From an optimization exercise on the open Yosys and OpenROAD flow, aimed at small area; shortcuts taken in it are not production practice. In this exercise RTL edits were held to simulation tests only and were not proved equivalent to the original. Not every run is shown, and edits may drop behaviour that the tests do not exercise. The flow treats the clock pin as an ideal source, which a real chip does not have.

==> design/flow/run.sh <==
#!/bin/bash
# synth_recipe.tcl (not shown) runs the flow's synth.tcl, then flattens the netlist and writes it again
# the make line also repeats each setting of config.mk as NAME=value (left out here)
make -C /OpenROAD-flow-scripts/flow DESIGN_CONFIG=/design/flow/config.mk WORK_HOME=/design/flow/orfs CLKGATE_MAP_FILE= SYNTH_SCRIPT=/design/flow/synth_recipe.tcl finish
==> design/flow/config.mk <==
export PLATFORM = sky130hd
export DESIGN_NAME = cfar_detector
export DESIGN_NICKNAME = cfar_detector
export VERILOG_FILES = /design/flow/design.v
export SDC_FILE = /design/flow/constraint.sdc
export NUM_CORES = 4
export LEC_CHECK = 0
export CAP_MARGIN = 20
export CORE_MARGIN = 2
export CORE_UTILIZATION = 40
export SLEW_MARGIN = 20
==> design/flow/constraint.sdc <==
create_clock -name core_clock -period 10.0 [get_ports {clk}]
set_input_delay 2.0000 -clock core_clock [delete_from_list [all_inputs] [get_ports {clk}]]
set_output_delay 2.0000 -clock core_clock [all_outputs]
set_load 0.01 [all_outputs]
==> design/flow/design.v <==
module cfar_detector #(
    parameter DATA_WIDTH = 16,
    parameter GUARD_CELLS = 4,
    parameter REFERENCE_CELLS = 16
)(
    input wire clk,
    input wire rst_n,
    input wire enable,
    input wire [DATA_WIDTH-1:0] data_in,
    input wire data_valid,
    input wire [15:0] threshold_scale,
    output reg [15:0] detected_range,
    output reg [15:0] detected_velocity,
    output reg target_detected
);
localparam LAST_CELL = GUARD_CELLS*2+REFERENCE_CELLS*2;
localparam SUM_WIDTH = DATA_WIDTH + $clog2(REFERENCE_CELLS*2);
reg [DATA_WIDTH-1:0] cfar_window [0:LAST_CELL];
reg [SUM_WIDTH-1:0] reference_sum;
reg [SUM_WIDTH-1:0] reference_sum_next;
reg [DATA_WIDTH+15:0] threshold;
reg [DATA_WIDTH-1:0] cell_under_test;
reg [DATA_WIDTH-1:0] cell_under_test_d;
reg [15:0] range_counter;
reg [15:0] velocity_counter;
integer i;
always @(*) begin
    reference_sum_next = 0;
    for (i = 0; i < REFERENCE_CELLS; i = i + 1) begin
        reference_sum_next = reference_sum_next + cfar_window[i];
    end
    for (i = GUARD_CELLS*2+REFERENCE_CELLS+1; i <= LAST_CELL; i = i + 1) begin
        reference_sum_next = reference_sum_next + cfar_window[i];
    end
end
always @(posedge clk or negedge rst_n) begin
    if (!rst_n) begin
        for (i = 0; i <= LAST_CELL; i = i + 1) begin
            cfar_window[i] <= 0;
        end
        reference_sum <= 0;
        threshold <= 0;
        cell_under_test <= 0;
        cell_under_test_d <= 0;
        target_detected <= 0;
        detected_range <= 0;
        detected_velocity <= 0;
        range_counter <= 0;
        velocity_counter <= 0;
    end else if (enable && data_valid) begin
        for (i = LAST_CELL; i > 0; i = i - 1) begin
            cfar_window[i] <= cfar_window[i-1];
        end
        cfar_window[0] <= data_in;
        reference_sum <= reference_sum_next;
        threshold <= (reference_sum >> $clog2(REFERENCE_CELLS*2)) * threshold_scale;
        cell_under_test <= cfar_window[GUARD_CELLS+REFERENCE_CELLS];
        cell_under_test_d <= cell_under_test;
        if (cell_under_test_d > threshold) begin
            target_detected <= 1;
            detected_range <= range_counter;
            detected_velocity <= velocity_counter;
        end else begin
            target_detected <= 0;
        end
        range_counter <= range_counter + 1;
        if (range_counter == 1023) begin  
            range_counter <= 0;
            velocity_counter <= velocity_counter + 1;
            if (velocity_counter == 63) begin  
                velocity_counter <= 0;
            end
        end
    end
end
endmodule
Fig. 1: run 1, met1 routing
Scale bar: 100 um. Supply wires on this layer in grey.
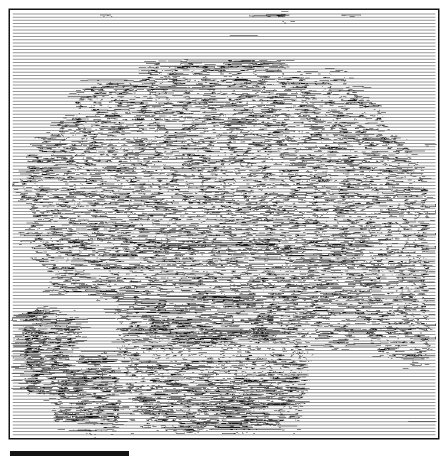
- wire length on this layer: 44.7 mm
- longest straight run: 90.6 um
- nets with wire on the layer: 5,700
- main direction: horizontal

Fig. 2: run 1, met2 routing
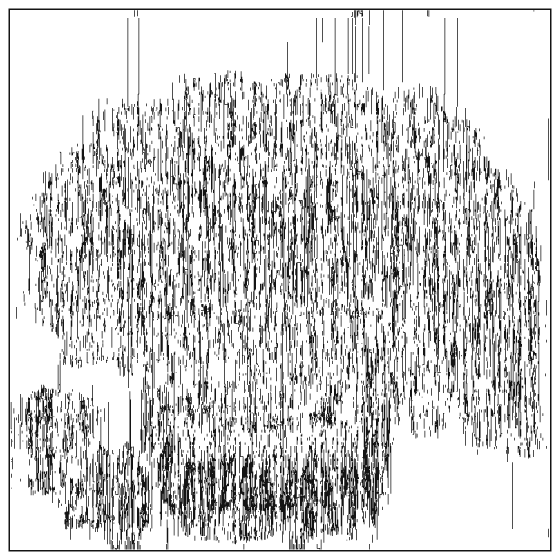
- wire length on this layer: 51.5 mm
- longest straight run: 83.1 um
- main direction: vertical
- nets with wire on the layer: 4,915
- share of all routed wire: 51%

Fig. 3: run 1, the metal 3 layer
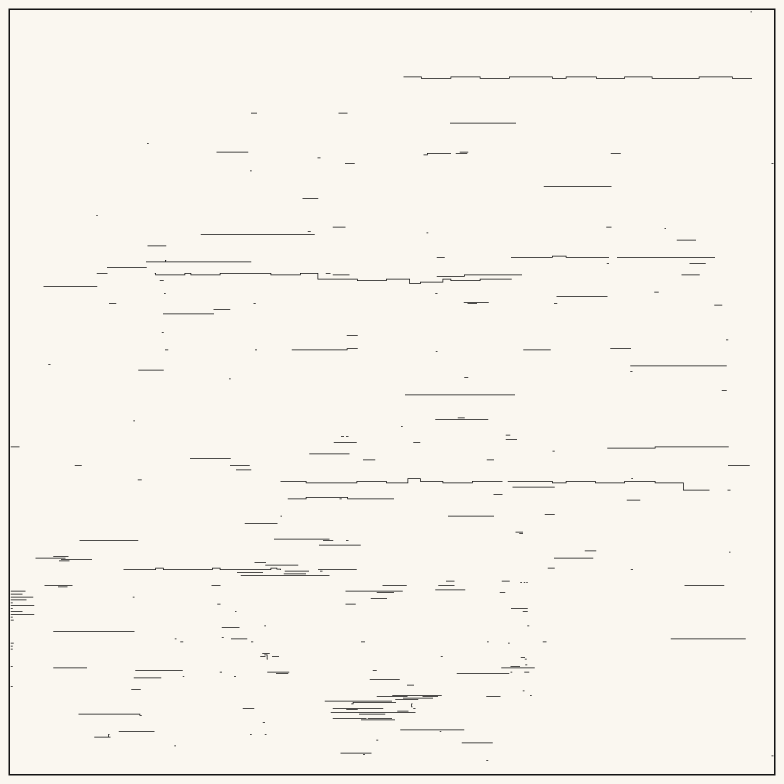
- main direction: horizontal
- longest straight run: 53.4 um

## run 1: kinds of logic after synthesis
| group | after synthesis |
|---|---|
| XOR/XNOR | 54 |
| flip-flops | 769 |
| AND/OR/NAND/NOR | 2056 |
| adder cells (fa/ha/maj) | 831 |
| buffers and inverters | 1115 |
| AO/OA/AOI/OAI | 500 |
## run 1: critical path, stage by stage
cell and delay [ns]:
clkdlybuf4s50_1 0.95, nand2_1 0.17, fa_1 0.53, inv_1 0.05, fa_1 0.53, inv_1 0.05
fa_1 0.48, fa_1 0.55, inv_1 0.05, fa_1 0.47, inv_1 0.05, fa_1 0.47
inv_1 0.04, ha_1 0.34, a21oi_1 0.15, o21ai_1 0.12, a2111oi_2 0.48, nor3_1 0.19
o21a_1 0.24, a21o_1 0.18, a211oi_1 0.26, o31ai_1 0.09
## run 1: cell usage in the layout (no fill, tap or decap), drive strengths merged, types with 4 or more instances in the layout
| master | n |
|---|---|
| o21a | 8 |
| ha | 164 |
| xnor2 | 31 |
| or3 | 4 |
| dfrtp | 769 |
| a21oi | 39 |
| xor2 | 23 |
| buf | 30 |
| a31oi | 37 |
| and2 | 91 |
| a211oi | 8 |
| nor4 | 7 |
| and3 | 15 |
| nor2 | 44 |
| nor3 | 9 |
| clkdlybuf4s50 | 67 |
| or4 | 4 |
| o31ai | 8 |
| clkinv | 12 |
| inv | 891 |
| fa | 667 |
| o211ai | 38 |
| nand4 | 44 |
| clkbuf | 124 |
| nand3 | 48 |
| bufinv | 6 |
| nand2b | 4 |
| o21ai | 314 |
| a21o | 24 |
| nor2b | 40 |
| nand2 | 1735 |
## run 1: flip-flops by register name, summed over array words and instances (netlist names)
name / count
threshold: 32
velocity_counter: 16
cfar_window: 640
target_detected: 1
range_counter: 16
cell_under_test: 16
reference_sum: 16
detected_velocity: 16
detected_range: 16
## run 1: cell type report
| type | instances | area (um2) | area share |
|---|---|---|---|
| well taps | 1650 | 2060 | 0.0370 |
| repair buffers | 97 | 1020 | 0.0183 |
| inverters | 885 | 3320 | 0.0596 |
| clock inverters | 27 | 349 | 0.00626 |
| flip-flops and latches | 769 | 19200 | 0.345 |
| clock buffers | 124 | 2570 | 0.0461 |
| multi-input cells | 3441 | 27200 | 0.488 |
==> results.py, run 1 <==
metrics = {
    "critical_path": {
        "crit_end": "threshold[26]$_DFFE_PN0P_",
        "worstSetupPathType": "in -> reg",
        "startpoint": "threshold_scale[2]",
        "crit_path_max_fanout": 16,
        "timing.rr.end": "reference_sum[19]$_DFFE_PN0P_",
    },
    "status": {
        "status": "timing/DRC/antenna clean",
    },
    "yosys": {
        "synth_area_leader_cell": "dfrtp_1",
        "ys_seq_area_frac": 0.380,
        "ys_ff_latch": 769,
        "synth_common_cells": "1,735 x nand2_1, 885 x inv_1, 769 x dfrtp_1",
        "synth-async-reset-ratio": 1.00,
        "ys_top_cells_by_area": "dfrtp_1 38%, fa_1 26%, nand2_1 13%",
        "synth-xor-area-share": 0.00935,
    },
    "global_route": {
        "first_global_vias": 35700,
        "grt_pass1_wl_um": 180000,
        "gr-usage-met1": 0.221,
        "grt-ovfl-total": 0,
        "grtUsageTotal": 0.167,
    },
    "timing": {
        "hold_violations": 0,
        "fin_skew_ns": 0.0320,
        "slew_viol_final": 0,
        "setup_tns_ns": 0,
        "max_slew.worst_pin.slew_ns": 1.09,
        "layout_min_cycle_time_ns": 7.97,
        "setup_ws_ns": 2.03,
        "fin_crit_sh": 0.797,
    },
    "floorplanning": {
        "dieArea_um2": 129000,
        "initial_core_util": 0.403,
    },
    "detailed_routing": {
        "routedWlPerCell_um": 14.5,
        "num_vias": 33100,
        "dr_wl_met2_um": 51500,
        "ant_nets": 0,
    },
    "finish": {
        "fin_nets": 6148,
        "areaGrowthSynthToFinish_pct": 10.2,
        "drive_above_1_share": 0.0341,
    },
    "cts": {
        "cts_buffers": 87,
        "cts_tree": "done",
        "cts-resized-gates": 0,
        "clk_pin_slew_ns": 0.06,
    },
    "worst_hold_path": {
        "min_path_cells": 2,
    },
    "place": {
        "placed_cell_area_um2": 52800,
    },
}
==> run 1 -> run 2 <==
==> design/flow/design.v (replaced) <==
module cfar_detector #(
    parameter DATA_WIDTH = 16,
    parameter GUARD_CELLS = 4,
    parameter REFERENCE_CELLS = 16
)(
    input wire clk,
    input wire rst_n,
    input wire enable,
    input wire [DATA_WIDTH-1:0] data_in,
    input wire data_valid,
    input wire [15:0] threshold_scale,
    output reg [15:0] detected_range,
    output reg [15:0] detected_velocity,
    output reg target_detected
);
wire acc = enable & data_valid;
reg [15:0] dly [1:41];           
reg [20:0] rsum;                 
reg [15:0] cnt;                  
reg        warm;                 
reg        p1, p2;               
integer i;
always @(posedge clk) begin
    if (acc) begin
        dly[1] <= data_in;
        for (i = 2; i <= 41; i = i + 1)
            dly[i] <= dly[i-1];
    end
end
wire [5:0] c6 = cnt[5:0];
wire v16 = warm | (c6 >= 6'd16);
wire v21 = warm | (c6 >= 6'd21);
wire v25 = warm | (c6 >= 6'd25);
wire v41 = warm | (c6 >= 6'd41);
wire [15:0] t16 = dly[16] & {16{v16}};
wire [15:0] t25 = dly[25] & {16{v25}};
wire [15:0] t41 = dly[41] & {16{v41}};
wire [20:0] rsum_next = rsum + data_in - t16 + t25 - t41;
wire [15:0] mean = rsum[20:5];
wire [16:0] tlow = mean * threshold_scale;
reg hi;
always @(*) begin
    hi = 1'b0;
    for (i = 1; i < 16; i = i + 1)
        hi = hi | (threshold_scale[i] & (|(mean >> (16 - i))));
end
wire [15:0] cut = dly[21];
wire det_next = v21 & ~hi & ~tlow[16] & (cut > tlow[15:0]);
always @(posedge clk or negedge rst_n) begin
    if (!rst_n) begin
        rsum <= 0;
        cnt <= 0;
        warm <= 0;
        p1 <= 0;
        p2 <= 0;
        target_detected <= 0;
        detected_range <= 0;
        detected_velocity <= 0;
    end else if (acc) begin
        rsum <= rsum_next;
        cnt <= cnt + 1'b1;
        if (&c6)
            warm <= 1'b1;
        p1 <= det_next;
        p2 <= p1;
        target_detected <= p2;
        if (p2) begin
            detected_range <= {6'd0, cnt[9:0]};
            detected_velocity <= {10'd0, cnt[15:10]};
        end
    end
end
endmodule
--- a/design/flow/config.mk
+++ b/design/flow/config.mk
@@ -8,4 +8,6 @@
 export CAP_MARGIN = 20
 export CORE_MARGIN = 2
-export CORE_UTILIZATION = 40
+export CORE_UTILIZATION = 60
+export CTS_BUF_LIST = sky130_fd_sc_hd__clkbuf_8
+export CTS_CLUSTER_SIZE = 30
 export SLEW_MARGIN = 20
Fig. 4: run 2, met1 routing
Scale bar: 50 um. Supply wires on this layer in grey.
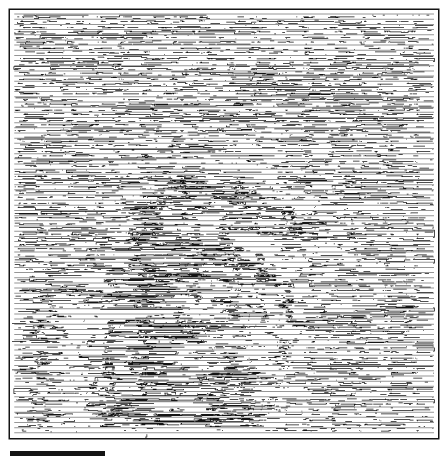
- wire length on this layer: 22.3 mm
- main direction: horizontal

Fig. 5: run 2, worst path highlighted
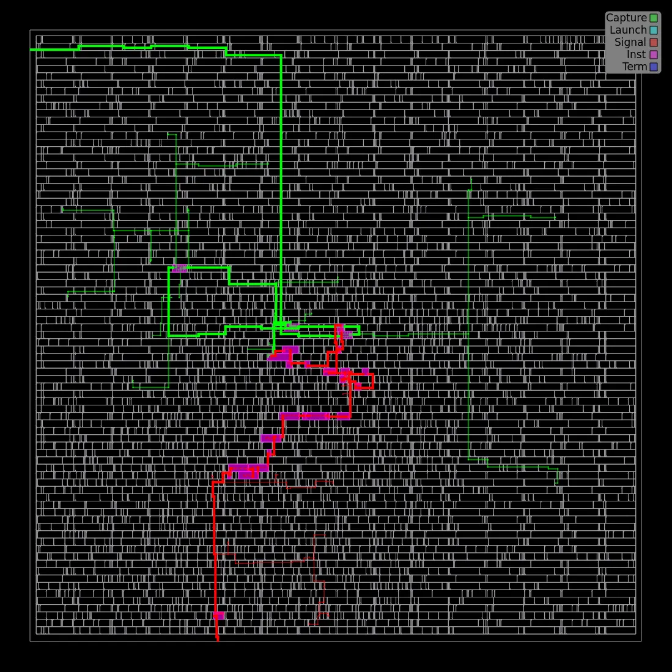
sum of negative setup slack: 0 ns
final worst setup slack: 2.00 ns

==> results.py, run 2 <==
metrics = {
    "cts": {
        "clk_pin_slew_ns": 0.07,
        "cts_buffers": 107,
        "cts_tree": "done",
        "cts-resized-gates": 0,
        "ctsHoldBuffers": 0,
        "cts.htree.levels": 3,
    },
    "yosys": {
        "synth_common_cells": "656 x edfxtp_1, 172 x nand2_1, 161 x inv_1",
        "synth-xor-area-share": 0.0203,
        "ys.flop_type": "edfxtp_1",
        "ys_top_cells_by_area": "edfxtp_1 67%, fa_1 9.7%, dfrtp_1 4.9%",
        "yosys.cell_types.count": 63,
        "ys_ff_latch": 713,
        "synth_area_leader_cell": "edfxtp_1",
        "ys_seq_area_frac": 0.720,
    },
    "timing": {
        "hold_violations": 0,
        "slew_viol_final": 0,
        "fin_crit_sh": 0.800,
        "grt_setup_unrepaired": "false",
        "max_slew.worst_pin.slew_ns": 1.12,
        "fin_skew_ns": 0.0251,
        "layout_min_cycle_time_ns": 8.00,
    },
    "global_route": {
        "grt_pass1_wl_um": 75200,
        "grt-ovfl-total": 0,
        "first_global_vias": 13800,
        "grtUsageTotal": 0.198,
    },
    "critical_path": {
        "worstSetupPathType": "in -> reg",
        "crit_path_max_fanout": 16,
    },
    "floorplanning": {
        "die_h_um": 225,
        "dieArea_um2": 50700,
    },
    "finish": {
        "drive_above_1_share": 0.0900,
        "areaGrowthSynthToFinish_pct": 10.7,
        "reg_top3": "dly (656), rsum (21), cnt (16)",
        "largest_reg_flops": 656,
        "final_common_cell": "edfxtp_1",
        "multi_input_area_um2": 7360,
        "regArea_um2": 21100,
        "final_cell_mix": "656 x edfxtp_1, 199 x inv_1, 172 x nand2_1, 142 x fa_1, 111 x clkbuf_8",
        "regMostFlops": "dly",
        "fin_nets": 2123,
    },
    "status": {
        "status": "timing/DRC/antenna clean",
    },
    "place": {
        "dp_slack_ns": 1.35,
        "placed_cell_area_um2": 30500,
    },
    "detailed_routing": {
        "routedWlPerCell_um": 19.0,
        "num_vias": 13600,
        "ant_nets": 0,
    },
}
Fig. 6: run 2, met2 routing
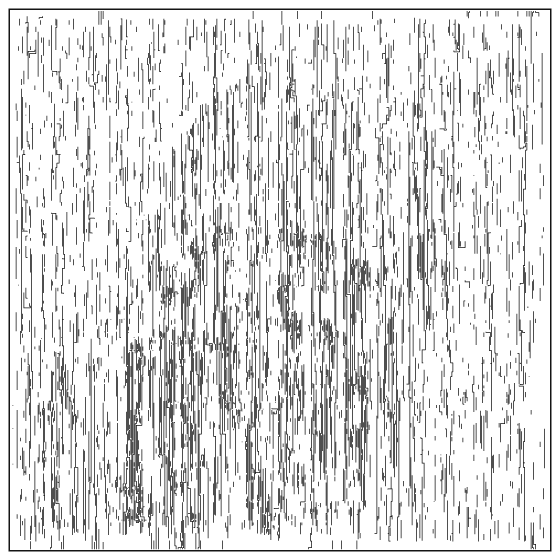
- nets with wire on the layer: 1,860
- main direction: vertical
- share of all routed wire: 47%

run 2: cell count changes in the layout (fill, tap and decap cells not counted), sizes merged, moves of 67 or more:
cell    change
nand2    -1563
dfrtp     -712
o21ai     -272
fa        -525
inv       -689
ha         -67
edfxtp    +656
run 2: path summary, 6_finish.rpt:
kind,startpoint,end,slack (ns),depth (start not counted)
min reg2reg,dly[23][14]$_DFFE_PP_,dly[24][14]$_DFFE_PP_,0.40,0
max in group asynchronous,rst_n,rsum[2]$_DFFE_PN0P_,7.99,2
min,dly[23][14]$_DFFE_PP_,dly[24][14]$_DFFE_PP_,0.40,0
min in group asynchronous,rst_n,detected_range[6]$_DFFE_PN0P_,1.50,2
max,threshold_scale[3],p1$_DFFE_PN0P_,2.00,22
max reg2reg,rsum[10]$_DFFE_PN0P_,p1$_DFFE_PN0P_,3.27,22
run 2: cell families (layout without fill, tap and decap cells):
kind of cell	after synthesis	after routing
XOR/XNOR	68	68
other	1	16
AND/OR/NAND/NOR	345	345
multiplexers	14	14
buffers and inverters	213	418
adder cells (fa/ha/maj)	239	239
AO/OA/AOI/OAI	120	120
flip-flops	713	713
run 2: area by class of cell:
type,count,area share
repair buffers,62,0.0190
clock buffers,111,0.0470
inverters,162,0.0190
clock inverters,83,0.0141
well taps,622,0.0240
flip-flops and latches,713,0.650
multi-input cells,802,0.227
run 2: critical path, cell delays in order:
cell and delay [ns]:
clkdlybuf4s50_1 0.90, nand2_1 0.17, fa_1 0.58, fa_1 0.43, fa_1 0.51, inv_1 0.05, fa_1 0.47, fa_1 0.54
inv_1 0.05, fa_1 0.52, inv_1 0.04, ha_1 0.25, or3_1 0.37, or3_1 0.34, a31oi_1 0.20, xor2_1 0.18
ha_1 0.28, nand4_1 0.10, nor2_1 0.06, a21oi_1 0.12, nand4_1 0.10, o41ai_2 0.29
run 2: per-layer routing:
layer | GRT usage | share of wire
met5 | 0 | 0
met3 | 0.0411 | 0.043
met2 | 0.308 | 0.47
met1 | 0.282 | 0.46
met4 | 0.0752 | 0.026
==> run 2 -> run 3 <==
--- a/design/flow/config.mk
+++ b/design/flow/config.mk
@@ -8,6 +8,5 @@
 export CAP_MARGIN = 20
 export CORE_MARGIN = 2
-export CORE_UTILIZATION = 60
-export CTS_BUF_LIST = sky130_fd_sc_hd__clkbuf_8
-export CTS_CLUSTER_SIZE = 30
+export CORE_UTILIZATION = 40
+export CTS_BUF_LIST = sky130_fd_sc_hd__clkbuf_4
 export SLEW_MARGIN = 20
Fig. 7: run 3, worst path highlighted
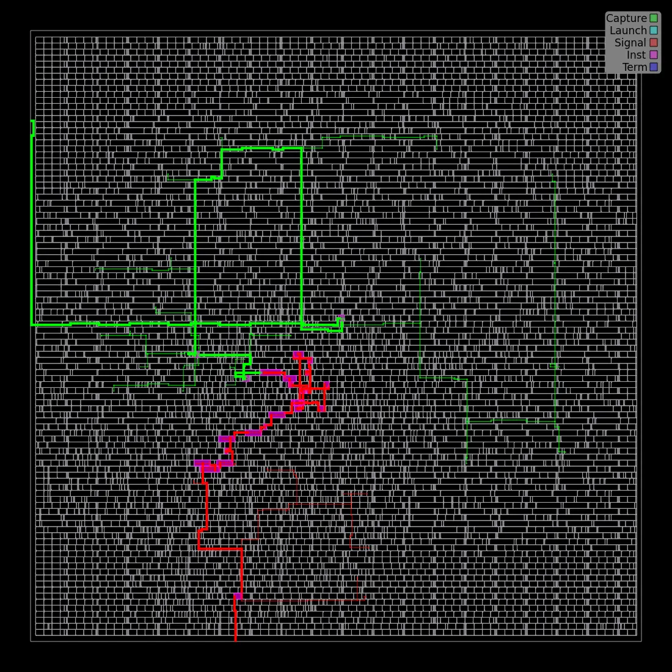
post-layout util: 0.453
min Tclk post-route: 7.91 ns
final worst setup slack: 2.09 ns
fin cells: 2,986

Fig. 8: run 3, met1 routing
Scale bar: 100 um. Supply wires on this layer in grey.
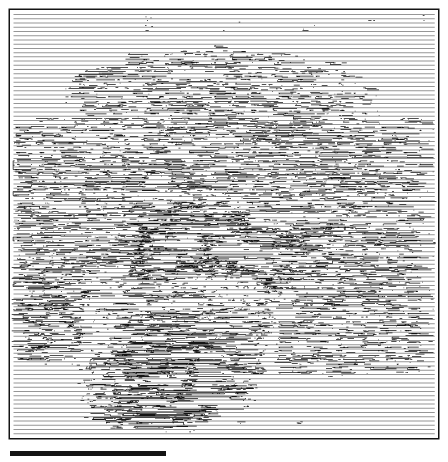
vias: 14.0k
final wirelength: 51,100 um

==> results.py, run 3 <==
metrics = {
    "critical_path": {
        "crit_chain": "clkdlybuf4s50_1 > nand2_1 > fa_1 > fa_1 > fa_1 > inv_1 > fa_1 > fa_1 > inv_1 > fa_1 > inv_1 > ha_1 > or3_1 > or3_1 > a31oi_1 > xor2_1 > ha_1 > nand4_1 > nor2_1 > a21oi_1 > nand4_1 > o41ai_2",
        "crit_required_ns": 10.86,
        "cpMostUsedCell": "fa_1",
        "crit_cells": 22,
        "slowest_stage": "clkdlybuf4s50_1",
        "worstSetupPathType": "in -> reg",
        "cp.buffers_inverters": 4,
        "cp_top_family": "adder cells",
        "reg2reg_depth": 22,
        "crit_path_max_fanout": 16,
    },
    "global_route": {
        "first_global_vias": 15000,
        "grt-ovfl-total": 0,
        "antenna_found_initial": 3,
        "grtUsageTotal": 0.141,
        "grt_pass1_wl_um": 81700,
    },
    "place": {
        "gp_congestion": 0.796,
        "placed_cell_area_um2": 30900,
    },
    "yosys": {
        "synth_area_leader_cell": "edfxtp_1",
        "synth-async-reset-ratio": 0.0799,
        "ys_seq_area_frac": 0.720,
        "ys_top_cells_by_area": "edfxtp_1 67%, fa_1 9.7%, dfrtp_1 4.9%",
        "ys_ff_latch": 713,
        "synth_common_cells": "656 x edfxtp_1, 172 x nand2_1, 161 x inv_1",
        "synth_edf_count": 656,
    },
    "finish": {
        "regMostFlops": "dly",
        "fin_nets": 2186,
        "final_common_cell": "edfxtp_1",
        "largest_reg_flops": 656,
        "reg_top3": "dly (656), rsum (21), cnt (16)",
        "areaGrowthSynthToFinish_pct": 12.4,
        "multi_input_area_um2": 7360,
        "regArea_um2": 21100,
        "drive_above_1_share": 0.146,
    },
    "detailed_routing": {
        "ant_nets": 0,
        "drt_iter0_drc": 945,
        "routedWlPerCell_um": 17.1,
    },
    "floorplanning": {
        "io_pins": 69,
        "dieArea_um2": 75600,
        "initial_core_util": 0.403,
        "die_h_um": 275,
    },
    "cts": {
        "ctsHoldBuffers": 0,
        "clk_pin_slew_ns": 0.07,
        "cts_tree": "done",
        "cts.htree.levels": 4,
        "cts-resized-gates": 0,
        "cts_buffers": 170,
    },
    "timing": {
        "fin_skew_ns": 0.0636,
        "hold_violations": 0,
        "grt_setup_unrepaired": "false",
        "max_slew.worst_pin.slew_ns": 1.00,
        "slew_viol_final": 0,
    },
    "status": {
        "status": "timing/DRC/antenna clean",
    },
    "worst_hold_path": {
        "hp-class": "reg -> reg",
    },
}
Fig. 9: run 3, the metal 3 layer
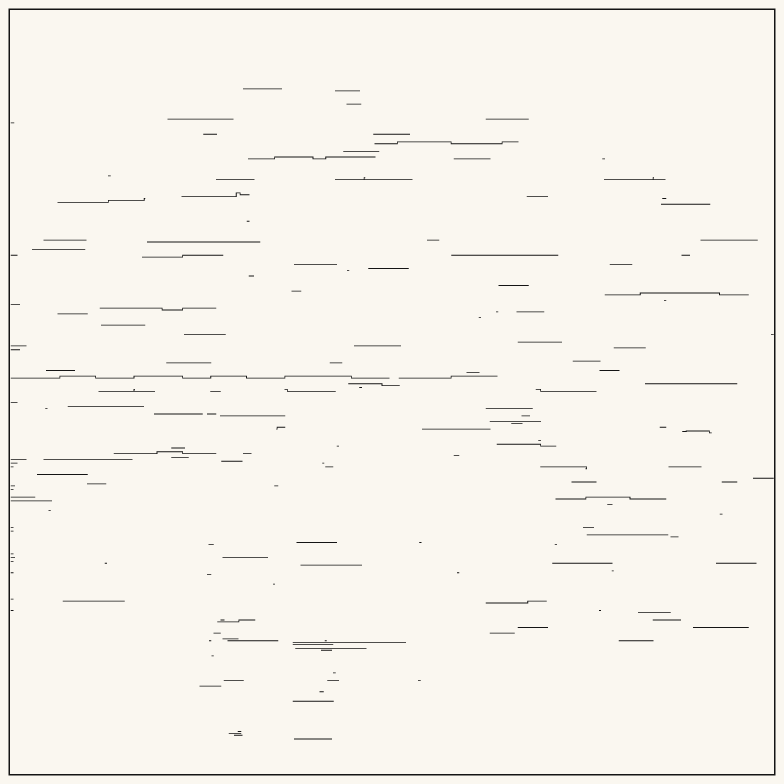
- nets with wire on the layer: 78
- longest straight run: 40.5 um
- main direction: horizontal

[run 3: cell counts after synthesis]
No cell type changed its count.
[run 3: final timing paths]
kind | startpoint | endpoint | slack, ns
hold / removal | dly[7][14]$_DFFE_PP_ | dly[8][14]$_DFFE_PP_ | 0.37
setup / recovery | threshold_scale[3] | p1$_DFFE_PN0P_ | 2.09
min in group asynchronous | rst_n | target_detected$_DFFE_PN0P_ | 1.19
hold reg to reg | dly[7][14]$_DFFE_PP_ | dly[8][14]$_DFFE_PP_ | 0.37
setup reg to reg | rsum[10]$_DFFE_PN0P_ | p1$_DFFE_PN0P_ | 3.23
max in group asynchronous | rst_n | rsum[1]$_DFFE_PN0P_ | 8.24
[run 3: final cells by class]
cell class	instances	area share
diodes	2	0.000152
clock buffers	238	0.0541
clock inverters	48	0.00808
inverters	162	0.0187
multi-input cells	802	0.223
flip-flops and latches	713	0.640
well taps	959	0.0364
repair buffers	62	0.0194
[run 3: cell families (layout without fill, tap and decap cells)]
family / count (synthesis) / count (layout) / share of synthesized area
other cells: 1 / 18 / 0.000128
compound gates: 120 / 120 / 0.0278
flops: 713 / 713 / 0.720
mux: 14 / 14 / 0.00537
buf+inv: 213 / 510 / 0.0316
xor+xnor: 68 / 68 / 0.0203
fa+ha+maj: 239 / 239 / 0.138
simple gates: 345 / 345 / 0.0569
[run 3: routing by layer]
layer,vias to the layer above,part of all wire,track usage
li1,6514,-,-
met4,0,0.026,0.0626
met1,7157,0.47,0.195
met5,-,0,0
met3,83,0.039,0.0352
met2,280,0.47,0.213
[run 3: through the flow]
stage,setup WS [ns],std cells
after detailed placement,1.14,2697
final,2.09,2986
after CTS,2.23,2983
after global placement,1.33,2697
after floorplan,2.29,1728
after global routing,1.81,2986
==> run 3 -> run 4 <==
--- a/design/flow/config.mk
+++ b/design/flow/config.mk
@@ -9,4 +9,3 @@
 export CORE_MARGIN = 2
 export CORE_UTILIZATION = 40
-export CTS_BUF_LIST = sky130_fd_sc_hd__clkbuf_4
 export SLEW_MARGIN = 20
Fig. 10: run 4, the metal 3 layer
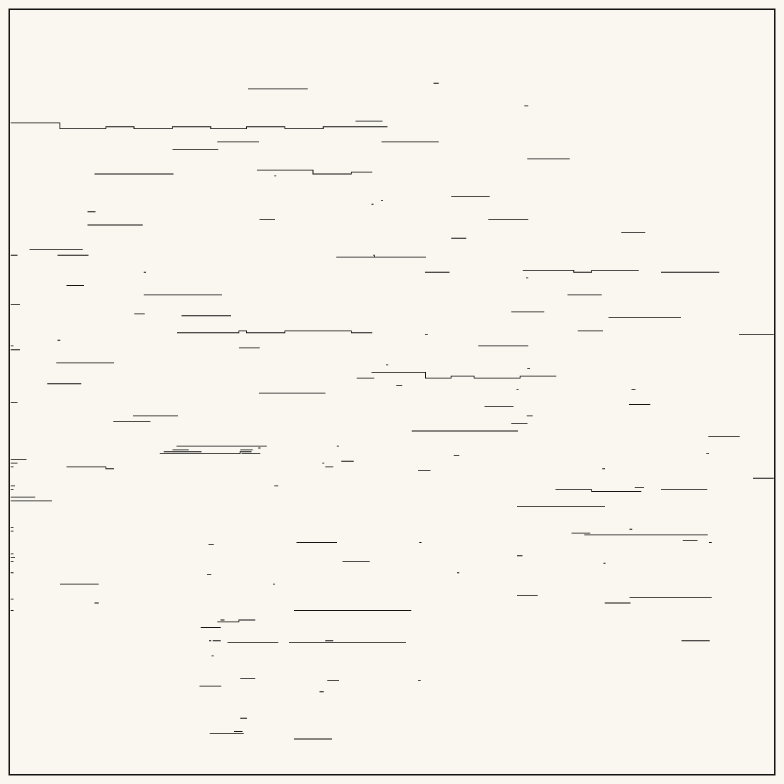
final wirelength: 49,900 um
vias: 13.4k
global-route track usage on met3: 0.0242

Fig. 11: run 4, met2 routing
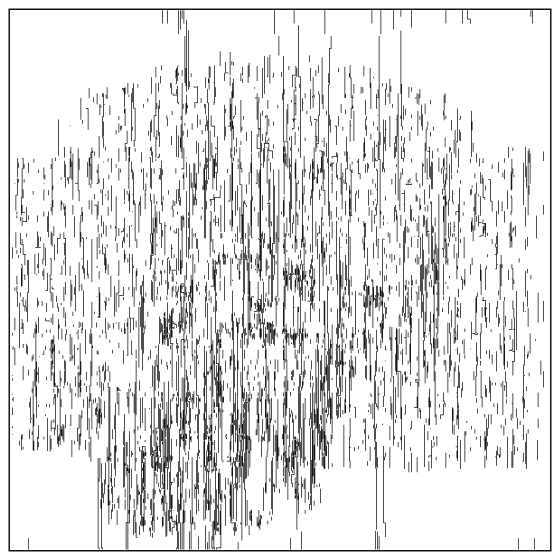
- share of all routed wire: 47%
- wire length on this layer: 23.4 mm

==> results.py, run 4 <==
metrics = {
    "timing": {
        "grt_setup_unrepaired": "false",
        "slew_viol_final": 0,
        "max_slew.worst_pin.slew_ns": 0.977,
        "setup_tns_ns": 0,
        "layout_min_cycle_time_ns": 8.27,
        "fin_skew_ns": 0.0270,
    },
    "global_route": {
        "grtUsageTotal": 0.137,
        "first_global_vias": 14200,
    },
    "critical_path": {
        "cp_top_family": "adder cells",
        "startpoint": "threshold_scale[3]",
        "cpMostUsedCell": "fa_1",
        "slowest_stage": "clkdlybuf4s50_1",
        "cpPeakStageDelay_ns": 1.01,
        "cp.buffers_inverters": 4,
        "crit_path_max_fanout": 16,
        "crit_chain": "clkdlybuf4s50_1 > nand2_1 > fa_1 > fa_1 > fa_1 > inv_1 > fa_1 > fa_1 > inv_1 > fa_1 > inv_1 > ha_1 > or3_1 > or3_1 > a31oi_1 > xor2_1 > ha_1 > nand4_1 > nor2_1 > a21oi_1 > nand4_1 > o41ai_2",
        "worstSetupPathType": "in -> reg",
    },
    "floorplanning": {
        "io_pins": 69,
        "die_h_um": 275,
    },
    "worst_hold_path": {
        "hp-start": "dly[30][11]$_DFFE_PP_",
        "hp-class": "reg -> reg",
    },
    "finish": {
        "final_cell_mix": "656 x edfxtp_1, 172 x nand2_1, 161 x inv_1, 142 x fa_1, 97 x ha_1",
        "regMostFlops": "dly",
        "fin_nets": 2086,
        "drive_above_1_share": 0.0776,
        "areaGrowthSynthToFinish_pct": 13.4,
        "reg_top3": "dly (656), rsum (21), cnt (16)",
        "final_common_cell": "edfxtp_1",
        "final_cells": 2829,
    },
    "yosys": {
        "synth_edf_count": 656,
        "ys_ff_latch": 713,
        "synth-async-reset-ratio": 0.0799,
        "synth_common_cells": "656 x edfxtp_1, 172 x nand2_1, 161 x inv_1",
        "ys_seq_area_frac": 0.720,
    },
    "place": {
        "dp_cells": 2697,
    },
    "cts": {
        "ctsHoldBuffers": 0,
        "cts_buffers": 70,
        "cts.htree.levels": 3,
        "clk_pin_slew_ns": 0.06,
        "cts-resized-gates": 0,
    },
    "status": {
        "status": "timing/DRC/antenna clean",
    },
    "detailed_routing": {
        "routedWlPerCell_um": 17.6,
    },
}
Fig. 12: run 4, met1 routing
Scale bar: 100 um. Supply wires on this layer in grey.
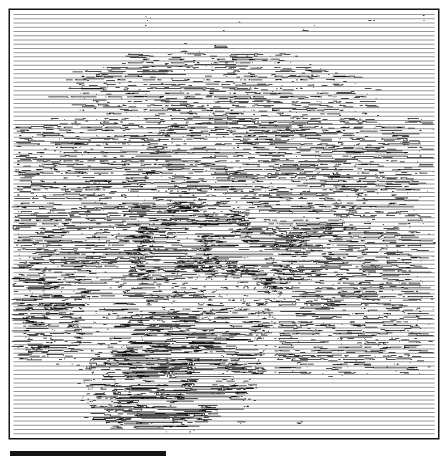
- main direction: horizontal
- longest straight run: 78.7 um
- wire length on this layer: 23.5 mm

-- run 4: cell counts after synthesis --
No cell type changed its count.
-- run 4: layout make-up --
cell class,count,area [um2],area share
Timing Repair Buffer,62,639,0.0192
Clock buffer,84,1810,0.0545
Multi-Input combinational cell,802,7360,0.221
Clock inverter,46,527,0.0158
Tap cell,959,1200,0.0360
Antenna cell,1,2.50,0.0000752
Inverter,162,616,0.0185
Sequential cell,713,21100,0.635
-- run 4: final timing paths --
kind / cells after the start / endpoint / slack [ns]
worst min register to register: 0 / dly[31][11]$_DFFE_PP_ / 0.40
min in group asynchronous: 2 / target_detected$_DFFE_PN0P_ / 1.54
worst max register to register: 22 / p1$_DFFE_PN0P_ / 3.19
max in group asynchronous: 2 / rsum[0]$_DFFE_PN0P_ / 7.92
worst max-delay path: 22 / p1$_DFFE_PN0P_ / 1.73
worst min-delay path: 0 / dly[31][11]$_DFFE_PP_ / 0.40
-- run 4: metal layers --
layer	track usage	vias to the layer above	part of all wire
met1	0.193	6914	0.47
met4	0.0468	0	0.028
li1	-	6206	-
met3	0.0242	89	0.032
met5	0	-	0
met2	0.215	200	0.47
-- run 4: logic make-up (layout without fill, tap and decap cells) --
| logic type | after synthesis | after routing | synth area share |
|---|---|---|---|
| compound gates | 120 | 120 | 0.0278 |
| xor+xnor | 68 | 68 | 0.0203 |
| fa+ha+maj | 239 | 239 | 0.138 |
| buf+inv | 213 | 354 | 0.0316 |
| flops | 713 | 713 | 0.720 |
| mux | 14 | 14 | 0.00537 |
| other cells | 1 | 17 | 0.000128 |
| simple gates | 345 | 345 | 0.0569 |
-- run 4: per-stage QoR --
step / utilization / setup WS (ns)
floorplan: - / 2.29
global placement: 0.424 / 1.33
detailed placement: 0.424 / 1.14
CTS: 0.457 / 1.77
global route: 0.457 / 1.39
finish: 0.457 / 1.73
==> run 4 -> run 5 <==
==> design/flow/flow/run.sh (new file) <==
#!/bin/bash
# Standard ORFS layout with two changes: input/output port buffers use the
# smallest buffer cell, and clock tree synthesis uses small clock buffers
# without dummy loads.
set -euo pipefail
export BUFFER_PORTS_ARGS="-buffer_cell sky130_fd_sc_hd__buf_1"
export CTS_ARGS="-sink_clustering_enable -repair_clock_nets -dont_use_dummy_load -buf_list sky130_fd_sc_hd__clkbuf_4 ${CTS_EXTRA:-}"
bash standard.sh finish > standard_make.log 2>&1
==> design/flow/standard.sh (new file) <==
#!/bin/bash
# synth_recipe.tcl (not shown) runs the flow's synth.tcl, then flattens the netlist and writes it again
# the make line also repeats each setting of config.mk as NAME=value (left out here)
make -C /OpenROAD-flow-scripts/flow DESIGN_CONFIG=/design/flow/config.mk WORK_HOME=/design/flow/orfs CLKGATE_MAP_FILE= SYNTH_SCRIPT=/design/flow/synth_recipe.tcl "${@:-finish}"
--- a/design/flow/config.mk
+++ b/design/flow/config.mk
@@ -8,4 +8,4 @@
 export CAP_MARGIN = 20
 export CORE_MARGIN = 2
-export CORE_UTILIZATION = 40
+export CORE_UTILIZATION = 60
 export SLEW_MARGIN = 20
removed: design/flow/run.sh
Fig. 13: run 5, the metal 3 layer
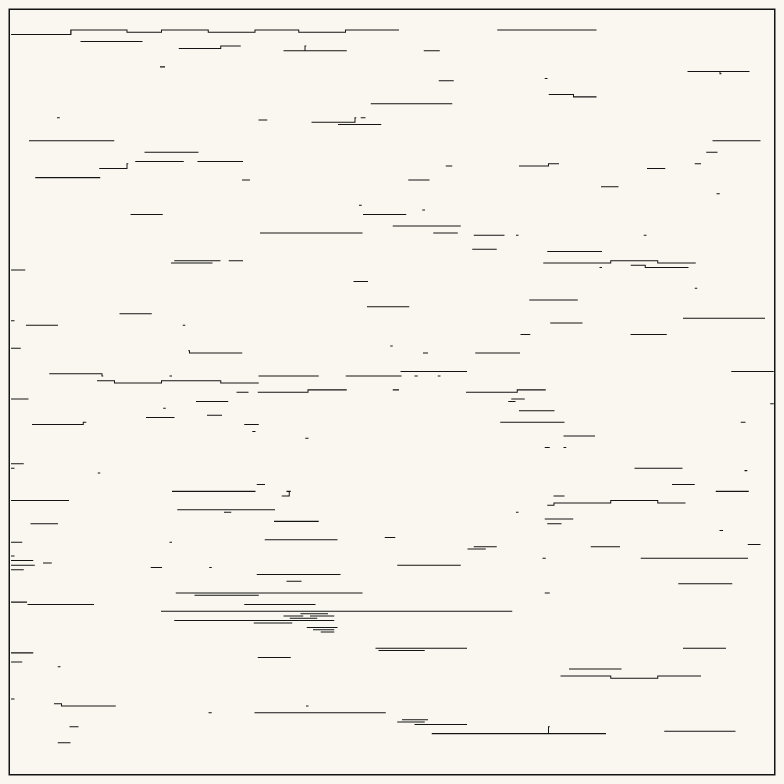
- wire length on this layer: 2,050 um
- main direction: horizontal
- nets with wire on the layer: 83
- share of all routed wire: 4.2%

Fig. 14: run 5, worst path highlighted
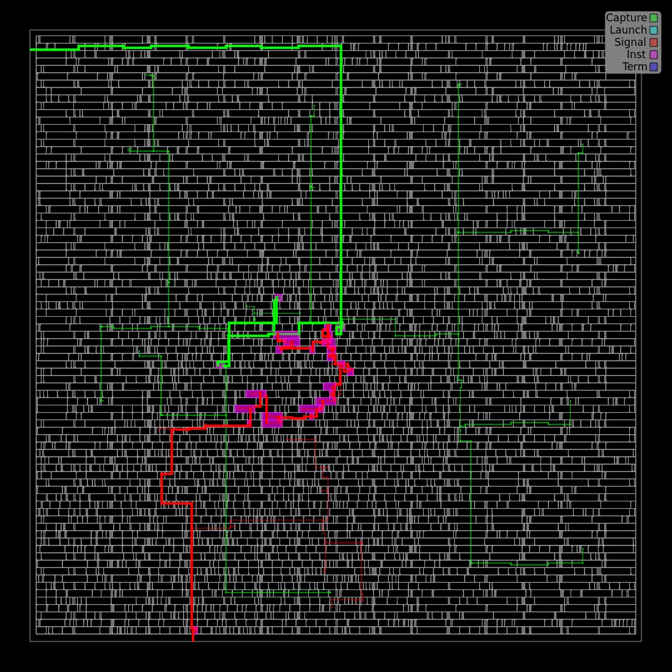
fin cells: 2,539
final worst setup slack: 2.46 ns

==> results.py, run 5 <==
metrics = {
    "status": {
        "status": "timing/DRC/antenna clean",
    },
    "critical_path": {
        "slowest_stage": "buf_1",
        "worstSetupPathType": "in -> reg",
        "crit_required_ns": 10.82,
        "cp_top_family": "adder cells",
        "crit_chain": "buf_1 > nand2_1 > fa_1 > fa_1 > fa_1 > fa_1 > inv_1 > fa_1 > inv_1 > fa_1 > inv_1 > ha_1 > or3_1 > or3_1 > a31oi_1 > xor2_1 > ha_1 > nand4_1 > nor2_1 > a21oi_1 > nand4_1 > o41ai_2",
        "cpMostUsedCell": "fa_1",
        "cp.buffers_inverters": 4,
        "crit_path_max_fanout": 16,
        "cpPeakStageDelay_ns": 0.71,
    },
    "place": {
        "placed_cell_area_um2": 30200,
        "dp_cells": 2362,
        "gp_congestion": 0.837,
    },
    "yosys": {
        "synth_common_cells": "656 x edfxtp_1, 172 x nand2_1, 161 x inv_1",
        "ys_ff_latch": 713,
        "synth_area_leader_cell": "edfxtp_1",
        "ys_seq_area_frac": 0.720,
        "synth_edf_count": 656,
        "synth-async-reset-ratio": 0.0799,
        "ys.flop_type": "edfxtp_1",
    },
    "finish": {
        "largest_reg_flops": 656,
        "fin_nets": 2191,
        "drive_above_1_share": 0.113,
        "regMostFlops": "dly",
        "final_common_cell": "edfxtp_1",
        "reg_top3": "dly (656), rsum (21), cnt (16)",
    },
    "floorplanning": {
        "dieArea_um2": 50700,
        "io_pins": 69,
        "die_h_um": 225,
        "initial_core_util": 0.603,
    },
    "cts": {
        "cts.htree.levels": 4,
        "cts_buffers": 174,
        "ctsHoldBuffers": 0,
        "cts_tree": "done",
    },
    "worst_hold_path": {
        "hp-class": "reg -> reg",
    },
    "timing": {
        "setup_tns_ns": 0,
        "fin_crit_sh": 0.754,
        "fin_skew_ns": 0.101,
        "layout_min_cycle_time_ns": 7.54,
        "slew_viol_final": 0,
        "max_slew.worst_pin.slew_ns": 1.13,
    },
    "global_route": {
        "top_usage_layer": "met2",
        "gr-usage-met1": 0.287,
        "gr-usage-met2": 0.307,
        "grtUsageTotal": 0.205,
    },
    "detailed_routing": {
        "drt_iter0_drc": 884,
    },
}
Fig. 15: run 5, met1 routing
Scale bar: 50 um. Supply wires on this layer in grey.
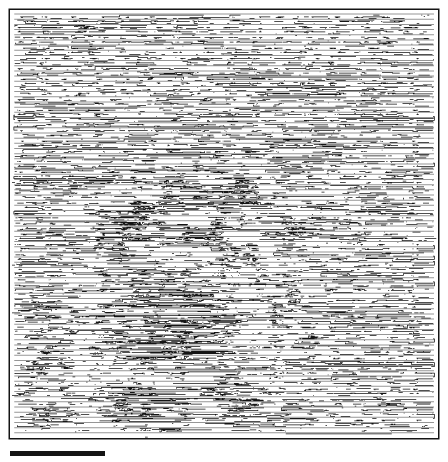
- longest straight run: 77.3 um
- share of all routed wire: 46%
- wire length on this layer: 22.3 mm
- nets with wire on the layer: 2,078

-- run 5: changes by cell type in the layout (fill, tap and decap cells not counted), moves of 2 or more --
cell             before  now
clkbuf_4              0  174
clkbuf_16            70    0
clkinv_2             12    0
clkinv_8              2    0
buf_4                 6    8
clkinvlp_4            3    0
inv_6                 2    0
buf_1                 0   51
diode_2               1    3
clkinv_16             3    0
clkinv_1             13    0
bufinv_16             7    0
clkbuf_1             13    0
clkdlybuf4s50_1      51    0
-- run 5: kinds of logic (layout without fill, tap and decap cells) --
kind of cell    Yosys count  in the layout  synth area share
mux                      14             14           0.00537
xor+xnor                 68             68            0.0203
fa+ha+maj               239            239             0.138
simple gates            345            345            0.0569
other cells               1             19          0.000128
buf+inv                 213            399            0.0316
compound gates          120            120            0.0278
flops                   713            713             0.720
-- run 5: final cells by class --
class,instances,area [um2]
fillers,3509,17100
clock buffers,174,1310
well taps,622,778
inverters,162,616
repair buffers,63,308
multi-input cells,802,7360
flip-flops and latches,713,21100
diodes,3,7.51
-- run 5: final timing paths --
| check | startpoint | to | slack [ns] | depth (start not counted) |
|---|---|---|---|---|
| worst max-delay path | threshold_scale[2] | p1$_DFFE_PN0P_ | 2.46 | 22 |
| worst min-delay path | dly[23][13]$_DFFE_PP_ | dly[24][13]$_DFFE_PP_ | 0.34 | 0 |
| worst max register to register | rsum[10]$_DFFE_PN0P_ | p1$_DFFE_PN0P_ | 3.33 | 22 |
| worst min register to register | dly[23][13]$_DFFE_PP_ | dly[24][13]$_DFFE_PP_ | 0.34 | 0 |
| max in group asynchronous | rst_n | rsum[16]$_DFFE_PN0P_ | 8.18 | 2 |
| min in group asynchronous | rst_n | detected_velocity[5]$_DFFE_PN0P_ | 1.25 | 2 |
-- run 5: routing by layer --
layer	share of wire	up-vias
met5	0	-
met1	0.46	6881
li1	-	6397
met3	0.042	91
met2	0.47	297
met4	0.030	0
==> run 5 -> run 6 <==
==> design/flow/flow/run.sh (replaced) <==
#!/bin/bash
# Standard ORFS layout with two changes: input/output port buffers use the
# smallest buffer cell, and clock tree synthesis uses small clock buffers
# without dummy loads.
set -euo pipefail
export BUFFER_PORTS_ARGS="-buffer_cell sky130_fd_sc_hd__buf_1"
export CTS_ARGS="-sink_clustering_enable -repair_clock_nets -dont_use_dummy_load -buf_list sky130_fd_sc_hd__clkbuf_8 -sink_clustering_size 20 -sink_clustering_max_diameter 80"
bash standard.sh finish > standard_make.log 2>&1
Fig. 16: run 6, met1 routing
Scale bar: 50 um. Supply wires on this layer in grey.
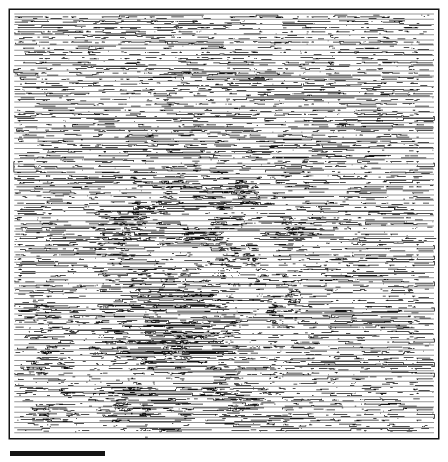
- main direction: horizontal
- wire length on this layer: 21.8 mm
- nets with wire on the layer: 1,939
- longest straight run: 106 um
- share of all routed wire: 46%

Fig. 17: run 6, met2 routing
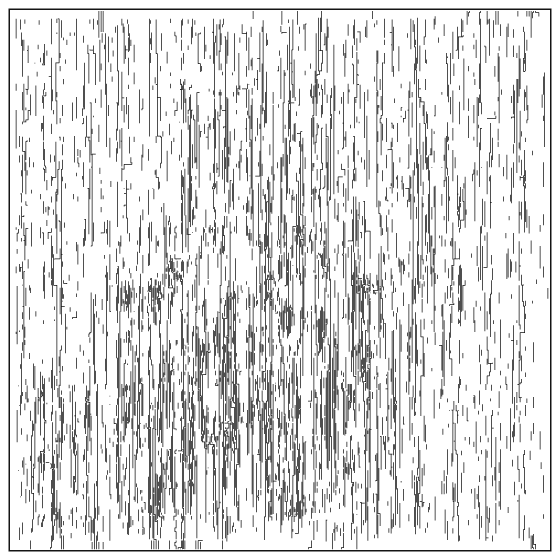
vias: 12.9k
final wirelength: 47,000 um

==> results.py, run 6 <==
metrics = {
    "finish": {
        "areaGrowthSynthToFinish_pct": 4.91,
        "drive_above_1_share": 0.0488,
        "fill_cells": 3525,
        "final_cell_mix": "656 x edfxtp_1, 172 x nand2_1, 161 x inv_1, 142 x fa_1, 97 x ha_1",
        "regMostFlops": "dly",
        "final_cells": 2406,
        "antenna_cells": 0,
        "reg_top3": "dly (656), rsum (21), cnt (16)",
    },
    "timing": {
        "hold_violations": 0,
        "setup_ws_ns": 2.15,
        "layout_min_cycle_time_ns": 7.85,
    },
    "critical_path": {
        "cpMostUsedCell": "fa_1",
        "cpPeakStageDelay_ns": 0.70,
        "slowest_stage": "buf_1",
        "crit_path_max_fanout": 16,
        "crit_required_ns": 10.50,
        "cp_top_family": "adder cells",
    },
    "global_route": {
        "grtUsageTotal": 0.193,
        "antenna_found_initial": 0,
        "first_global_vias": 13200,
    },
    "floorplanning": {
        "initial_core_util": 0.603,
    },
    "status": {
        "status": "timing/DRC/antenna clean",
    },
    "yosys": {
        "synth-async-reset-ratio": 0.0799,
        "ys_top_cells_by_area": "edfxtp_1 67%, fa_1 9.7%, dfrtp_1 4.9%",
        "ys_seq_area_frac": 0.720,
    },
    "cts": {
        "cts_buffers": 44,
        "cts.htree.levels": 2,
    },
    "detailed_routing": {
        "drt_iter0_drc": 781,
        "ant_nets": 0,
    },
    "place": {
        "gp_congestion": 0.837,
    },
}
Fig. 18: run 6, signal wires on met4
Scale bar: 50 um. Supply wires on this layer in grey.
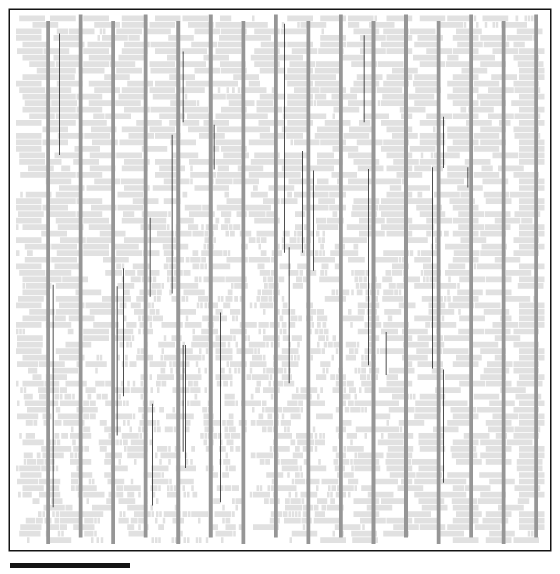
- main direction: vertical
- nets with wire on the layer: 16
- longest straight run: 95.2 um

==> run 6: changes by cell type in the layout (fill, tap and decap cells not counted) <==
cell and delta:
clkbuf_8 +44, clkbuf_4 -174, diode_2 -3
==> run 6: cells by family after synthesis <==
kind of cell | after synthesis | share of synthesized area
compound gates | 120 | 0.0278
flops | 713 | 0.720
xor+xnor | 68 | 0.0203
other cells | 1 | 0.000128
buf+inv | 213 | 0.0316
fa+ha+maj | 239 | 0.138
simple gates | 345 | 0.0569
mux | 14 | 0.00537
==> run 6: routing by layer <==
metal / GRT usage / share of wire / up-vias
li1: - / - / 6085
met1: 0.282 / 0.46 / 6582
met2: 0.307 / 0.48 / 194
met3: 0.0284 / 0.034 / 61
met4: 0.0598 / 0.024 / 0
met5: 0 / 0 / -
==> run 6: cell type report <==
cell class | instances | area share
Sequential cell | 713 | 0.686
Multi-Input combinational cell | 802 | 0.239
Tap cell | 622 | 0.0253
Inverter | 162 | 0.0200
Clock buffer | 44 | 0.0197
Timing Repair Buffer | 63 | 0.00999
==> run 6: final timing paths <==
path / from / end / slack, ns / depth (start not counted)
worst max-delay path: threshold_scale[2] / p1$_DFFE_PN0P_ / 2.15 / 22
worst min-delay path: dly[23][5]$_DFFE_PP_ / dly[24][5]$_DFFE_PP_ / 0.35 / 0
worst max register to register: rsum[10]$_DFFE_PN0P_ / p1$_DFFE_PN0P_ / 3.21 / 22
worst min register to register: dly[23][5]$_DFFE_PP_ / dly[24][5]$_DFFE_PP_ / 0.35 / 0
max in group asynchronous: rst_n / rsum[5]$_DFFE_PN0P_ / 7.92 / 2
min in group asynchronous: rst_n / rsum[11]$_DFFE_PN0P_ / 1.51 / 2
==> run 7: a larger rewrite; changed files in full <==
==> design/flow/design.v <==
module cfar_detector #(
    parameter DATA_WIDTH = 16,
    parameter GUARD_CELLS = 4,
    parameter REFERENCE_CELLS = 16
)(
    input wire clk,
    input wire rst_n,
    input wire enable,
    input wire [DATA_WIDTH-1:0] data_in,
    input wire data_valid,
    input wire [15:0] threshold_scale,
    output reg [15:0] detected_range,
    output reg [15:0] detected_velocity,
    output reg target_detected
);
wire acc = enable & data_valid;
reg [15:0] dly [1:41];           
reg [20:0] rsum;                 
reg [15:0] cnt;                  
reg        warm;                 
reg        p1, p2;               
integer i;
always @(posedge clk) begin
    if (acc) begin
        dly[1] <= data_in;
        for (i = 2; i <= 41; i = i + 1)
            dly[i] <= dly[i-1];
    end
end
wire [5:0] c6 = cnt[5:0];
wire v16 = warm | (c6 >= 6'd16);
wire v21 = warm | (c6 >= 6'd21);
wire v25 = warm | (c6 >= 6'd25);
wire v41 = warm | (c6 >= 6'd41);
wire [15:0] t16 = dly[16] & {16{v16}};
wire [15:0] t25 = dly[25] & {16{v25}};
wire [15:0] t41 = dly[41] & {16{v41}};
wire [20:0] rsum_next = rsum + data_in - t16 + t25 - t41;
wire [15:0] mean = rsum[20:5];
wire [15:0] scale = threshold_scale;
wire [15:0] cut_n = ~dly[21];
reg hi;
always @(*) begin
    hi = 1'b0;
    for (i = 1; i < 16; i = i + 1)
        hi = hi | (scale[i] & (|(mean >> (16 - i))));
end
wire [15:0] pp [0:15];
genvar gi;
generate
    for (gi = 0; gi < 16; gi = gi + 1) begin : g_pp
        assign pp[gi] = scale & {16{mean[gi]}};
    end
endgenerate
wire ms1 = pp[0][0] ^ cut_n[0] ^ 1'b1;
wire mc2 = (pp[0][0] & cut_n[0]) | (pp[0][0] & 1'b1) | (cut_n[0] & 1'b1);
wire ms3 = pp[0][1] ^ pp[1][0] ^ cut_n[1];
wire mc4 = (pp[0][1] & pp[1][0]) | (pp[0][1] & cut_n[1]) | (pp[1][0] & cut_n[1]);
wire ms5 = pp[0][2] ^ pp[1][1] ^ pp[2][0];
wire mc6 = (pp[0][2] & pp[1][1]) | (pp[0][2] & pp[2][0]) | (pp[1][1] & pp[2][0]);
wire ms7 = cut_n[2] ^ mc4 ^ ms5;
wire mc8 = (cut_n[2] & mc4) | (cut_n[2] & ms5) | (mc4 & ms5);
wire ms9 = pp[0][3] ^ pp[1][2] ^ pp[2][1];
wire mc10 = (pp[0][3] & pp[1][2]) | (pp[0][3] & pp[2][1]) | (pp[1][2] & pp[2][1]);
wire ms11 = pp[3][0] ^ cut_n[3] ^ mc6;
wire mc12 = (pp[3][0] & cut_n[3]) | (pp[3][0] & mc6) | (cut_n[3] & mc6);
wire ms13 = ms9 ^ mc8 ^ ms11;
wire mc14 = (ms9 & mc8) | (ms9 & ms11) | (mc8 & ms11);
wire ms15 = pp[0][4] ^ pp[1][3] ^ pp[2][2];
wire mc16 = (pp[0][4] & pp[1][3]) | (pp[0][4] & pp[2][2]) | (pp[1][3] & pp[2][2]);
wire ms17 = pp[3][1] ^ pp[4][0] ^ cut_n[4];
wire mc18 = (pp[3][1] & pp[4][0]) | (pp[3][1] & cut_n[4]) | (pp[4][0] & cut_n[4]);
wire ms19 = mc10 ^ ms15 ^ ms17;
wire mc20 = (mc10 & ms15) | (mc10 & ms17) | (ms15 & ms17);
wire ms21 = mc12 ^ ms19 ^ mc14;
wire mc22 = (mc12 & ms19) | (mc12 & mc14) | (ms19 & mc14);
wire ms23 = pp[0][5] ^ pp[1][4] ^ pp[2][3];
wire mc24 = (pp[0][5] & pp[1][4]) | (pp[0][5] & pp[2][3]) | (pp[1][4] & pp[2][3]);
wire ms25 = pp[3][2] ^ pp[4][1] ^ pp[5][0];
wire mc26 = (pp[3][2] & pp[4][1]) | (pp[3][2] & pp[5][0]) | (pp[4][1] & pp[5][0]);
wire ms27 = cut_n[5] ^ mc16 ^ mc18;
wire mc28 = (cut_n[5] & mc16) | (cut_n[5] & mc18) | (mc16 & mc18);
wire ms29 = ms23 ^ ms25 ^ mc20;
wire mc30 = (ms23 & ms25) | (ms23 & mc20) | (ms25 & mc20);
wire ms31 = ms27 ^ ms29 ^ mc22;
wire mc32 = (ms27 & ms29) | (ms27 & mc22) | (ms29 & mc22);
wire ms33 = pp[0][6] ^ pp[1][5] ^ pp[2][4];
wire mc34 = (pp[0][6] & pp[1][5]) | (pp[0][6] & pp[2][4]) | (pp[1][5] & pp[2][4]);
wire ms35 = pp[3][3] ^ pp[4][2] ^ pp[5][1];
wire mc36 = (pp[3][3] & pp[4][2]) | (pp[3][3] & pp[5][1]) | (pp[4][2] & pp[5][1]);
wire ms37 = pp[6][0] ^ cut_n[6] ^ mc24;
wire mc38 = (pp[6][0] & cut_n[6]) | (pp[6][0] & mc24) | (cut_n[6] & mc24);
wire ms39 = mc26 ^ ms33 ^ ms35;
wire mc40 = (mc26 & ms33) | (mc26 & ms35) | (ms33 & ms35);
wire ms41 = mc28 ^ ms37 ^ ms39;
wire mc42 = (mc28 & ms37) | (mc28 & ms39) | (ms37 & ms39);
wire ms43 = mc30 ^ ms41 ^ mc32;
wire mc44 = (mc30 & ms41) | (mc30 & mc32) | (ms41 & mc32);
wire ms45 = pp[0][7] ^ pp[1][6] ^ pp[2][5];
wire mc46 = (pp[0][7] & pp[1][6]) | (pp[0][7] & pp[2][5]) | (pp[1][6] & pp[2][5]);
wire ms47 = pp[3][4] ^ pp[4][3] ^ pp[5][2];
wire mc48 = (pp[3][4] & pp[4][3]) | (pp[3][4] & pp[5][2]) | (pp[4][3] & pp[5][2]);
wire ms49 = pp[6][1] ^ pp[7][0] ^ cut_n[7];
wire mc50 = (pp[6][1] & pp[7][0]) | (pp[6][1] & cut_n[7]) | (pp[7][0] & cut_n[7]);
wire ms51 = mc34 ^ mc36 ^ ms45;
wire mc52 = (mc34 & mc36) | (mc34 & ms45) | (mc36 & ms45);
wire ms53 = ms47 ^ ms49 ^ mc38;
wire mc54 = (ms47 & ms49) | (ms47 & mc38) | (ms49 & mc38);
wire ms55 = mc40 ^ ms51 ^ mc42;
wire mc56 = (mc40 & ms51) | (mc40 & mc42) | (ms51 & mc42);
wire ms57 = ms53 ^ ms55 ^ mc44;
wire mc58 = (ms53 & ms55) | (ms53 & mc44) | (ms55 & mc44);
wire ms59 = pp[0][8] ^ pp[1][7] ^ pp[2][6];
wire mc60 = (pp[0][8] & pp[1][7]) | (pp[0][8] & pp[2][6]) | (pp[1][7] & pp[2][6]);
wire ms61 = pp[3][5] ^ pp[4][4] ^ pp[5][3];
wire mc62 = (pp[3][5] & pp[4][4]) | (pp[3][5] & pp[5][3]) | (pp[4][4] & pp[5][3]);
wire ms63 = pp[6][2] ^ pp[7][1] ^ pp[8][0];
wire mc64 = (pp[6][2] & pp[7][1]) | (pp[6][2] & pp[8][0]) | (pp[7][1] & pp[8][0]);
wire ms65 = cut_n[8] ^ mc46 ^ mc48;
wire mc66 = (cut_n[8] & mc46) | (cut_n[8] & mc48) | (mc46 & mc48);
wire ms67 = mc50 ^ ms59 ^ ms61;
wire mc68 = (mc50 & ms59) | (mc50 & ms61) | (ms59 & ms61);
wire ms69 = ms63 ^ mc52 ^ ms65;
wire mc70 = (ms63 & mc52) | (ms63 & ms65) | (mc52 & ms65);
wire ms71 = ms67 ^ mc54 ^ ms69;
wire mc72 = (ms67 & mc54) | (ms67 & ms69) | (mc54 & ms69);
wire ms73 = mc56 ^ ms71 ^ mc58;
wire mc74 = (mc56 & ms71) | (mc56 & mc58) | (ms71 & mc58);
wire ms75 = pp[0][9] ^ pp[1][8] ^ pp[2][7];
wire mc76 = (pp[0][9] & pp[1][8]) | (pp[0][9] & pp[2][7]) | (pp[1][8] & pp[2][7]);
wire ms77 = pp[3][6] ^ pp[4][5] ^ pp[5][4];
wire mc78 = (pp[3][6] & pp[4][5]) | (pp[3][6] & pp[5][4]) | (pp[4][5] & pp[5][4]);
wire ms79 = pp[6][3] ^ pp[7][2] ^ pp[8][1];
wire mc80 = (pp[6][3] & pp[7][2]) | (pp[6][3] & pp[8][1]) | (pp[7][2] & pp[8][1]);
wire ms81 = pp[9][0] ^ cut_n[9] ^ mc60;
wire mc82 = (pp[9][0] & cut_n[9]) | (pp[9][0] & mc60) | (cut_n[9] & mc60);
wire ms83 = mc62 ^ mc64 ^ ms75;
wire mc84 = (mc62 & mc64) | (mc62 & ms75) | (mc64 & ms75);
wire ms85 = ms77 ^ ms79 ^ mc66;
wire mc86 = (ms77 & ms79) | (ms77 & mc66) | (ms79 & mc66);
wire ms87 = mc68 ^ ms81 ^ ms83;
wire mc88 = (mc68 & ms81) | (mc68 & ms83) | (ms81 & ms83);
wire ms89 = mc70 ^ ms85 ^ ms87;
wire mc90 = (mc70 & ms85) | (mc70 & ms87) | (ms85 & ms87);
wire ms91 = mc72 ^ ms89 ^ mc74;
wire mc92 = (mc72 & ms89) | (mc72 & mc74) | (ms89 & mc74);
wire ms93 = pp[0][10] ^ pp[1][9] ^ pp[2][8];
wire mc94 = (pp[0][10] & pp[1][9]) | (pp[0][10] & pp[2][8]) | (pp[1][9] & pp[2][8]);
wire ms95 = pp[3][7] ^ pp[4][6] ^ pp[5][5];
wire mc96 = (pp[3][7] & pp[4][6]) | (pp[3][7] & pp[5][5]) | (pp[4][6] & pp[5][5]);
wire ms97 = pp[6][4] ^ pp[7][3] ^ pp[8][2];
wire mc98 = (pp[6][4] & pp[7][3]) | (pp[6][4] & pp[8][2]) | (pp[7][3] & pp[8][2]);
wire ms99 = pp[9][1] ^ pp[10][0] ^ cut_n[10];
wire mc100 = (pp[9][1] & pp[10][0]) | (pp[9][1] & cut_n[10]) | (pp[10][0] & cut_n[10]);
wire ms101 = mc76 ^ mc78 ^ mc80;
wire mc102 = (mc76 & mc78) | (mc76 & mc80) | (mc78 & mc80);
wire ms103 = ms93 ^ ms95 ^ ms97;
wire mc104 = (ms93 & ms95) | (ms93 & ms97) | (ms95 & ms97);
wire ms105 = ms99 ^ mc82 ^ mc84;
wire mc106 = (ms99 & mc82) | (ms99 & mc84) | (mc82 & mc84);
wire ms107 = ms101 ^ ms103 ^ mc86;
wire mc108 = (ms101 & ms103) | (ms101 & mc86) | (ms103 & mc86);
wire ms109 = mc88 ^ ms105 ^ mc90;
wire mc110 = (mc88 & ms105) | (mc88 & mc90) | (ms105 & mc90);
wire ms111 = ms107 ^ ms109 ^ mc92;
wire mc112 = (ms107 & ms109) | (ms107 & mc92) | (ms109 & mc92);
wire ms113 = pp[0][11] ^ pp[1][10] ^ pp[2][9];
wire mc114 = (pp[0][11] & pp[1][10]) | (pp[0][11] & pp[2][9]) | (pp[1][10] & pp[2][9]);
wire ms115 = pp[3][8] ^ pp[4][7] ^ pp[5][6];
wire mc116 = (pp[3][8] & pp[4][7]) | (pp[3][8] & pp[5][6]) | (pp[4][7] & pp[5][6]);
wire ms117 = pp[6][5] ^ pp[7][4] ^ pp[8][3];
wire mc118 = (pp[6][5] & pp[7][4]) | (pp[6][5] & pp[8][3]) | (pp[7][4] & pp[8][3]);
wire ms119 = pp[9][2] ^ pp[10][1] ^ pp[11][0];
wire mc120 = (pp[9][2] & pp[10][1]) | (pp[9][2] & pp[11][0]) | (pp[10][1] & pp[11][0]);
wire ms121 = cut_n[11] ^ mc94 ^ mc96;
wire mc122 = (cut_n[11] & mc94) | (cut_n[11] & mc96) | (mc94 & mc96);
wire ms123 = mc98 ^ mc100 ^ ms113;
wire mc124 = (mc98 & mc100) | (mc98 & ms113) | (mc100 & ms113);
wire ms125 = ms115 ^ ms117 ^ ms119;
wire mc126 = (ms115 & ms117) | (ms115 & ms119) | (ms117 & ms119);
wire ms127 = mc102 ^ mc104 ^ ms121;
wire mc128 = (mc102 & mc104) | (mc102 & ms121) | (mc104 & ms121);
wire ms129 = ms123 ^ ms125 ^ mc106;
wire mc130 = (ms123 & ms125) | (ms123 & mc106) | (ms125 & mc106);
wire ms131 = ms127 ^ mc108 ^ ms129;
wire mc132 = (ms127 & mc108) | (ms127 & ms129) | (mc108 & ms129);
wire ms133 = mc110 ^ ms131 ^ mc112;
wire mc134 = (mc110 & ms131) | (mc110 & mc112) | (ms131 & mc112);
wire ms135 = pp[0][12] ^ pp[1][11] ^ pp[2][10];
wire mc136 = (pp[0][12] & pp[1][11]) | (pp[0][12] & pp[2][10]) | (pp[1][11] & pp[2][10]);
wire ms137 = pp[3][9] ^ pp[4][8] ^ pp[5][7];
wire mc138 = (pp[3][9] & pp[4][8]) | (pp[3][9] & pp[5][7]) | (pp[4][8] & pp[5][7]);
wire ms139 = pp[6][6] ^ pp[7][5] ^ pp[8][4];
wire mc140 = (pp[6][6] & pp[7][5]) | (pp[6][6] & pp[8][4]) | (pp[7][5] & pp[8][4]);
wire ms141 = pp[9][3] ^ pp[10][2] ^ pp[11][1];
wire mc142 = (pp[9][3] & pp[10][2]) | (pp[9][3] & pp[11][1]) | (pp[10][2] & pp[11][1]);
wire ms143 = pp[12][0] ^ cut_n[12] ^ mc114;
wire mc144 = (pp[12][0] & cut_n[12]) | (pp[12][0] & mc114) | (cut_n[12] & mc114);
wire ms145 = mc116 ^ mc118 ^ mc120;
wire mc146 = (mc116 & mc118) | (mc116 & mc120) | (mc118 & mc120);
wire ms147 = ms135 ^ ms137 ^ ms139;
wire mc148 = (ms135 & ms137) | (ms135 & ms139) | (ms137 & ms139);
wire ms149 = ms141 ^ mc122 ^ mc124;
wire mc150 = (ms141 & mc122) | (ms141 & mc124) | (mc122 & mc124);
wire ms151 = mc126 ^ ms143 ^ ms145;
wire mc152 = (mc126 & ms143) | (mc126 & ms145) | (ms143 & ms145);
wire ms153 = ms147 ^ mc128 ^ ms149;
wire mc154 = (ms147 & mc128) | (ms147 & ms149) | (mc128 & ms149);
wire ms155 = ms151 ^ mc130 ^ ms153;
wire mc156 = (ms151 & mc130) | (ms151 & ms153) | (mc130 & ms153);
wire ms157 = mc132 ^ ms155 ^ mc134;
wire mc158 = (mc132 & ms155) | (mc132 & mc134) | (ms155 & mc134);
wire ms159 = pp[0][13] ^ pp[1][12] ^ pp[2][11];
wire mc160 = (pp[0][13] & pp[1][12]) | (pp[0][13] & pp[2][11]) | (pp[1][12] & pp[2][11]);
wire ms161 = pp[3][10] ^ pp[4][9] ^ pp[5][8];
wire mc162 = (pp[3][10] & pp[4][9]) | (pp[3][10] & pp[5][8]) | (pp[4][9] & pp[5][8]);
wire ms163 = pp[6][7] ^ pp[7][6] ^ pp[8][5];
wire mc164 = (pp[6][7] & pp[7][6]) | (pp[6][7] & pp[8][5]) | (pp[7][6] & pp[8][5]);
wire ms165 = pp[9][4] ^ pp[10][3] ^ pp[11][2];
wire mc166 = (pp[9][4] & pp[10][3]) | (pp[9][4] & pp[11][2]) | (pp[10][3] & pp[11][2]);
wire ms167 = pp[12][1] ^ pp[13][0] ^ cut_n[13];
wire mc168 = (pp[12][1] & pp[13][0]) | (pp[12][1] & cut_n[13]) | (pp[13][0] & cut_n[13]);
wire ms169 = mc136 ^ mc138 ^ mc140;
wire mc170 = (mc136 & mc138) | (mc136 & mc140) | (mc138 & mc140);
wire ms171 = mc142 ^ ms159 ^ ms161;
wire mc172 = (mc142 & ms159) | (mc142 & ms161) | (ms159 & ms161);
wire ms173 = ms163 ^ ms165 ^ ms167;
wire mc174 = (ms163 & ms165) | (ms163 & ms167) | (ms165 & ms167);
wire ms175 = mc144 ^ mc146 ^ mc148;
wire mc176 = (mc144 & mc146) | (mc144 & mc148) | (mc146 & mc148);
wire ms177 = ms169 ^ ms171 ^ ms173;
wire mc178 = (ms169 & ms171) | (ms169 & ms173) | (ms171 & ms173);
wire ms179 = mc150 ^ mc152 ^ ms175;
wire mc180 = (mc150 & mc152) | (mc150 & ms175) | (mc152 & ms175);
wire ms181 = ms177 ^ mc154 ^ ms179;
wire mc182 = (ms177 & mc154) | (ms177 & ms179) | (mc154 & ms179);
wire ms183 = mc156 ^ ms181 ^ mc158;
wire mc184 = (mc156 & ms181) | (mc156 & mc158) | (ms181 & mc158);
wire ms185 = pp[0][14] ^ pp[1][13] ^ pp[2][12];
wire mc186 = (pp[0][14] & pp[1][13]) | (pp[0][14] & pp[2][12]) | (pp[1][13] & pp[2][12]);
wire ms187 = pp[3][11] ^ pp[4][10] ^ pp[5][9];
wire mc188 = (pp[3][11] & pp[4][10]) | (pp[3][11] & pp[5][9]) | (pp[4][10] & pp[5][9]);
wire ms189 = pp[6][8] ^ pp[7][7] ^ pp[8][6];
wire mc190 = (pp[6][8] & pp[7][7]) | (pp[6][8] & pp[8][6]) | (pp[7][7] & pp[8][6]);
wire ms191 = pp[9][5] ^ pp[10][4] ^ pp[11][3];
wire mc192 = (pp[9][5] & pp[10][4]) | (pp[9][5] & pp[11][3]) | (pp[10][4] & pp[11][3]);
wire ms193 = pp[12][2] ^ pp[13][1] ^ pp[14][0];
wire mc194 = (pp[12][2] & pp[13][1]) | (pp[12][2] & pp[14][0]) | (pp[13][1] & pp[14][0]);
wire ms195 = cut_n[14] ^ mc160 ^ mc162;
wire mc196 = (cut_n[14] & mc160) | (cut_n[14] & mc162) | (mc160 & mc162);
wire ms197 = mc164 ^ mc166 ^ mc168;
wire mc198 = (mc164 & mc166) | (mc164 & mc168) | (mc166 & mc168);
wire ms199 = ms185 ^ ms187 ^ ms189;
wire mc200 = (ms185 & ms187) | (ms185 & ms189) | (ms187 & ms189);
wire ms201 = ms191 ^ ms193 ^ mc170;
wire mc202 = (ms191 & ms193) | (ms191 & mc170) | (ms193 & mc170);
wire ms203 = mc172 ^ mc174 ^ ms195;
wire mc204 = (mc172 & mc174) | (mc172 & ms195) | (mc174 & ms195);
wire ms205 = ms197 ^ ms199 ^ mc176;
wire mc206 = (ms197 & ms199) | (ms197 & mc176) | (ms199 & mc176);
wire ms207 = mc178 ^ ms201 ^ ms203;
wire mc208 = (mc178 & ms201) | (mc178 & ms203) | (ms201 & ms203);
wire ms209 = mc180 ^ ms205 ^ ms207;
wire mc210 = (mc180 & ms205) | (mc180 & ms207) | (ms205 & ms207);
wire ms211 = mc182 ^ ms209 ^ mc184;
wire mc212 = (mc182 & ms209) | (mc182 & mc184) | (ms209 & mc184);
wire ms213 = pp[0][15] ^ pp[1][14] ^ pp[2][13];
wire mc214 = (pp[0][15] & pp[1][14]) | (pp[0][15] & pp[2][13]) | (pp[1][14] & pp[2][13]);
wire ms215 = pp[3][12] ^ pp[4][11] ^ pp[5][10];
wire mc216 = (pp[3][12] & pp[4][11]) | (pp[3][12] & pp[5][10]) | (pp[4][11] & pp[5][10]);
wire ms217 = pp[6][9] ^ pp[7][8] ^ pp[8][7];
wire mc218 = (pp[6][9] & pp[7][8]) | (pp[6][9] & pp[8][7]) | (pp[7][8] & pp[8][7]);
wire ms219 = pp[9][6] ^ pp[10][5] ^ pp[11][4];
wire mc220 = (pp[9][6] & pp[10][5]) | (pp[9][6] & pp[11][4]) | (pp[10][5] & pp[11][4]);
wire ms221 = pp[12][3] ^ pp[13][2] ^ pp[14][1];
wire mc222 = (pp[12][3] & pp[13][2]) | (pp[12][3] & pp[14][1]) | (pp[13][2] & pp[14][1]);
wire ms223 = pp[15][0] ^ cut_n[15] ^ mc186;
wire mc224 = (pp[15][0] & cut_n[15]) | (pp[15][0] & mc186) | (cut_n[15] & mc186);
wire ms225 = mc188 ^ mc190 ^ mc192;
wire mc226 = (mc188 & mc190) | (mc188 & mc192) | (mc190 & mc192);
wire ms227 = mc194 ^ ms213 ^ ms215;
wire mc228 = (mc194 & ms213) | (mc194 & ms215) | (ms213 & ms215);
wire ms229 = ms217 ^ ms219 ^ ms221;
wire mc230 = (ms217 & ms219) | (ms217 & ms221) | (ms219 & ms221);
wire ms231 = mc196 ^ mc198 ^ mc200;
wire mc232 = (mc196 & mc198) | (mc196 & mc200) | (mc198 & mc200);
wire ms233 = ms223 ^ ms225 ^ ms227;
wire mc234 = (ms223 & ms225) | (ms223 & ms227) | (ms225 & ms227);
wire ms235 = ms229 ^ mc202 ^ mc204;
wire mc236 = (ms229 & mc202) | (ms229 & mc204) | (mc202 & mc204);
wire ms237 = ms231 ^ ms233 ^ mc206;
wire mc238 = (ms231 & ms233) | (ms231 & mc206) | (ms233 & mc206);
wire ms239 = mc208 ^ ms235 ^ mc210;
wire mc240 = (mc208 & ms235) | (mc208 & mc210) | (ms235 & mc210);
wire ms241 = ms237 ^ ms239 ^ mc212;
wire mc242 = (ms237 & ms239) | (ms237 & mc212) | (ms239 & mc212);
wire ms243 = mc214 ^ mc216 ^ mc218;
wire mc244 = (mc214 & mc216) | (mc214 & mc218) | (mc216 & mc218);
wire ms245 = mc220 ^ mc222 ^ mc224;
wire mc246 = (mc220 & mc222) | (mc220 & mc224) | (mc222 & mc224);
wire ms247 = mc226 ^ mc228 ^ mc230;
wire mc248 = (mc226 & mc228) | (mc226 & mc230) | (mc228 & mc230);
wire ms249 = ms243 ^ mc232 ^ mc234;
wire mc250 = (ms243 & mc232) | (ms243 & mc234) | (mc232 & mc234);
wire ms251 = ms245 ^ ms247 ^ mc236;
wire mc252 = (ms245 & ms247) | (ms245 & mc236) | (ms247 & mc236);
wire ms253 = ms249 ^ mc238 ^ ms251;
wire mc254 = (ms249 & mc238) | (ms249 & ms251) | (mc238 & ms251);
wire ms255 = mc240 ^ ms253 ^ mc242;
wire mc256 = (mc240 & ms253) | (mc240 & mc242) | (ms253 & mc242);
wire ms257 = mc244 ^ mc246 ^ mc248;
wire ms258 = mc250 ^ ms257 ^ mc252;
wire ms259 = mc254 ^ ms258 ^ mc256;
wire [17:0] mra = {ms259, ms255, ms241, ms211, ms183, ms157, ms133, ms111, ms91, ms73, ms57, ms43, ms31, ms21, ms13, ms7, mc2, ms1};
wire [17:0] mrb = {1'b0, 1'b0, 1'b0, 1'b0, 1'b0, 1'b0, 1'b0, 1'b0, 1'b0, 1'b0, 1'b0, 1'b0, 1'b0, 1'b0, 1'b0, 1'b0, ms3, 1'b0};
wire [17:0] w = mra + mrb;
wire det_next = v21 & ~hi & ~w[17] & ~w[16];
always @(posedge clk or negedge rst_n) begin
    if (!rst_n) begin
        rsum <= 0;
        cnt <= 0;
        warm <= 0;
        p1 <= 0;
        p2 <= 0;
        target_detected <= 0;
        detected_range <= 0;
        detected_velocity <= 0;
    end else if (acc) begin
        rsum <= rsum_next;
        cnt <= cnt + 1'b1;
        if (&c6)
            warm <= 1'b1;
        p1 <= det_next;
        p2 <= p1;
        target_detected <= p2;
        if (p2) begin
            detected_range <= {6'd0, cnt[9:0]};
            detected_velocity <= {10'd0, cnt[15:10]};
        end
    end
end
endmodule
==> design/flow/flow/run.sh <==
#!/bin/bash
# Standard ORFS layout with two changes: input/output port buffers use the
# smallest buffer cell, and clock tree synthesis uses small clock buffers
# without dummy loads.
set -euo pipefail
export BUFFER_PORTS_ARGS="-buffer_cell sky130_fd_sc_hd__buf_1"
export CTS_ARGS="-sink_clustering_enable -repair_clock_nets -dont_use_dummy_load -buf_list sky130_fd_sc_hd__clkbuf_8 -sink_clustering_size 18 -sink_clustering_max_diameter 60"
bash standard.sh finish > standard_make.log 2>&1
Fig. 19: run 7, worst path highlighted
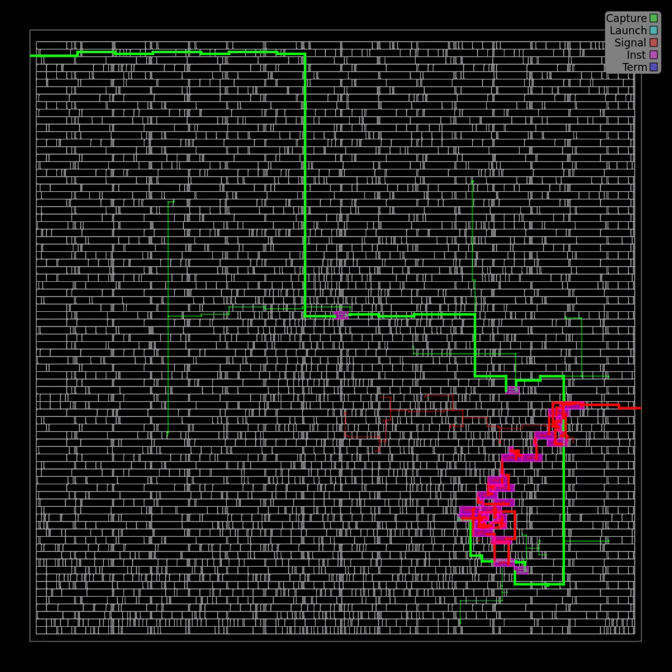
min Tclk post-route: 8.81 ns
post-layout util: 0.645

Fig. 20: run 7, signal wires on met4
Scale bar: 50 um. Supply wires on this layer in grey.
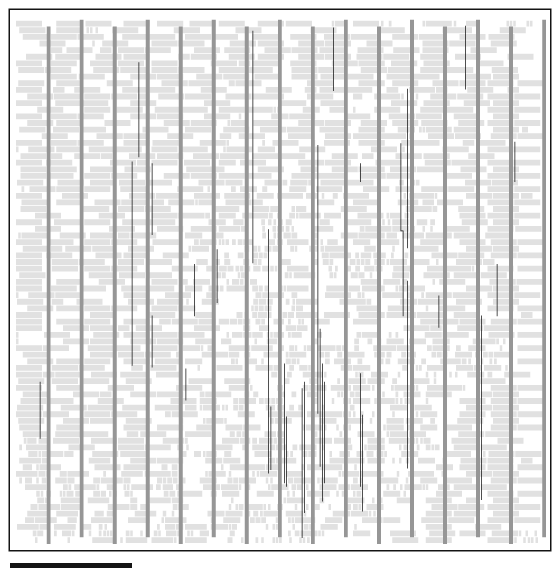
- wire length on this layer: 1,410 um
- main direction: vertical

==> results.py, run 7 <==
metrics = {
    "critical_path": {
        "cpMostUsedCell": "fa_1",
        "crit_required_ns": 10.47,
        "slowest_stage": "buf_1",
        "cpPeakStageDelay_ns": 0.52,
    },
    "detailed_routing": {
        "num_vias": 12100,
        "wl_um": 45200,
        "drt_iter0_drc": 962,
    },
    "cts": {
        "cts_buffers": 50,
        "ctsHoldBuffers": 0,
    },
    "status": {
        "status": "timing/DRC/antenna clean",
    },
    "yosys": {
        "ys_seq_area_frac": 0.742,
        "synth_common_cells": "656 x edfxtp_1, 175 x fa_1, 152 x inv_1",
        "synth-async-reset-ratio": 0.0799,
        "ys_top_cells_by_area": "edfxtp_1 69%, fa_1 12%, dfrtp_1 5.0%",
        "synth-xor-area-share": 0.0102,
        "synth_simple_gate_area_frac": 0.0563,
    },
    "timing": {
        "fin_skew_ns": 0.0741,
        "max_slew.worst_pin.slew_ns": 1.07,
    },
    "finish": {
        "reg_top3": "dly (656), rsum (21), cnt (16)",
        "largest_reg_flops": 656,
        "drive_above_1_share": 0.0533,
        "areaGrowthSynthToFinish_pct": 5.64,
    },
    "floorplanning": {
        "initial_core_util": 0.610,
    },
    "place": {
        "gp_congestion": 0.866,
    },
}
Fig. 21: run 7, met1 routing
Scale bar: 50 um. Supply wires on this layer in grey.
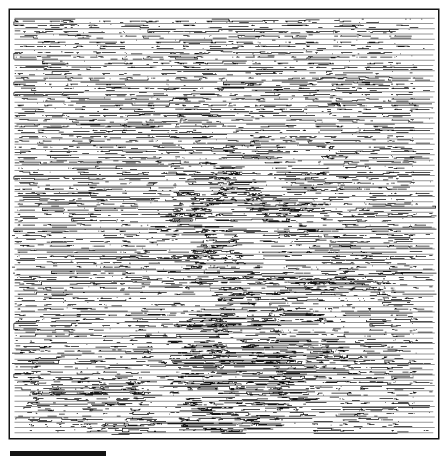
- wire length on this layer: 21.3 mm
- longest straight run: 86.0 um
- nets with wire on the layer: 1,791
- main direction: horizontal
- share of all routed wire: 47%

==> run 7: cell types whose count changed in the layout (fill, tap and decap cells not counted), sizes merged, moves of 6 or more <==
cell,previous run,this run
ha,97,31
nand2,172,121
fa,142,175
and2,70,102
xnor2,45,22
nor2,24,12
xor2,23,11
inv,162,153
nand3,17,8
o21ai,42,35
a211oi,12,6
clkbuf,45,51
o31ai,3,9
==> run 7: kinds of logic (layout without fill, tap and decap cells) <==
| family | after synthesis | count (layout) |
|---|---|---|
| flops | 713 | 713 |
| simple gates | 308 | 308 |
| fa+ha+maj | 206 | 206 |
| buf+inv | 205 | 270 |
| compound gates | 93 | 93 |
| xor+xnor | 33 | 33 |
| mux | 13 | 13 |
| other cells | 1 | 16 |
==> run 7: final timing paths <==
path	from	end	cells after the start
setup / recovery	threshold_scale[0]	p1$_DFFE_PN0P_	31
setup reg to reg	rsum[6]$_DFFE_PN0P_	p1$_DFFE_PN0P_	30
hold reg to reg	dly[29][4]$_DFFE_PP_	dly[30][4]$_DFFE_PP_	0
hold / removal	dly[29][4]$_DFFE_PP_	dly[30][4]$_DFFE_PP_	0
max in group asynchronous	rst_n	rsum[3]$_DFFE_PN0P_	2
min in group asynchronous	rst_n	cnt[11]$_DFFE_PN0P_	2
==> run 7: final cells by class <==
type,count,area share
multi-input cells,669,0.219
well taps,607,0.0252
clock buffers,50,0.0229
inverters,153,0.0193
repair buffers,67,0.0115
flip-flops and latches,713,0.702
==> run 7: metal layers <==
layer	part of all wire	wire [um]	global-route usage	vias up
met3	0.041	1840	0.0314	72
met2	0.46	20700	0.286	230
li1	-	-	-	5577
met1	0.47	21300	0.294	6201
met5	0	0	0	-
met4	0.031	1410	0.0684	0
==> run 7: critical path, delay by kind of cell <==
kind                     cells  cell delay (ns)
AO/OA/AOI/OAI                3             0.61
buffers and inverters        9             1.00
adder cells (fa/ha/maj)     15             4.99
AND/OR/NAND/NOR              4             0.66
==> run 7: through the flow <==
| step | hold WS, ns | utilization |
|---|---|---|
| after global routing | 0.357 | 0.645 |
| after CTS | 0.366 | 0.644 |
| after floorplan | 0.400 | - |
| after global placement | 0.401 | 0.629 |
| final | 0.373 | 0.645 |
| after detailed placement | 0.405 | 0.629 |
==> run 7 -> run 8 <==
==> design/flow/flow/run.sh (replaced) <==
#!/bin/bash
# Standard ORFS layout with two changes: input/output port buffers use the
# smallest buffer cell, and clock tree synthesis uses small clock buffers
# without dummy loads.
set -euo pipefail
export BUFFER_PORTS_ARGS="-buffer_cell sky130_fd_sc_hd__buf_1"
export CTS_ARGS="-sink_clustering_enable -repair_clock_nets -dont_use_dummy_load -buf_list sky130_fd_sc_hd__clkbuf_16 -sink_clustering_size 36 -sink_clustering_max_diameter 90"
bash standard.sh finish > standard_make.log 2>&1
Fig. 22: run 8, worst path highlighted
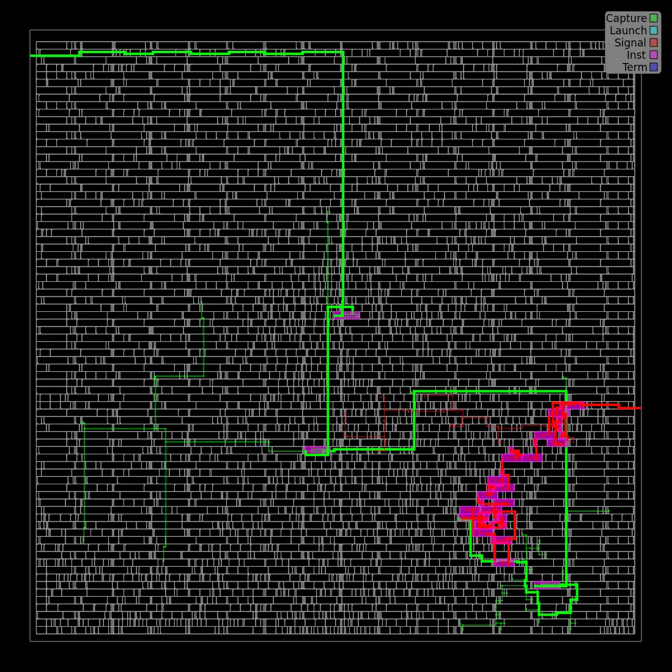
min Tclk post-route: 8.81 ns
post-layout util: 0.644
fin cells: 2,235

Fig. 23: run 8, the metal 3 layer
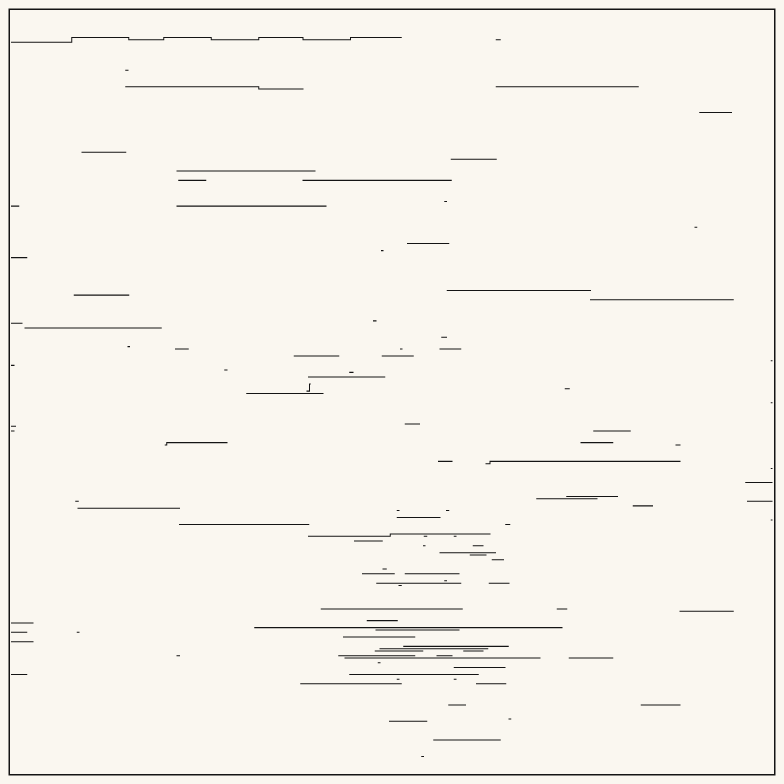
vias: 12.0k
final wirelength: 44,600 um
global-route track usage on met3: 0.0220

==> results.py, run 8 <==
metrics = {
    "global_route": {
        "first_global_vias": 12300,
        "grt_pass1_wl_um": 70200,
        "grtUsageTotal": 0.187,
    },
    "critical_path": {
        "reg2reg_depth": 30,
        "cpPeakStageDelay_ns": 0.51,
        "cpMostUsedCell": "fa_1",
        "crit_path_max_fanout": 16,
        "worstSetupPathType": "in -> reg",
    },
    "cts": {
        "clk_pin_slew_ns": 0.12,
        "ctsHoldBuffers": 0,
        "cts_tree": "done",
        "cts-resized-gates": 0,
        "cts_buffers": 26,
    },
    "timing": {
        "fin_skew_ns": 0.0769,
        "setup_tns_ns": 0,
        "slew_viol_final": 0,
        "grt_setup_unrepaired": "false",
        "max_slew.worst_pin.slew_ns": 1.06,
    },
    "worst_hold_path": {
        "min_path_cells": 0,
    },
    "finish": {
        "fin_nets": 1872,
        "regMostFlops": "dly",
        "reg_top3": "dly (656), rsum (21), cnt (16)",
        "antenna_cells": 0,
    },
    "place": {
        "gp_congestion": 0.866,
        "placed_cell_area_um2": 29400,
    },
    "status": {
        "status": "timing/DRC/antenna clean",
    },
    "yosys": {
        "synth_edf_count": 656,
        "ys_seq_area_frac": 0.742,
        "synth-async-reset-ratio": 0.0799,
    },
    "detailed_routing": {
        "routedWlPerCell_um": 20.0,
    },
}
Fig. 24: run 8, signal wires on met4
Scale bar: 50 um. Supply wires on this layer in grey.
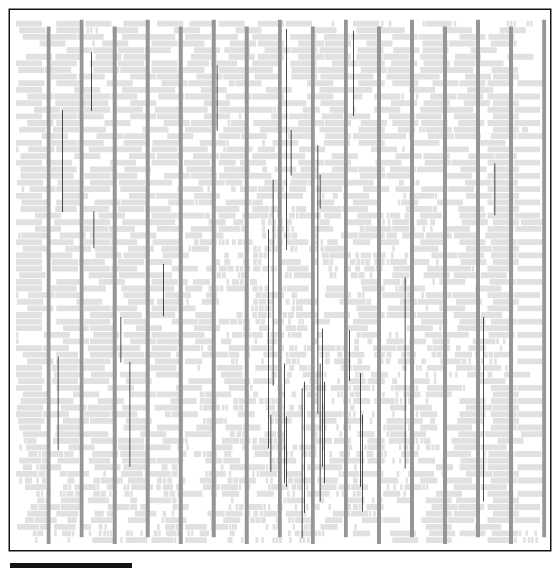
- wire length on this layer: 1,320 um
- nets with wire on the layer: 17
- longest straight run: 110 um
- main direction: vertical

run 8: final timing paths:
check	startpoint	endpoint	slack (ns)
min reg2reg	dly[39][11]$_DFFE_PP_	dly[40][11]$_DFFE_PP_	0.38
min	dly[39][11]$_DFFE_PP_	dly[40][11]$_DFFE_PP_	0.38
max in group asynchronous	rst_n	rsum[3]$_DFFE_PN0P_	7.81
max reg2reg	rsum[6]$_DFFE_PN0P_	p1$_DFFE_PN0P_	2.23
max	threshold_scale[0]	p1$_DFFE_PN0P_	1.19
min in group asynchronous	rst_n	cnt[12]$_DFFE_PN0P_	1.57
run 8: stage by stage:
stage | util | worst slack, ns | instances
final | 0.644 | 1.19 | 2235
after floorplan | - | 1.37 | 1587
after global placement | 0.629 | 0.834 | 2208
after CTS | 0.643 | 1.23 | 2234
after global routing | 0.644 | 0.780 | 2235
after detailed placement | 0.629 | 0.587 | 2208
run 8: critical path, delay by kind of cell:
family / cells / cell delay [ns]
adders and majority gates: 15 / 4.99
buffers and inverters: 9 / 0.99
and+or+nand+nor: 4 / 0.66
AOI/OAI and AO/OA: 3 / 0.61
run 8: logic make-up after synthesis:
logic type,Yosys count,synth area share
flip-flops,713,0.742
XOR/XNOR,33,0.0102
AO/OA/AOI/OAI,93,0.0206
multiplexers,13,0.00514
buffers and inverters,205,0.0292
other,1,0.000132
AND/OR/NAND/NOR,308,0.0563
adder cells (fa/ha/maj),206,0.137
run 8: final cells by class:
cell class              count  area [um2]  share of cell area
inverters                 153         582              0.0194
clock buffers              26         651              0.0217
well taps                 607         759              0.0253
repair buffers             67         345              0.0115
flip-flops and latches    713       21100               0.703
multi-input cells         669        6580               0.219
run 8: routing by layer:
layer	GRT usage	part of all wire	vias to the layer above
li1	-	-	5525
met1	0.291	0.47	6210
met2	0.286	0.46	162
met3	0.0220	0.035	65
met4	0.0560	0.030	0
met5	0	0	-
==> run 8 -> run 9 <==
==> design/flow/flow/run.sh (replaced) <==
#!/bin/bash
# Standard ORFS layout with two changes: input/output port buffers use the
# smallest buffer cell, and clock tree synthesis uses small clock buffers
# without dummy loads.
set -euo pipefail
export BUFFER_PORTS_ARGS="-buffer_cell sky130_fd_sc_hd__buf_1"
export CTS_ARGS="-sink_clustering_enable -repair_clock_nets -dont_use_dummy_load -buf_list sky130_fd_sc_hd__clkbuf_16 -sink_clustering_size 28 -sink_clustering_max_diameter 70"
bash standard.sh finish > standard_make.log 2>&1
Fig. 25: run 9, the metal 3 layer
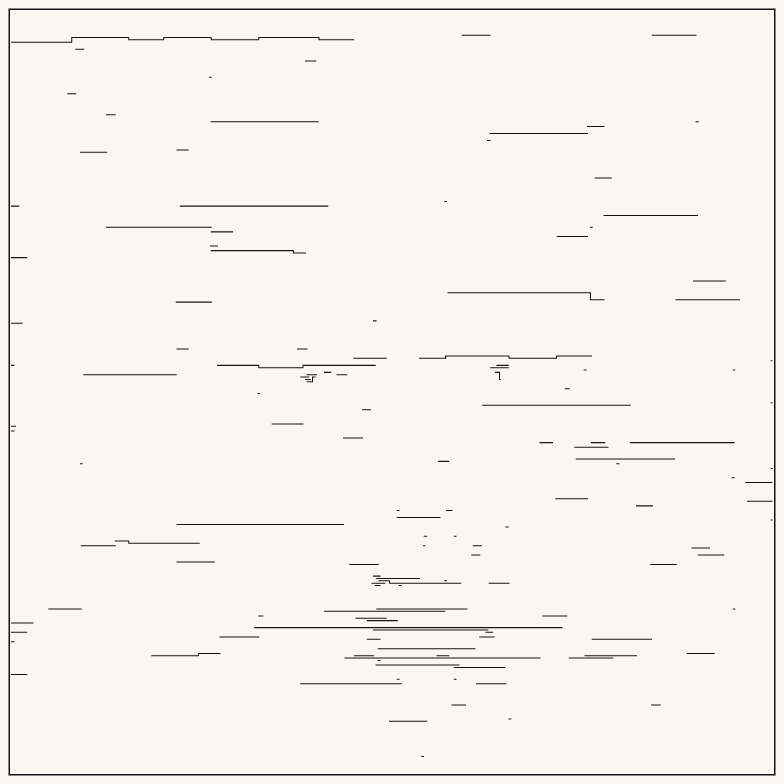
- longest straight run: 89.2 um
- nets with wire on the layer: 81
- share of all routed wire: 3.4%
- wire length on this layer: 1,510 um
- main direction: horizontal

Fig. 26: run 9, worst path highlighted
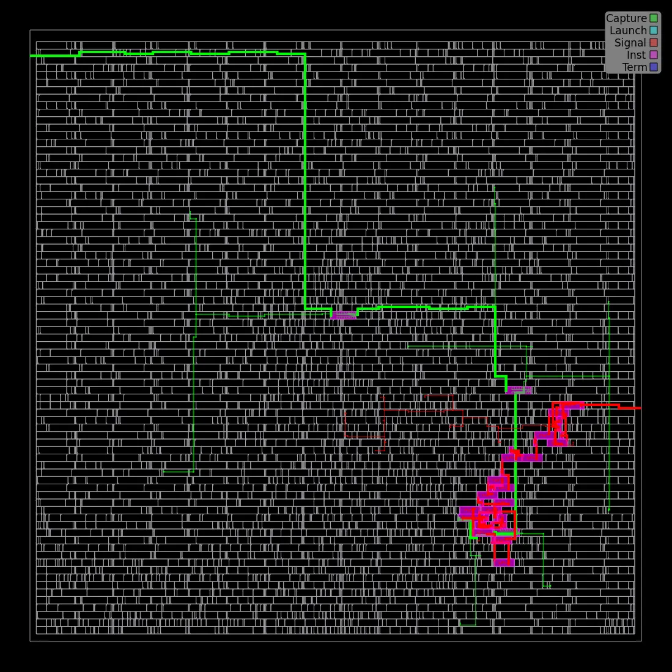
final worst setup slack: 1.10 ns
min Tclk post-route: 8.90 ns
post-layout util: 0.652
fin cells: 2,249

==> results.py, run 9 <==
metrics = {
    "status": {
        "status": "timing/DRC/antenna clean",
    },
    "finish": {
        "buf_share": 0.0132,
        "nClkBuffers": 38,
        "n_all_buffers": 69,
        "inverters": 153,
        "drive_above_1_share": 0.0475,
        "multi_input_area_share": 0.216,
        "antenna_cells": 0,
        "final_common_cell": "edfxtp_1",
        "fill_cells": 3254,
        "fin_nets": 1886,
        "seq_share": 0.695,
        "seq_cell_count": 713,
    },
    "timing": {
        "max_slew.worst_pin.slew_ns": 0.901,
        "fin_skew_ns": 0.0641,
        "setup_tns_ns": 0,
        "hold_violations": 0,
        "grt_setup_unrepaired": "false",
    },
    "critical_path": {
        "cpMostUsedCell": "fa_1",
        "cpPeakStageDelay_ns": 0.52,
        "crit_required_ns": 10.38,
        "crit_end": "p1$_DFFE_PN0P_",
        "worst-r2r-setup-slack_ns": 2.23,
        "r2r-start": "rsum[6]$_DFFE_PN0P_",
        "startpoint": "threshold_scale[0]",
        "slowest_stage": "buf_1",
    },
    "floorplanning": {
        "tap_cells": 607,
        "dieArea_um2": 49200,
        "io_pins": 69,
        "die_h_um": 222,
    },
    "detailed_routing": {
        "ant_nets": 0,
        "drt_iter0_drc": 911,
        "routedWlPerCell_um": 20.0,
        "num_vias": 12000,
    },
    "yosys": {
        "ys.flop_type": "edfxtp_1",
        "synth_area_leader_cell": "edfxtp_1",
        "ys_top_cells_by_area": "edfxtp_1 69%, fa_1 12%, dfrtp_1 5.0%",
        "synth_common_cells": "656 x edfxtp_1, 175 x fa_1, 152 x inv_1",
        "yosys.cell_types.count": 50,
        "synth_edf_count": 656,
        "synth-async-reset-ratio": 0.0799,
    },
    "worst_hold_path": {
        "min_path_cells": 0,
    },
    "global_route": {
        "grtUsageTotal": 0.191,
        "first_global_vias": 12500,
        "grt-ovfl-total": 0,
    },
    "place": {
        "dp_cells": 2208,
    },
    "cts": {
        "cts.htree.levels": 2,
        "cts-resized-gates": 0,
        "clk_pin_slew_ns": 0.08,
        "ctsHoldBuffers": 0,
    },
}
Fig. 27: run 9, signal wires on met4
Scale bar: 50 um. Supply wires on this layer in grey.
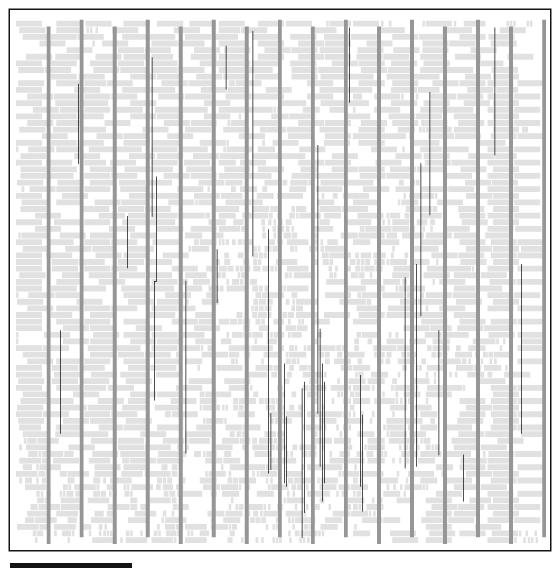
- wire length on this layer: 1,620 um
- share of all routed wire: 3.6%

run 9: cell counts after synthesis:
No cell type changed its count.
run 9: layer usage:
| layer | global-route usage | up-vias | part of all wire |
|---|---|---|---|
| li1 | - | 5563 | - |
| met1 | 0.293 | 6194 | 0.47 |
| met2 | 0.284 | 206 | 0.46 |
| met3 | 0.0272 | 75 | 0.033 |
| met4 | 0.0728 | 0 | 0.036 |
| met5 | 0 | - | 0 |
run 9: how the worst min path moves through the flow:
stage | start | endpoint
finish | dly[17][2]$_DFFE_PP_ | dly[18][2]$_DFFE_PP_
global route | dly[17][2]$_DFFE_PP_ | dly[18][2]$_DFFE_PP_
CTS | dly[17][2]$_DFFE_PP_ | dly[18][2]$_DFFE_PP_
detailed placement | dly[9][11]$_DFFE_PP_ | dly[10][11]$_DFFE_PP_
global placement | dly[24][12]$_DFFE_PP_ | dly[25][12]$_DFFE_PP_
floorplan | dly[9][0]$_DFFE_PP_ | dly[10][0]$_DFFE_PP_
run 9: worst max-delay path, delay by kind of cell:
kind | cells | cell delay, ns
adders and majority gates | 15 | 5.00
buffers and inverters | 9 | 1.00
and+or+nand+nor | 4 | 0.66
AOI/OAI and AO/OA | 3 | 0.61
run 9: logic make-up (layout without fill, tap and decap cells):
kind of cell | after synthesis | count (layout) | synth area share
adders and majority gates | 206 | 206 | 0.137
and+or+nand+nor | 308 | 308 | 0.0563
other | 1 | 16 | 0.000132
AOI/OAI and AO/OA | 93 | 93 | 0.0206
xor gates and xnor gates | 33 | 33 | 0.0102
muxes | 13 | 13 | 0.00514
DFF | 713 | 713 | 0.742
buffers and inverters | 205 | 260 | 0.0292
run 9: per-stage QoR:
stage | hold slack [ns] | worst slack [ns]
floorplan | 0.400 | 1.37
global placement | 0.401 | 0.834
detailed placement | 0.405 | 0.587
CTS | 0.385 | 1.16
global route | 0.388 | 0.693
finish | 0.380 | 1.10
==> run 9 -> run 10 <==
==> design/flow/flow/run.sh (replaced) <==
#!/bin/bash
# Standard ORFS layout with two changes: input/output port buffers use the
# smallest buffer cell, and clock tree synthesis uses small clock buffers
# without dummy loads.
set -euo pipefail
export BUFFER_PORTS_ARGS="-buffer_cell sky130_fd_sc_hd__buf_1"
export CTS_ARGS="-sink_clustering_enable -repair_clock_nets -dont_use_dummy_load -buf_list sky130_fd_sc_hd__clkbuf_8 -sink_clustering_size 16 -sink_clustering_max_diameter 60"
bash standard.sh finish > standard_make.log 2>&1
Fig. 28: run 10, met1 routing
Scale bar: 50 um. Supply wires on this layer in grey.
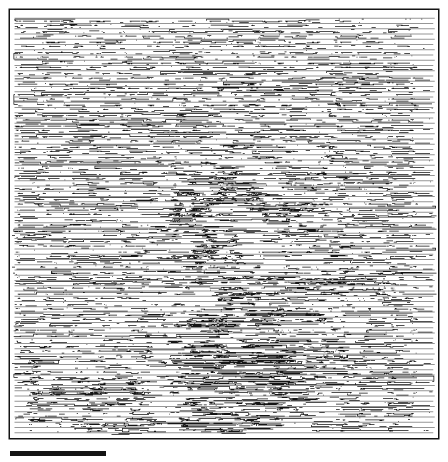
- main direction: horizontal
- wire length on this layer: 21.4 mm
- longest straight run: 71.8 um
- share of all routed wire: 47%

Fig. 29: run 10, signal wires on met4
Scale bar: 50 um. Supply wires on this layer in grey.
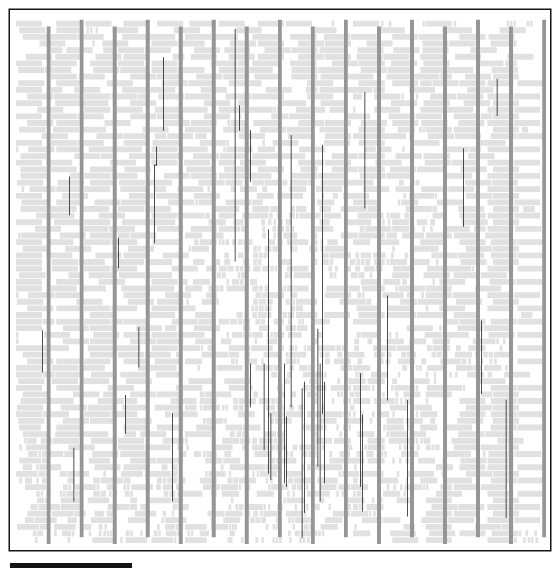
- share of all routed wire: 3.1%
- wire length on this layer: 1,430 um
- nets with wire on the layer: 19
- main direction: vertical

==> results.py, run 10 <==
metrics = {
    "yosys": {
        "synth-async-reset-ratio": 0.0799,
        "synthMuxAreaShare": 0.00514,
        "ys_top_cells_by_area": "edfxtp_1 69%, fa_1 12%, dfrtp_1 5.0%",
        "ys.flop_type": "edfxtp_1",
        "synth_edf_count": 656,
        "synth_compound_gate_area_share": 0.0206,
        "ys_ff_latch": 713,
    },
    "floorplanning": {
        "dieArea_um2": 49200,
        "initial_core_util": 0.610,
        "io_pins": 69,
        "die_h_um": 222,
    },
    "critical_path": {
        "worstSetupPathType": "in -> reg",
        "worst-r2r-setup-slack_ns": 2.23,
        "cpMostUsedCell": "fa_1",
        "cpPeakStageDelay_ns": 0.51,
    },
    "worst_hold_path": {
        "hp-start": "dly[12][2]$_DFFE_PP_",
    },
    "timing": {
        "setup_tns_ns": 0,
    },
    "finish": {
        "areaGrowthSynthToFinish_pct": 5.88,
        "final_common_cell": "edfxtp_1",
        "regMostFlops": "dly",
        "fin_nets": 1901,
        "multi_input_area_um2": 6580,
    },
    "global_route": {
        "gr-usage-met1": 0.293,
        "grt_use_met3": 0.0345,
    },
    "status": {
        "status": "timing/DRC/antenna clean",
    },
    "detailed_routing": {
        "wl_um": 45400,
        "num_vias": 12100,
    },
}
Fig. 30: run 10, worst path highlighted
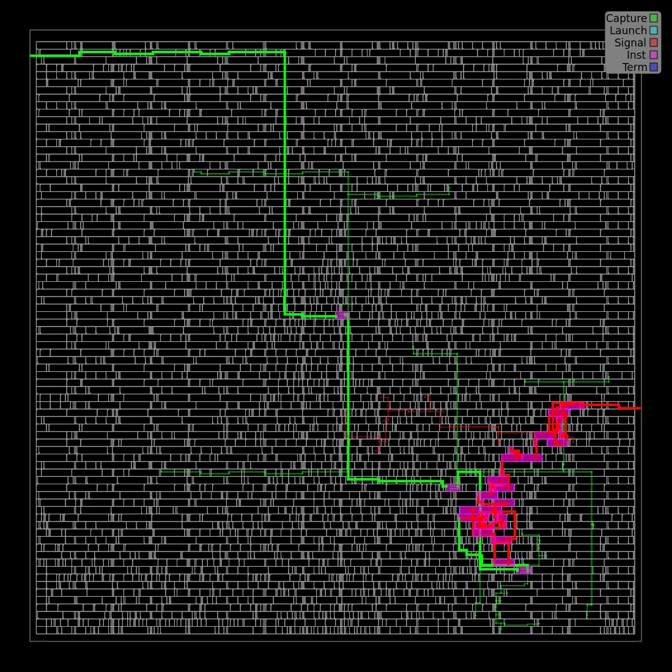
fin cells: 2,264
post-layout util: 0.646
min Tclk post-route: 8.77 ns
final worst setup slack: 1.23 ns

[run 10: worst max-delay path, delay by kind of cell]
| kind | cells | cell delay [ns] |
|---|---|---|
| AOI/OAI and AO/OA | 3 | 0.61 |
| adders and majority gates | 15 | 4.99 |
| buffers and inverters | 9 | 0.99 |
| and+or+nand+nor | 4 | 0.67 |
[run 10: worst max-delay path by stage]
| stage | depth (start not counted) | endpoint | slack, ns | startpoint |
|---|---|---|---|---|
| final | 31 | p1$_DFFE_PN0P_ | 1.23 | threshold_scale[0] |
| after global routing | 31 | p1$_DFFE_PN0P_ | 0.83 | threshold_scale[1] |
| after CTS | 31 | p1$_DFFE_PN0P_ | 1.29 | threshold_scale[0] |
| after detailed placement | 31 | p1$_DFFE_PN0P_ | 0.59 | threshold_scale[0] |
| after global placement | 31 | p1$_DFFE_PN0P_ | 0.83 | threshold_scale[1] |
| after floorplan | 31 | p1$_DFFE_PN0P_ | 1.37 | threshold_scale[1] |
[run 10: final cells by class]
cell class	count	share of cell area
sequential	713	0.701
multi-input combinational	669	0.218
tap	607	0.0252
clock buffer	55	0.0251
inverter	153	0.0193
timing repair buffer	67	0.0115
[run 10: metrics by stage]
stage	hold slack, ns	utilization	setup WS (ns)	instances
CTS	0.382	0.646	1.29	2263
global route	0.375	0.646	0.825	2264
global placement	0.401	0.629	0.834	2208
finish	0.379	0.646	1.23	2264
floorplan	0.400	-	1.37	1587
detailed placement	0.405	0.629	0.587	2208
[run 10: layer usage]
metal  up-vias  share of wire
met2       215           0.46
met1      6218           0.47
met4         0          0.031
met3        81          0.038
met5         -              0
li1       5574              -
[run 10: logic make-up (layout without fill, tap and decap cells)]
logic type | count (synthesis) | after routing
flops | 713 | 713
simple gates | 308 | 308
fa+ha+maj | 206 | 206
buf+inv | 205 | 275
compound gates | 93 | 93
xor+xnor | 33 | 33
mux | 13 | 13
other cells | 1 | 16

## Gallery

Worst path highlighted.
picture 1
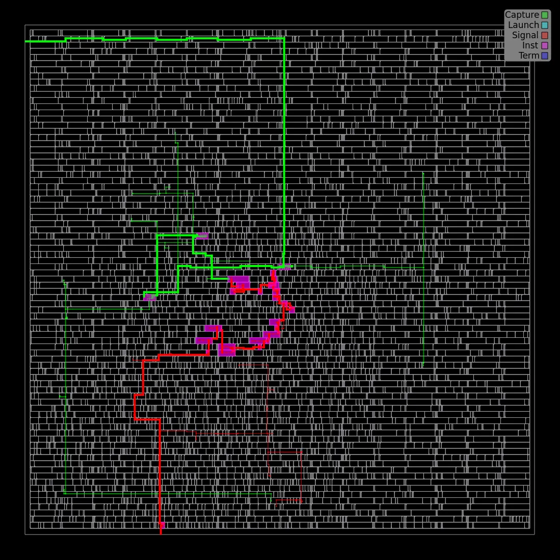
picture 2
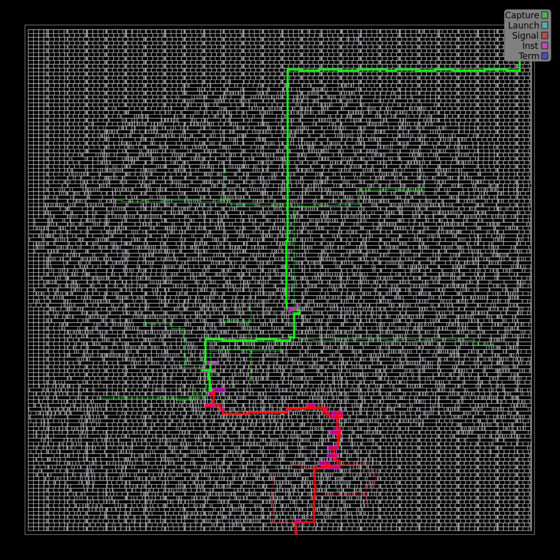
- most cells: picture 2
- highest utilization: picture 1
| picture | from |
|---|---|
| picture 2 | run 1 |
| picture 1 | run 6 |


==> notes/layouts.md <==
Pictures saved along the way, in no particular order.

The metal 3 layer.
image #1
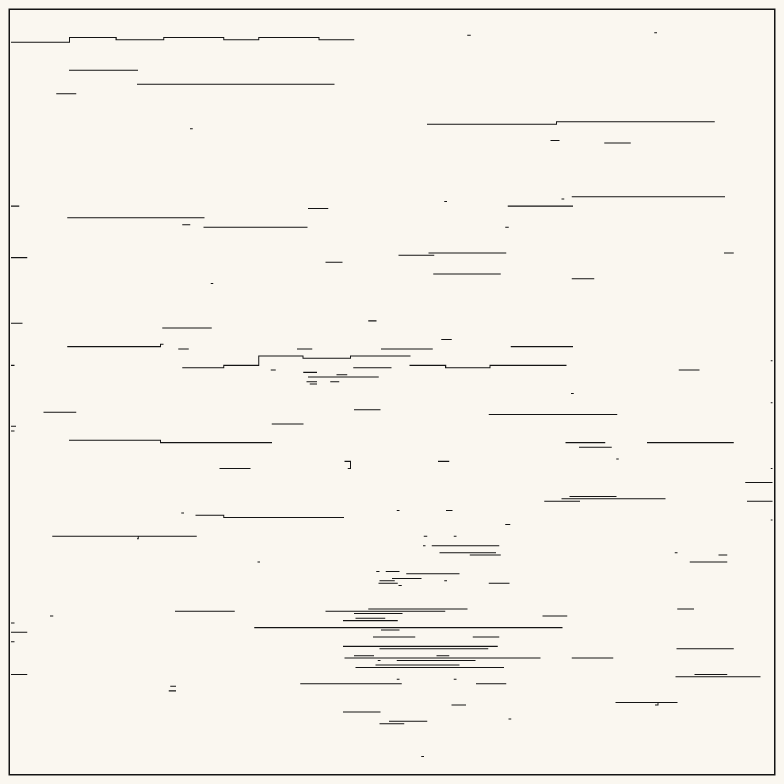
image #2
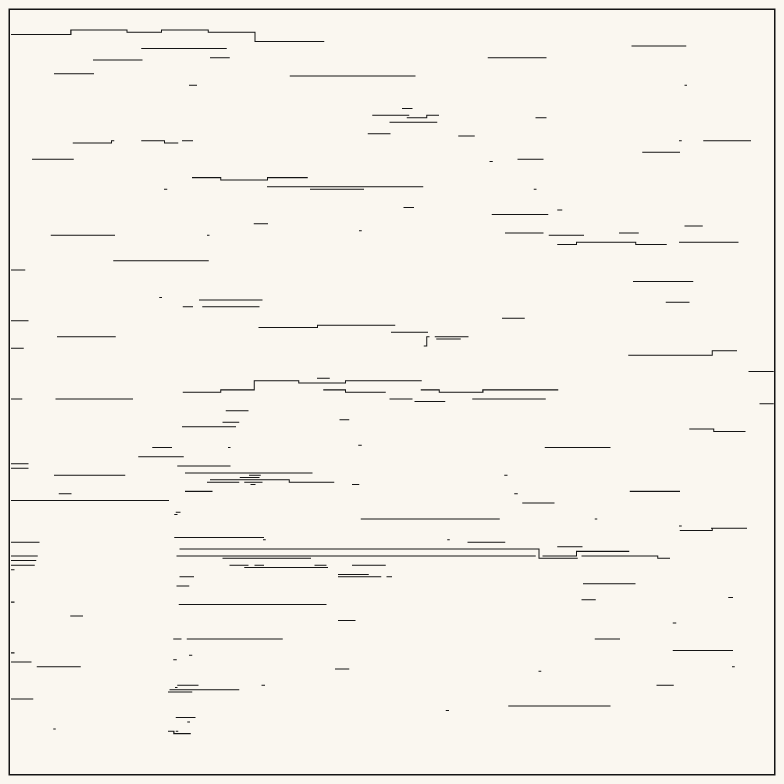
| picture | from |
|---|---|
| image #2 | run 2 |
| image #1 | run 7 |

Key to image #1:
- nets with wire on the layer: 81
- longest straight run: 89.2 um

static timing again, ports no longer ideal:
The flow's constraints put no driver on any port. The routed layouts listed below were extracted and timed again, unchanged, in two steps.
Step 1 assumes that a clkbuf_16 drives the clock port and a buf_2 every other input.
Step 2, shift: input delay + t, output delay - t, t = (earliest + latest rising clock arrival at the registers) / 2. This alone moves slack from input paths to output paths.
a / b / c = ideal ports / drivers / drivers and shift; a / b = the first two.
| run | t (ns) | setup WS [ns] | worst setup path at the end | worst slew at a driven data input, ns |
|---|---|---|---|---|
| run 1 | 0.742 | 2.027 / 2.077 / 1.335 | input to register | 0.09 |
| run 2 | 0.718 | 2.004 / 2.031 / 1.314 | input to register | 0.05 |
| run 3 | 0.994 | 2.090 / 2.113 / 1.119 | input to register | 0.06 |
| run 4 | 0.663 | 1.731 / 1.756 / 1.093 | input to register | 0.05 |
| run 5 | 0.953 | 2.462 / 2.494 / 1.541 | input to register | 0.05 |
| run 6 | 0.655 | 2.151 / 2.182 / 1.527 | input to register | 0.05 |
| run 7 | 0.670 | 1.188 / 1.198 / 0.528 | input to register | 0.06 |
| run 8 | 0.625 | 1.193 / 1.208 / 0.583 | input to register | 0.07 |
| run 9 | 0.595 | 1.104 / 1.118 / 0.523 | input to register | 0.07 |
| run 10 | 0.673 | 1.235 / 1.244 / 0.570 | input to register | 0.07 |
After both steps every run listed still meets setup and hold. For run 3, which loses most, drivers alone change the setup slack by +0.023 ns; drivers and shift together by -0.971 ns.
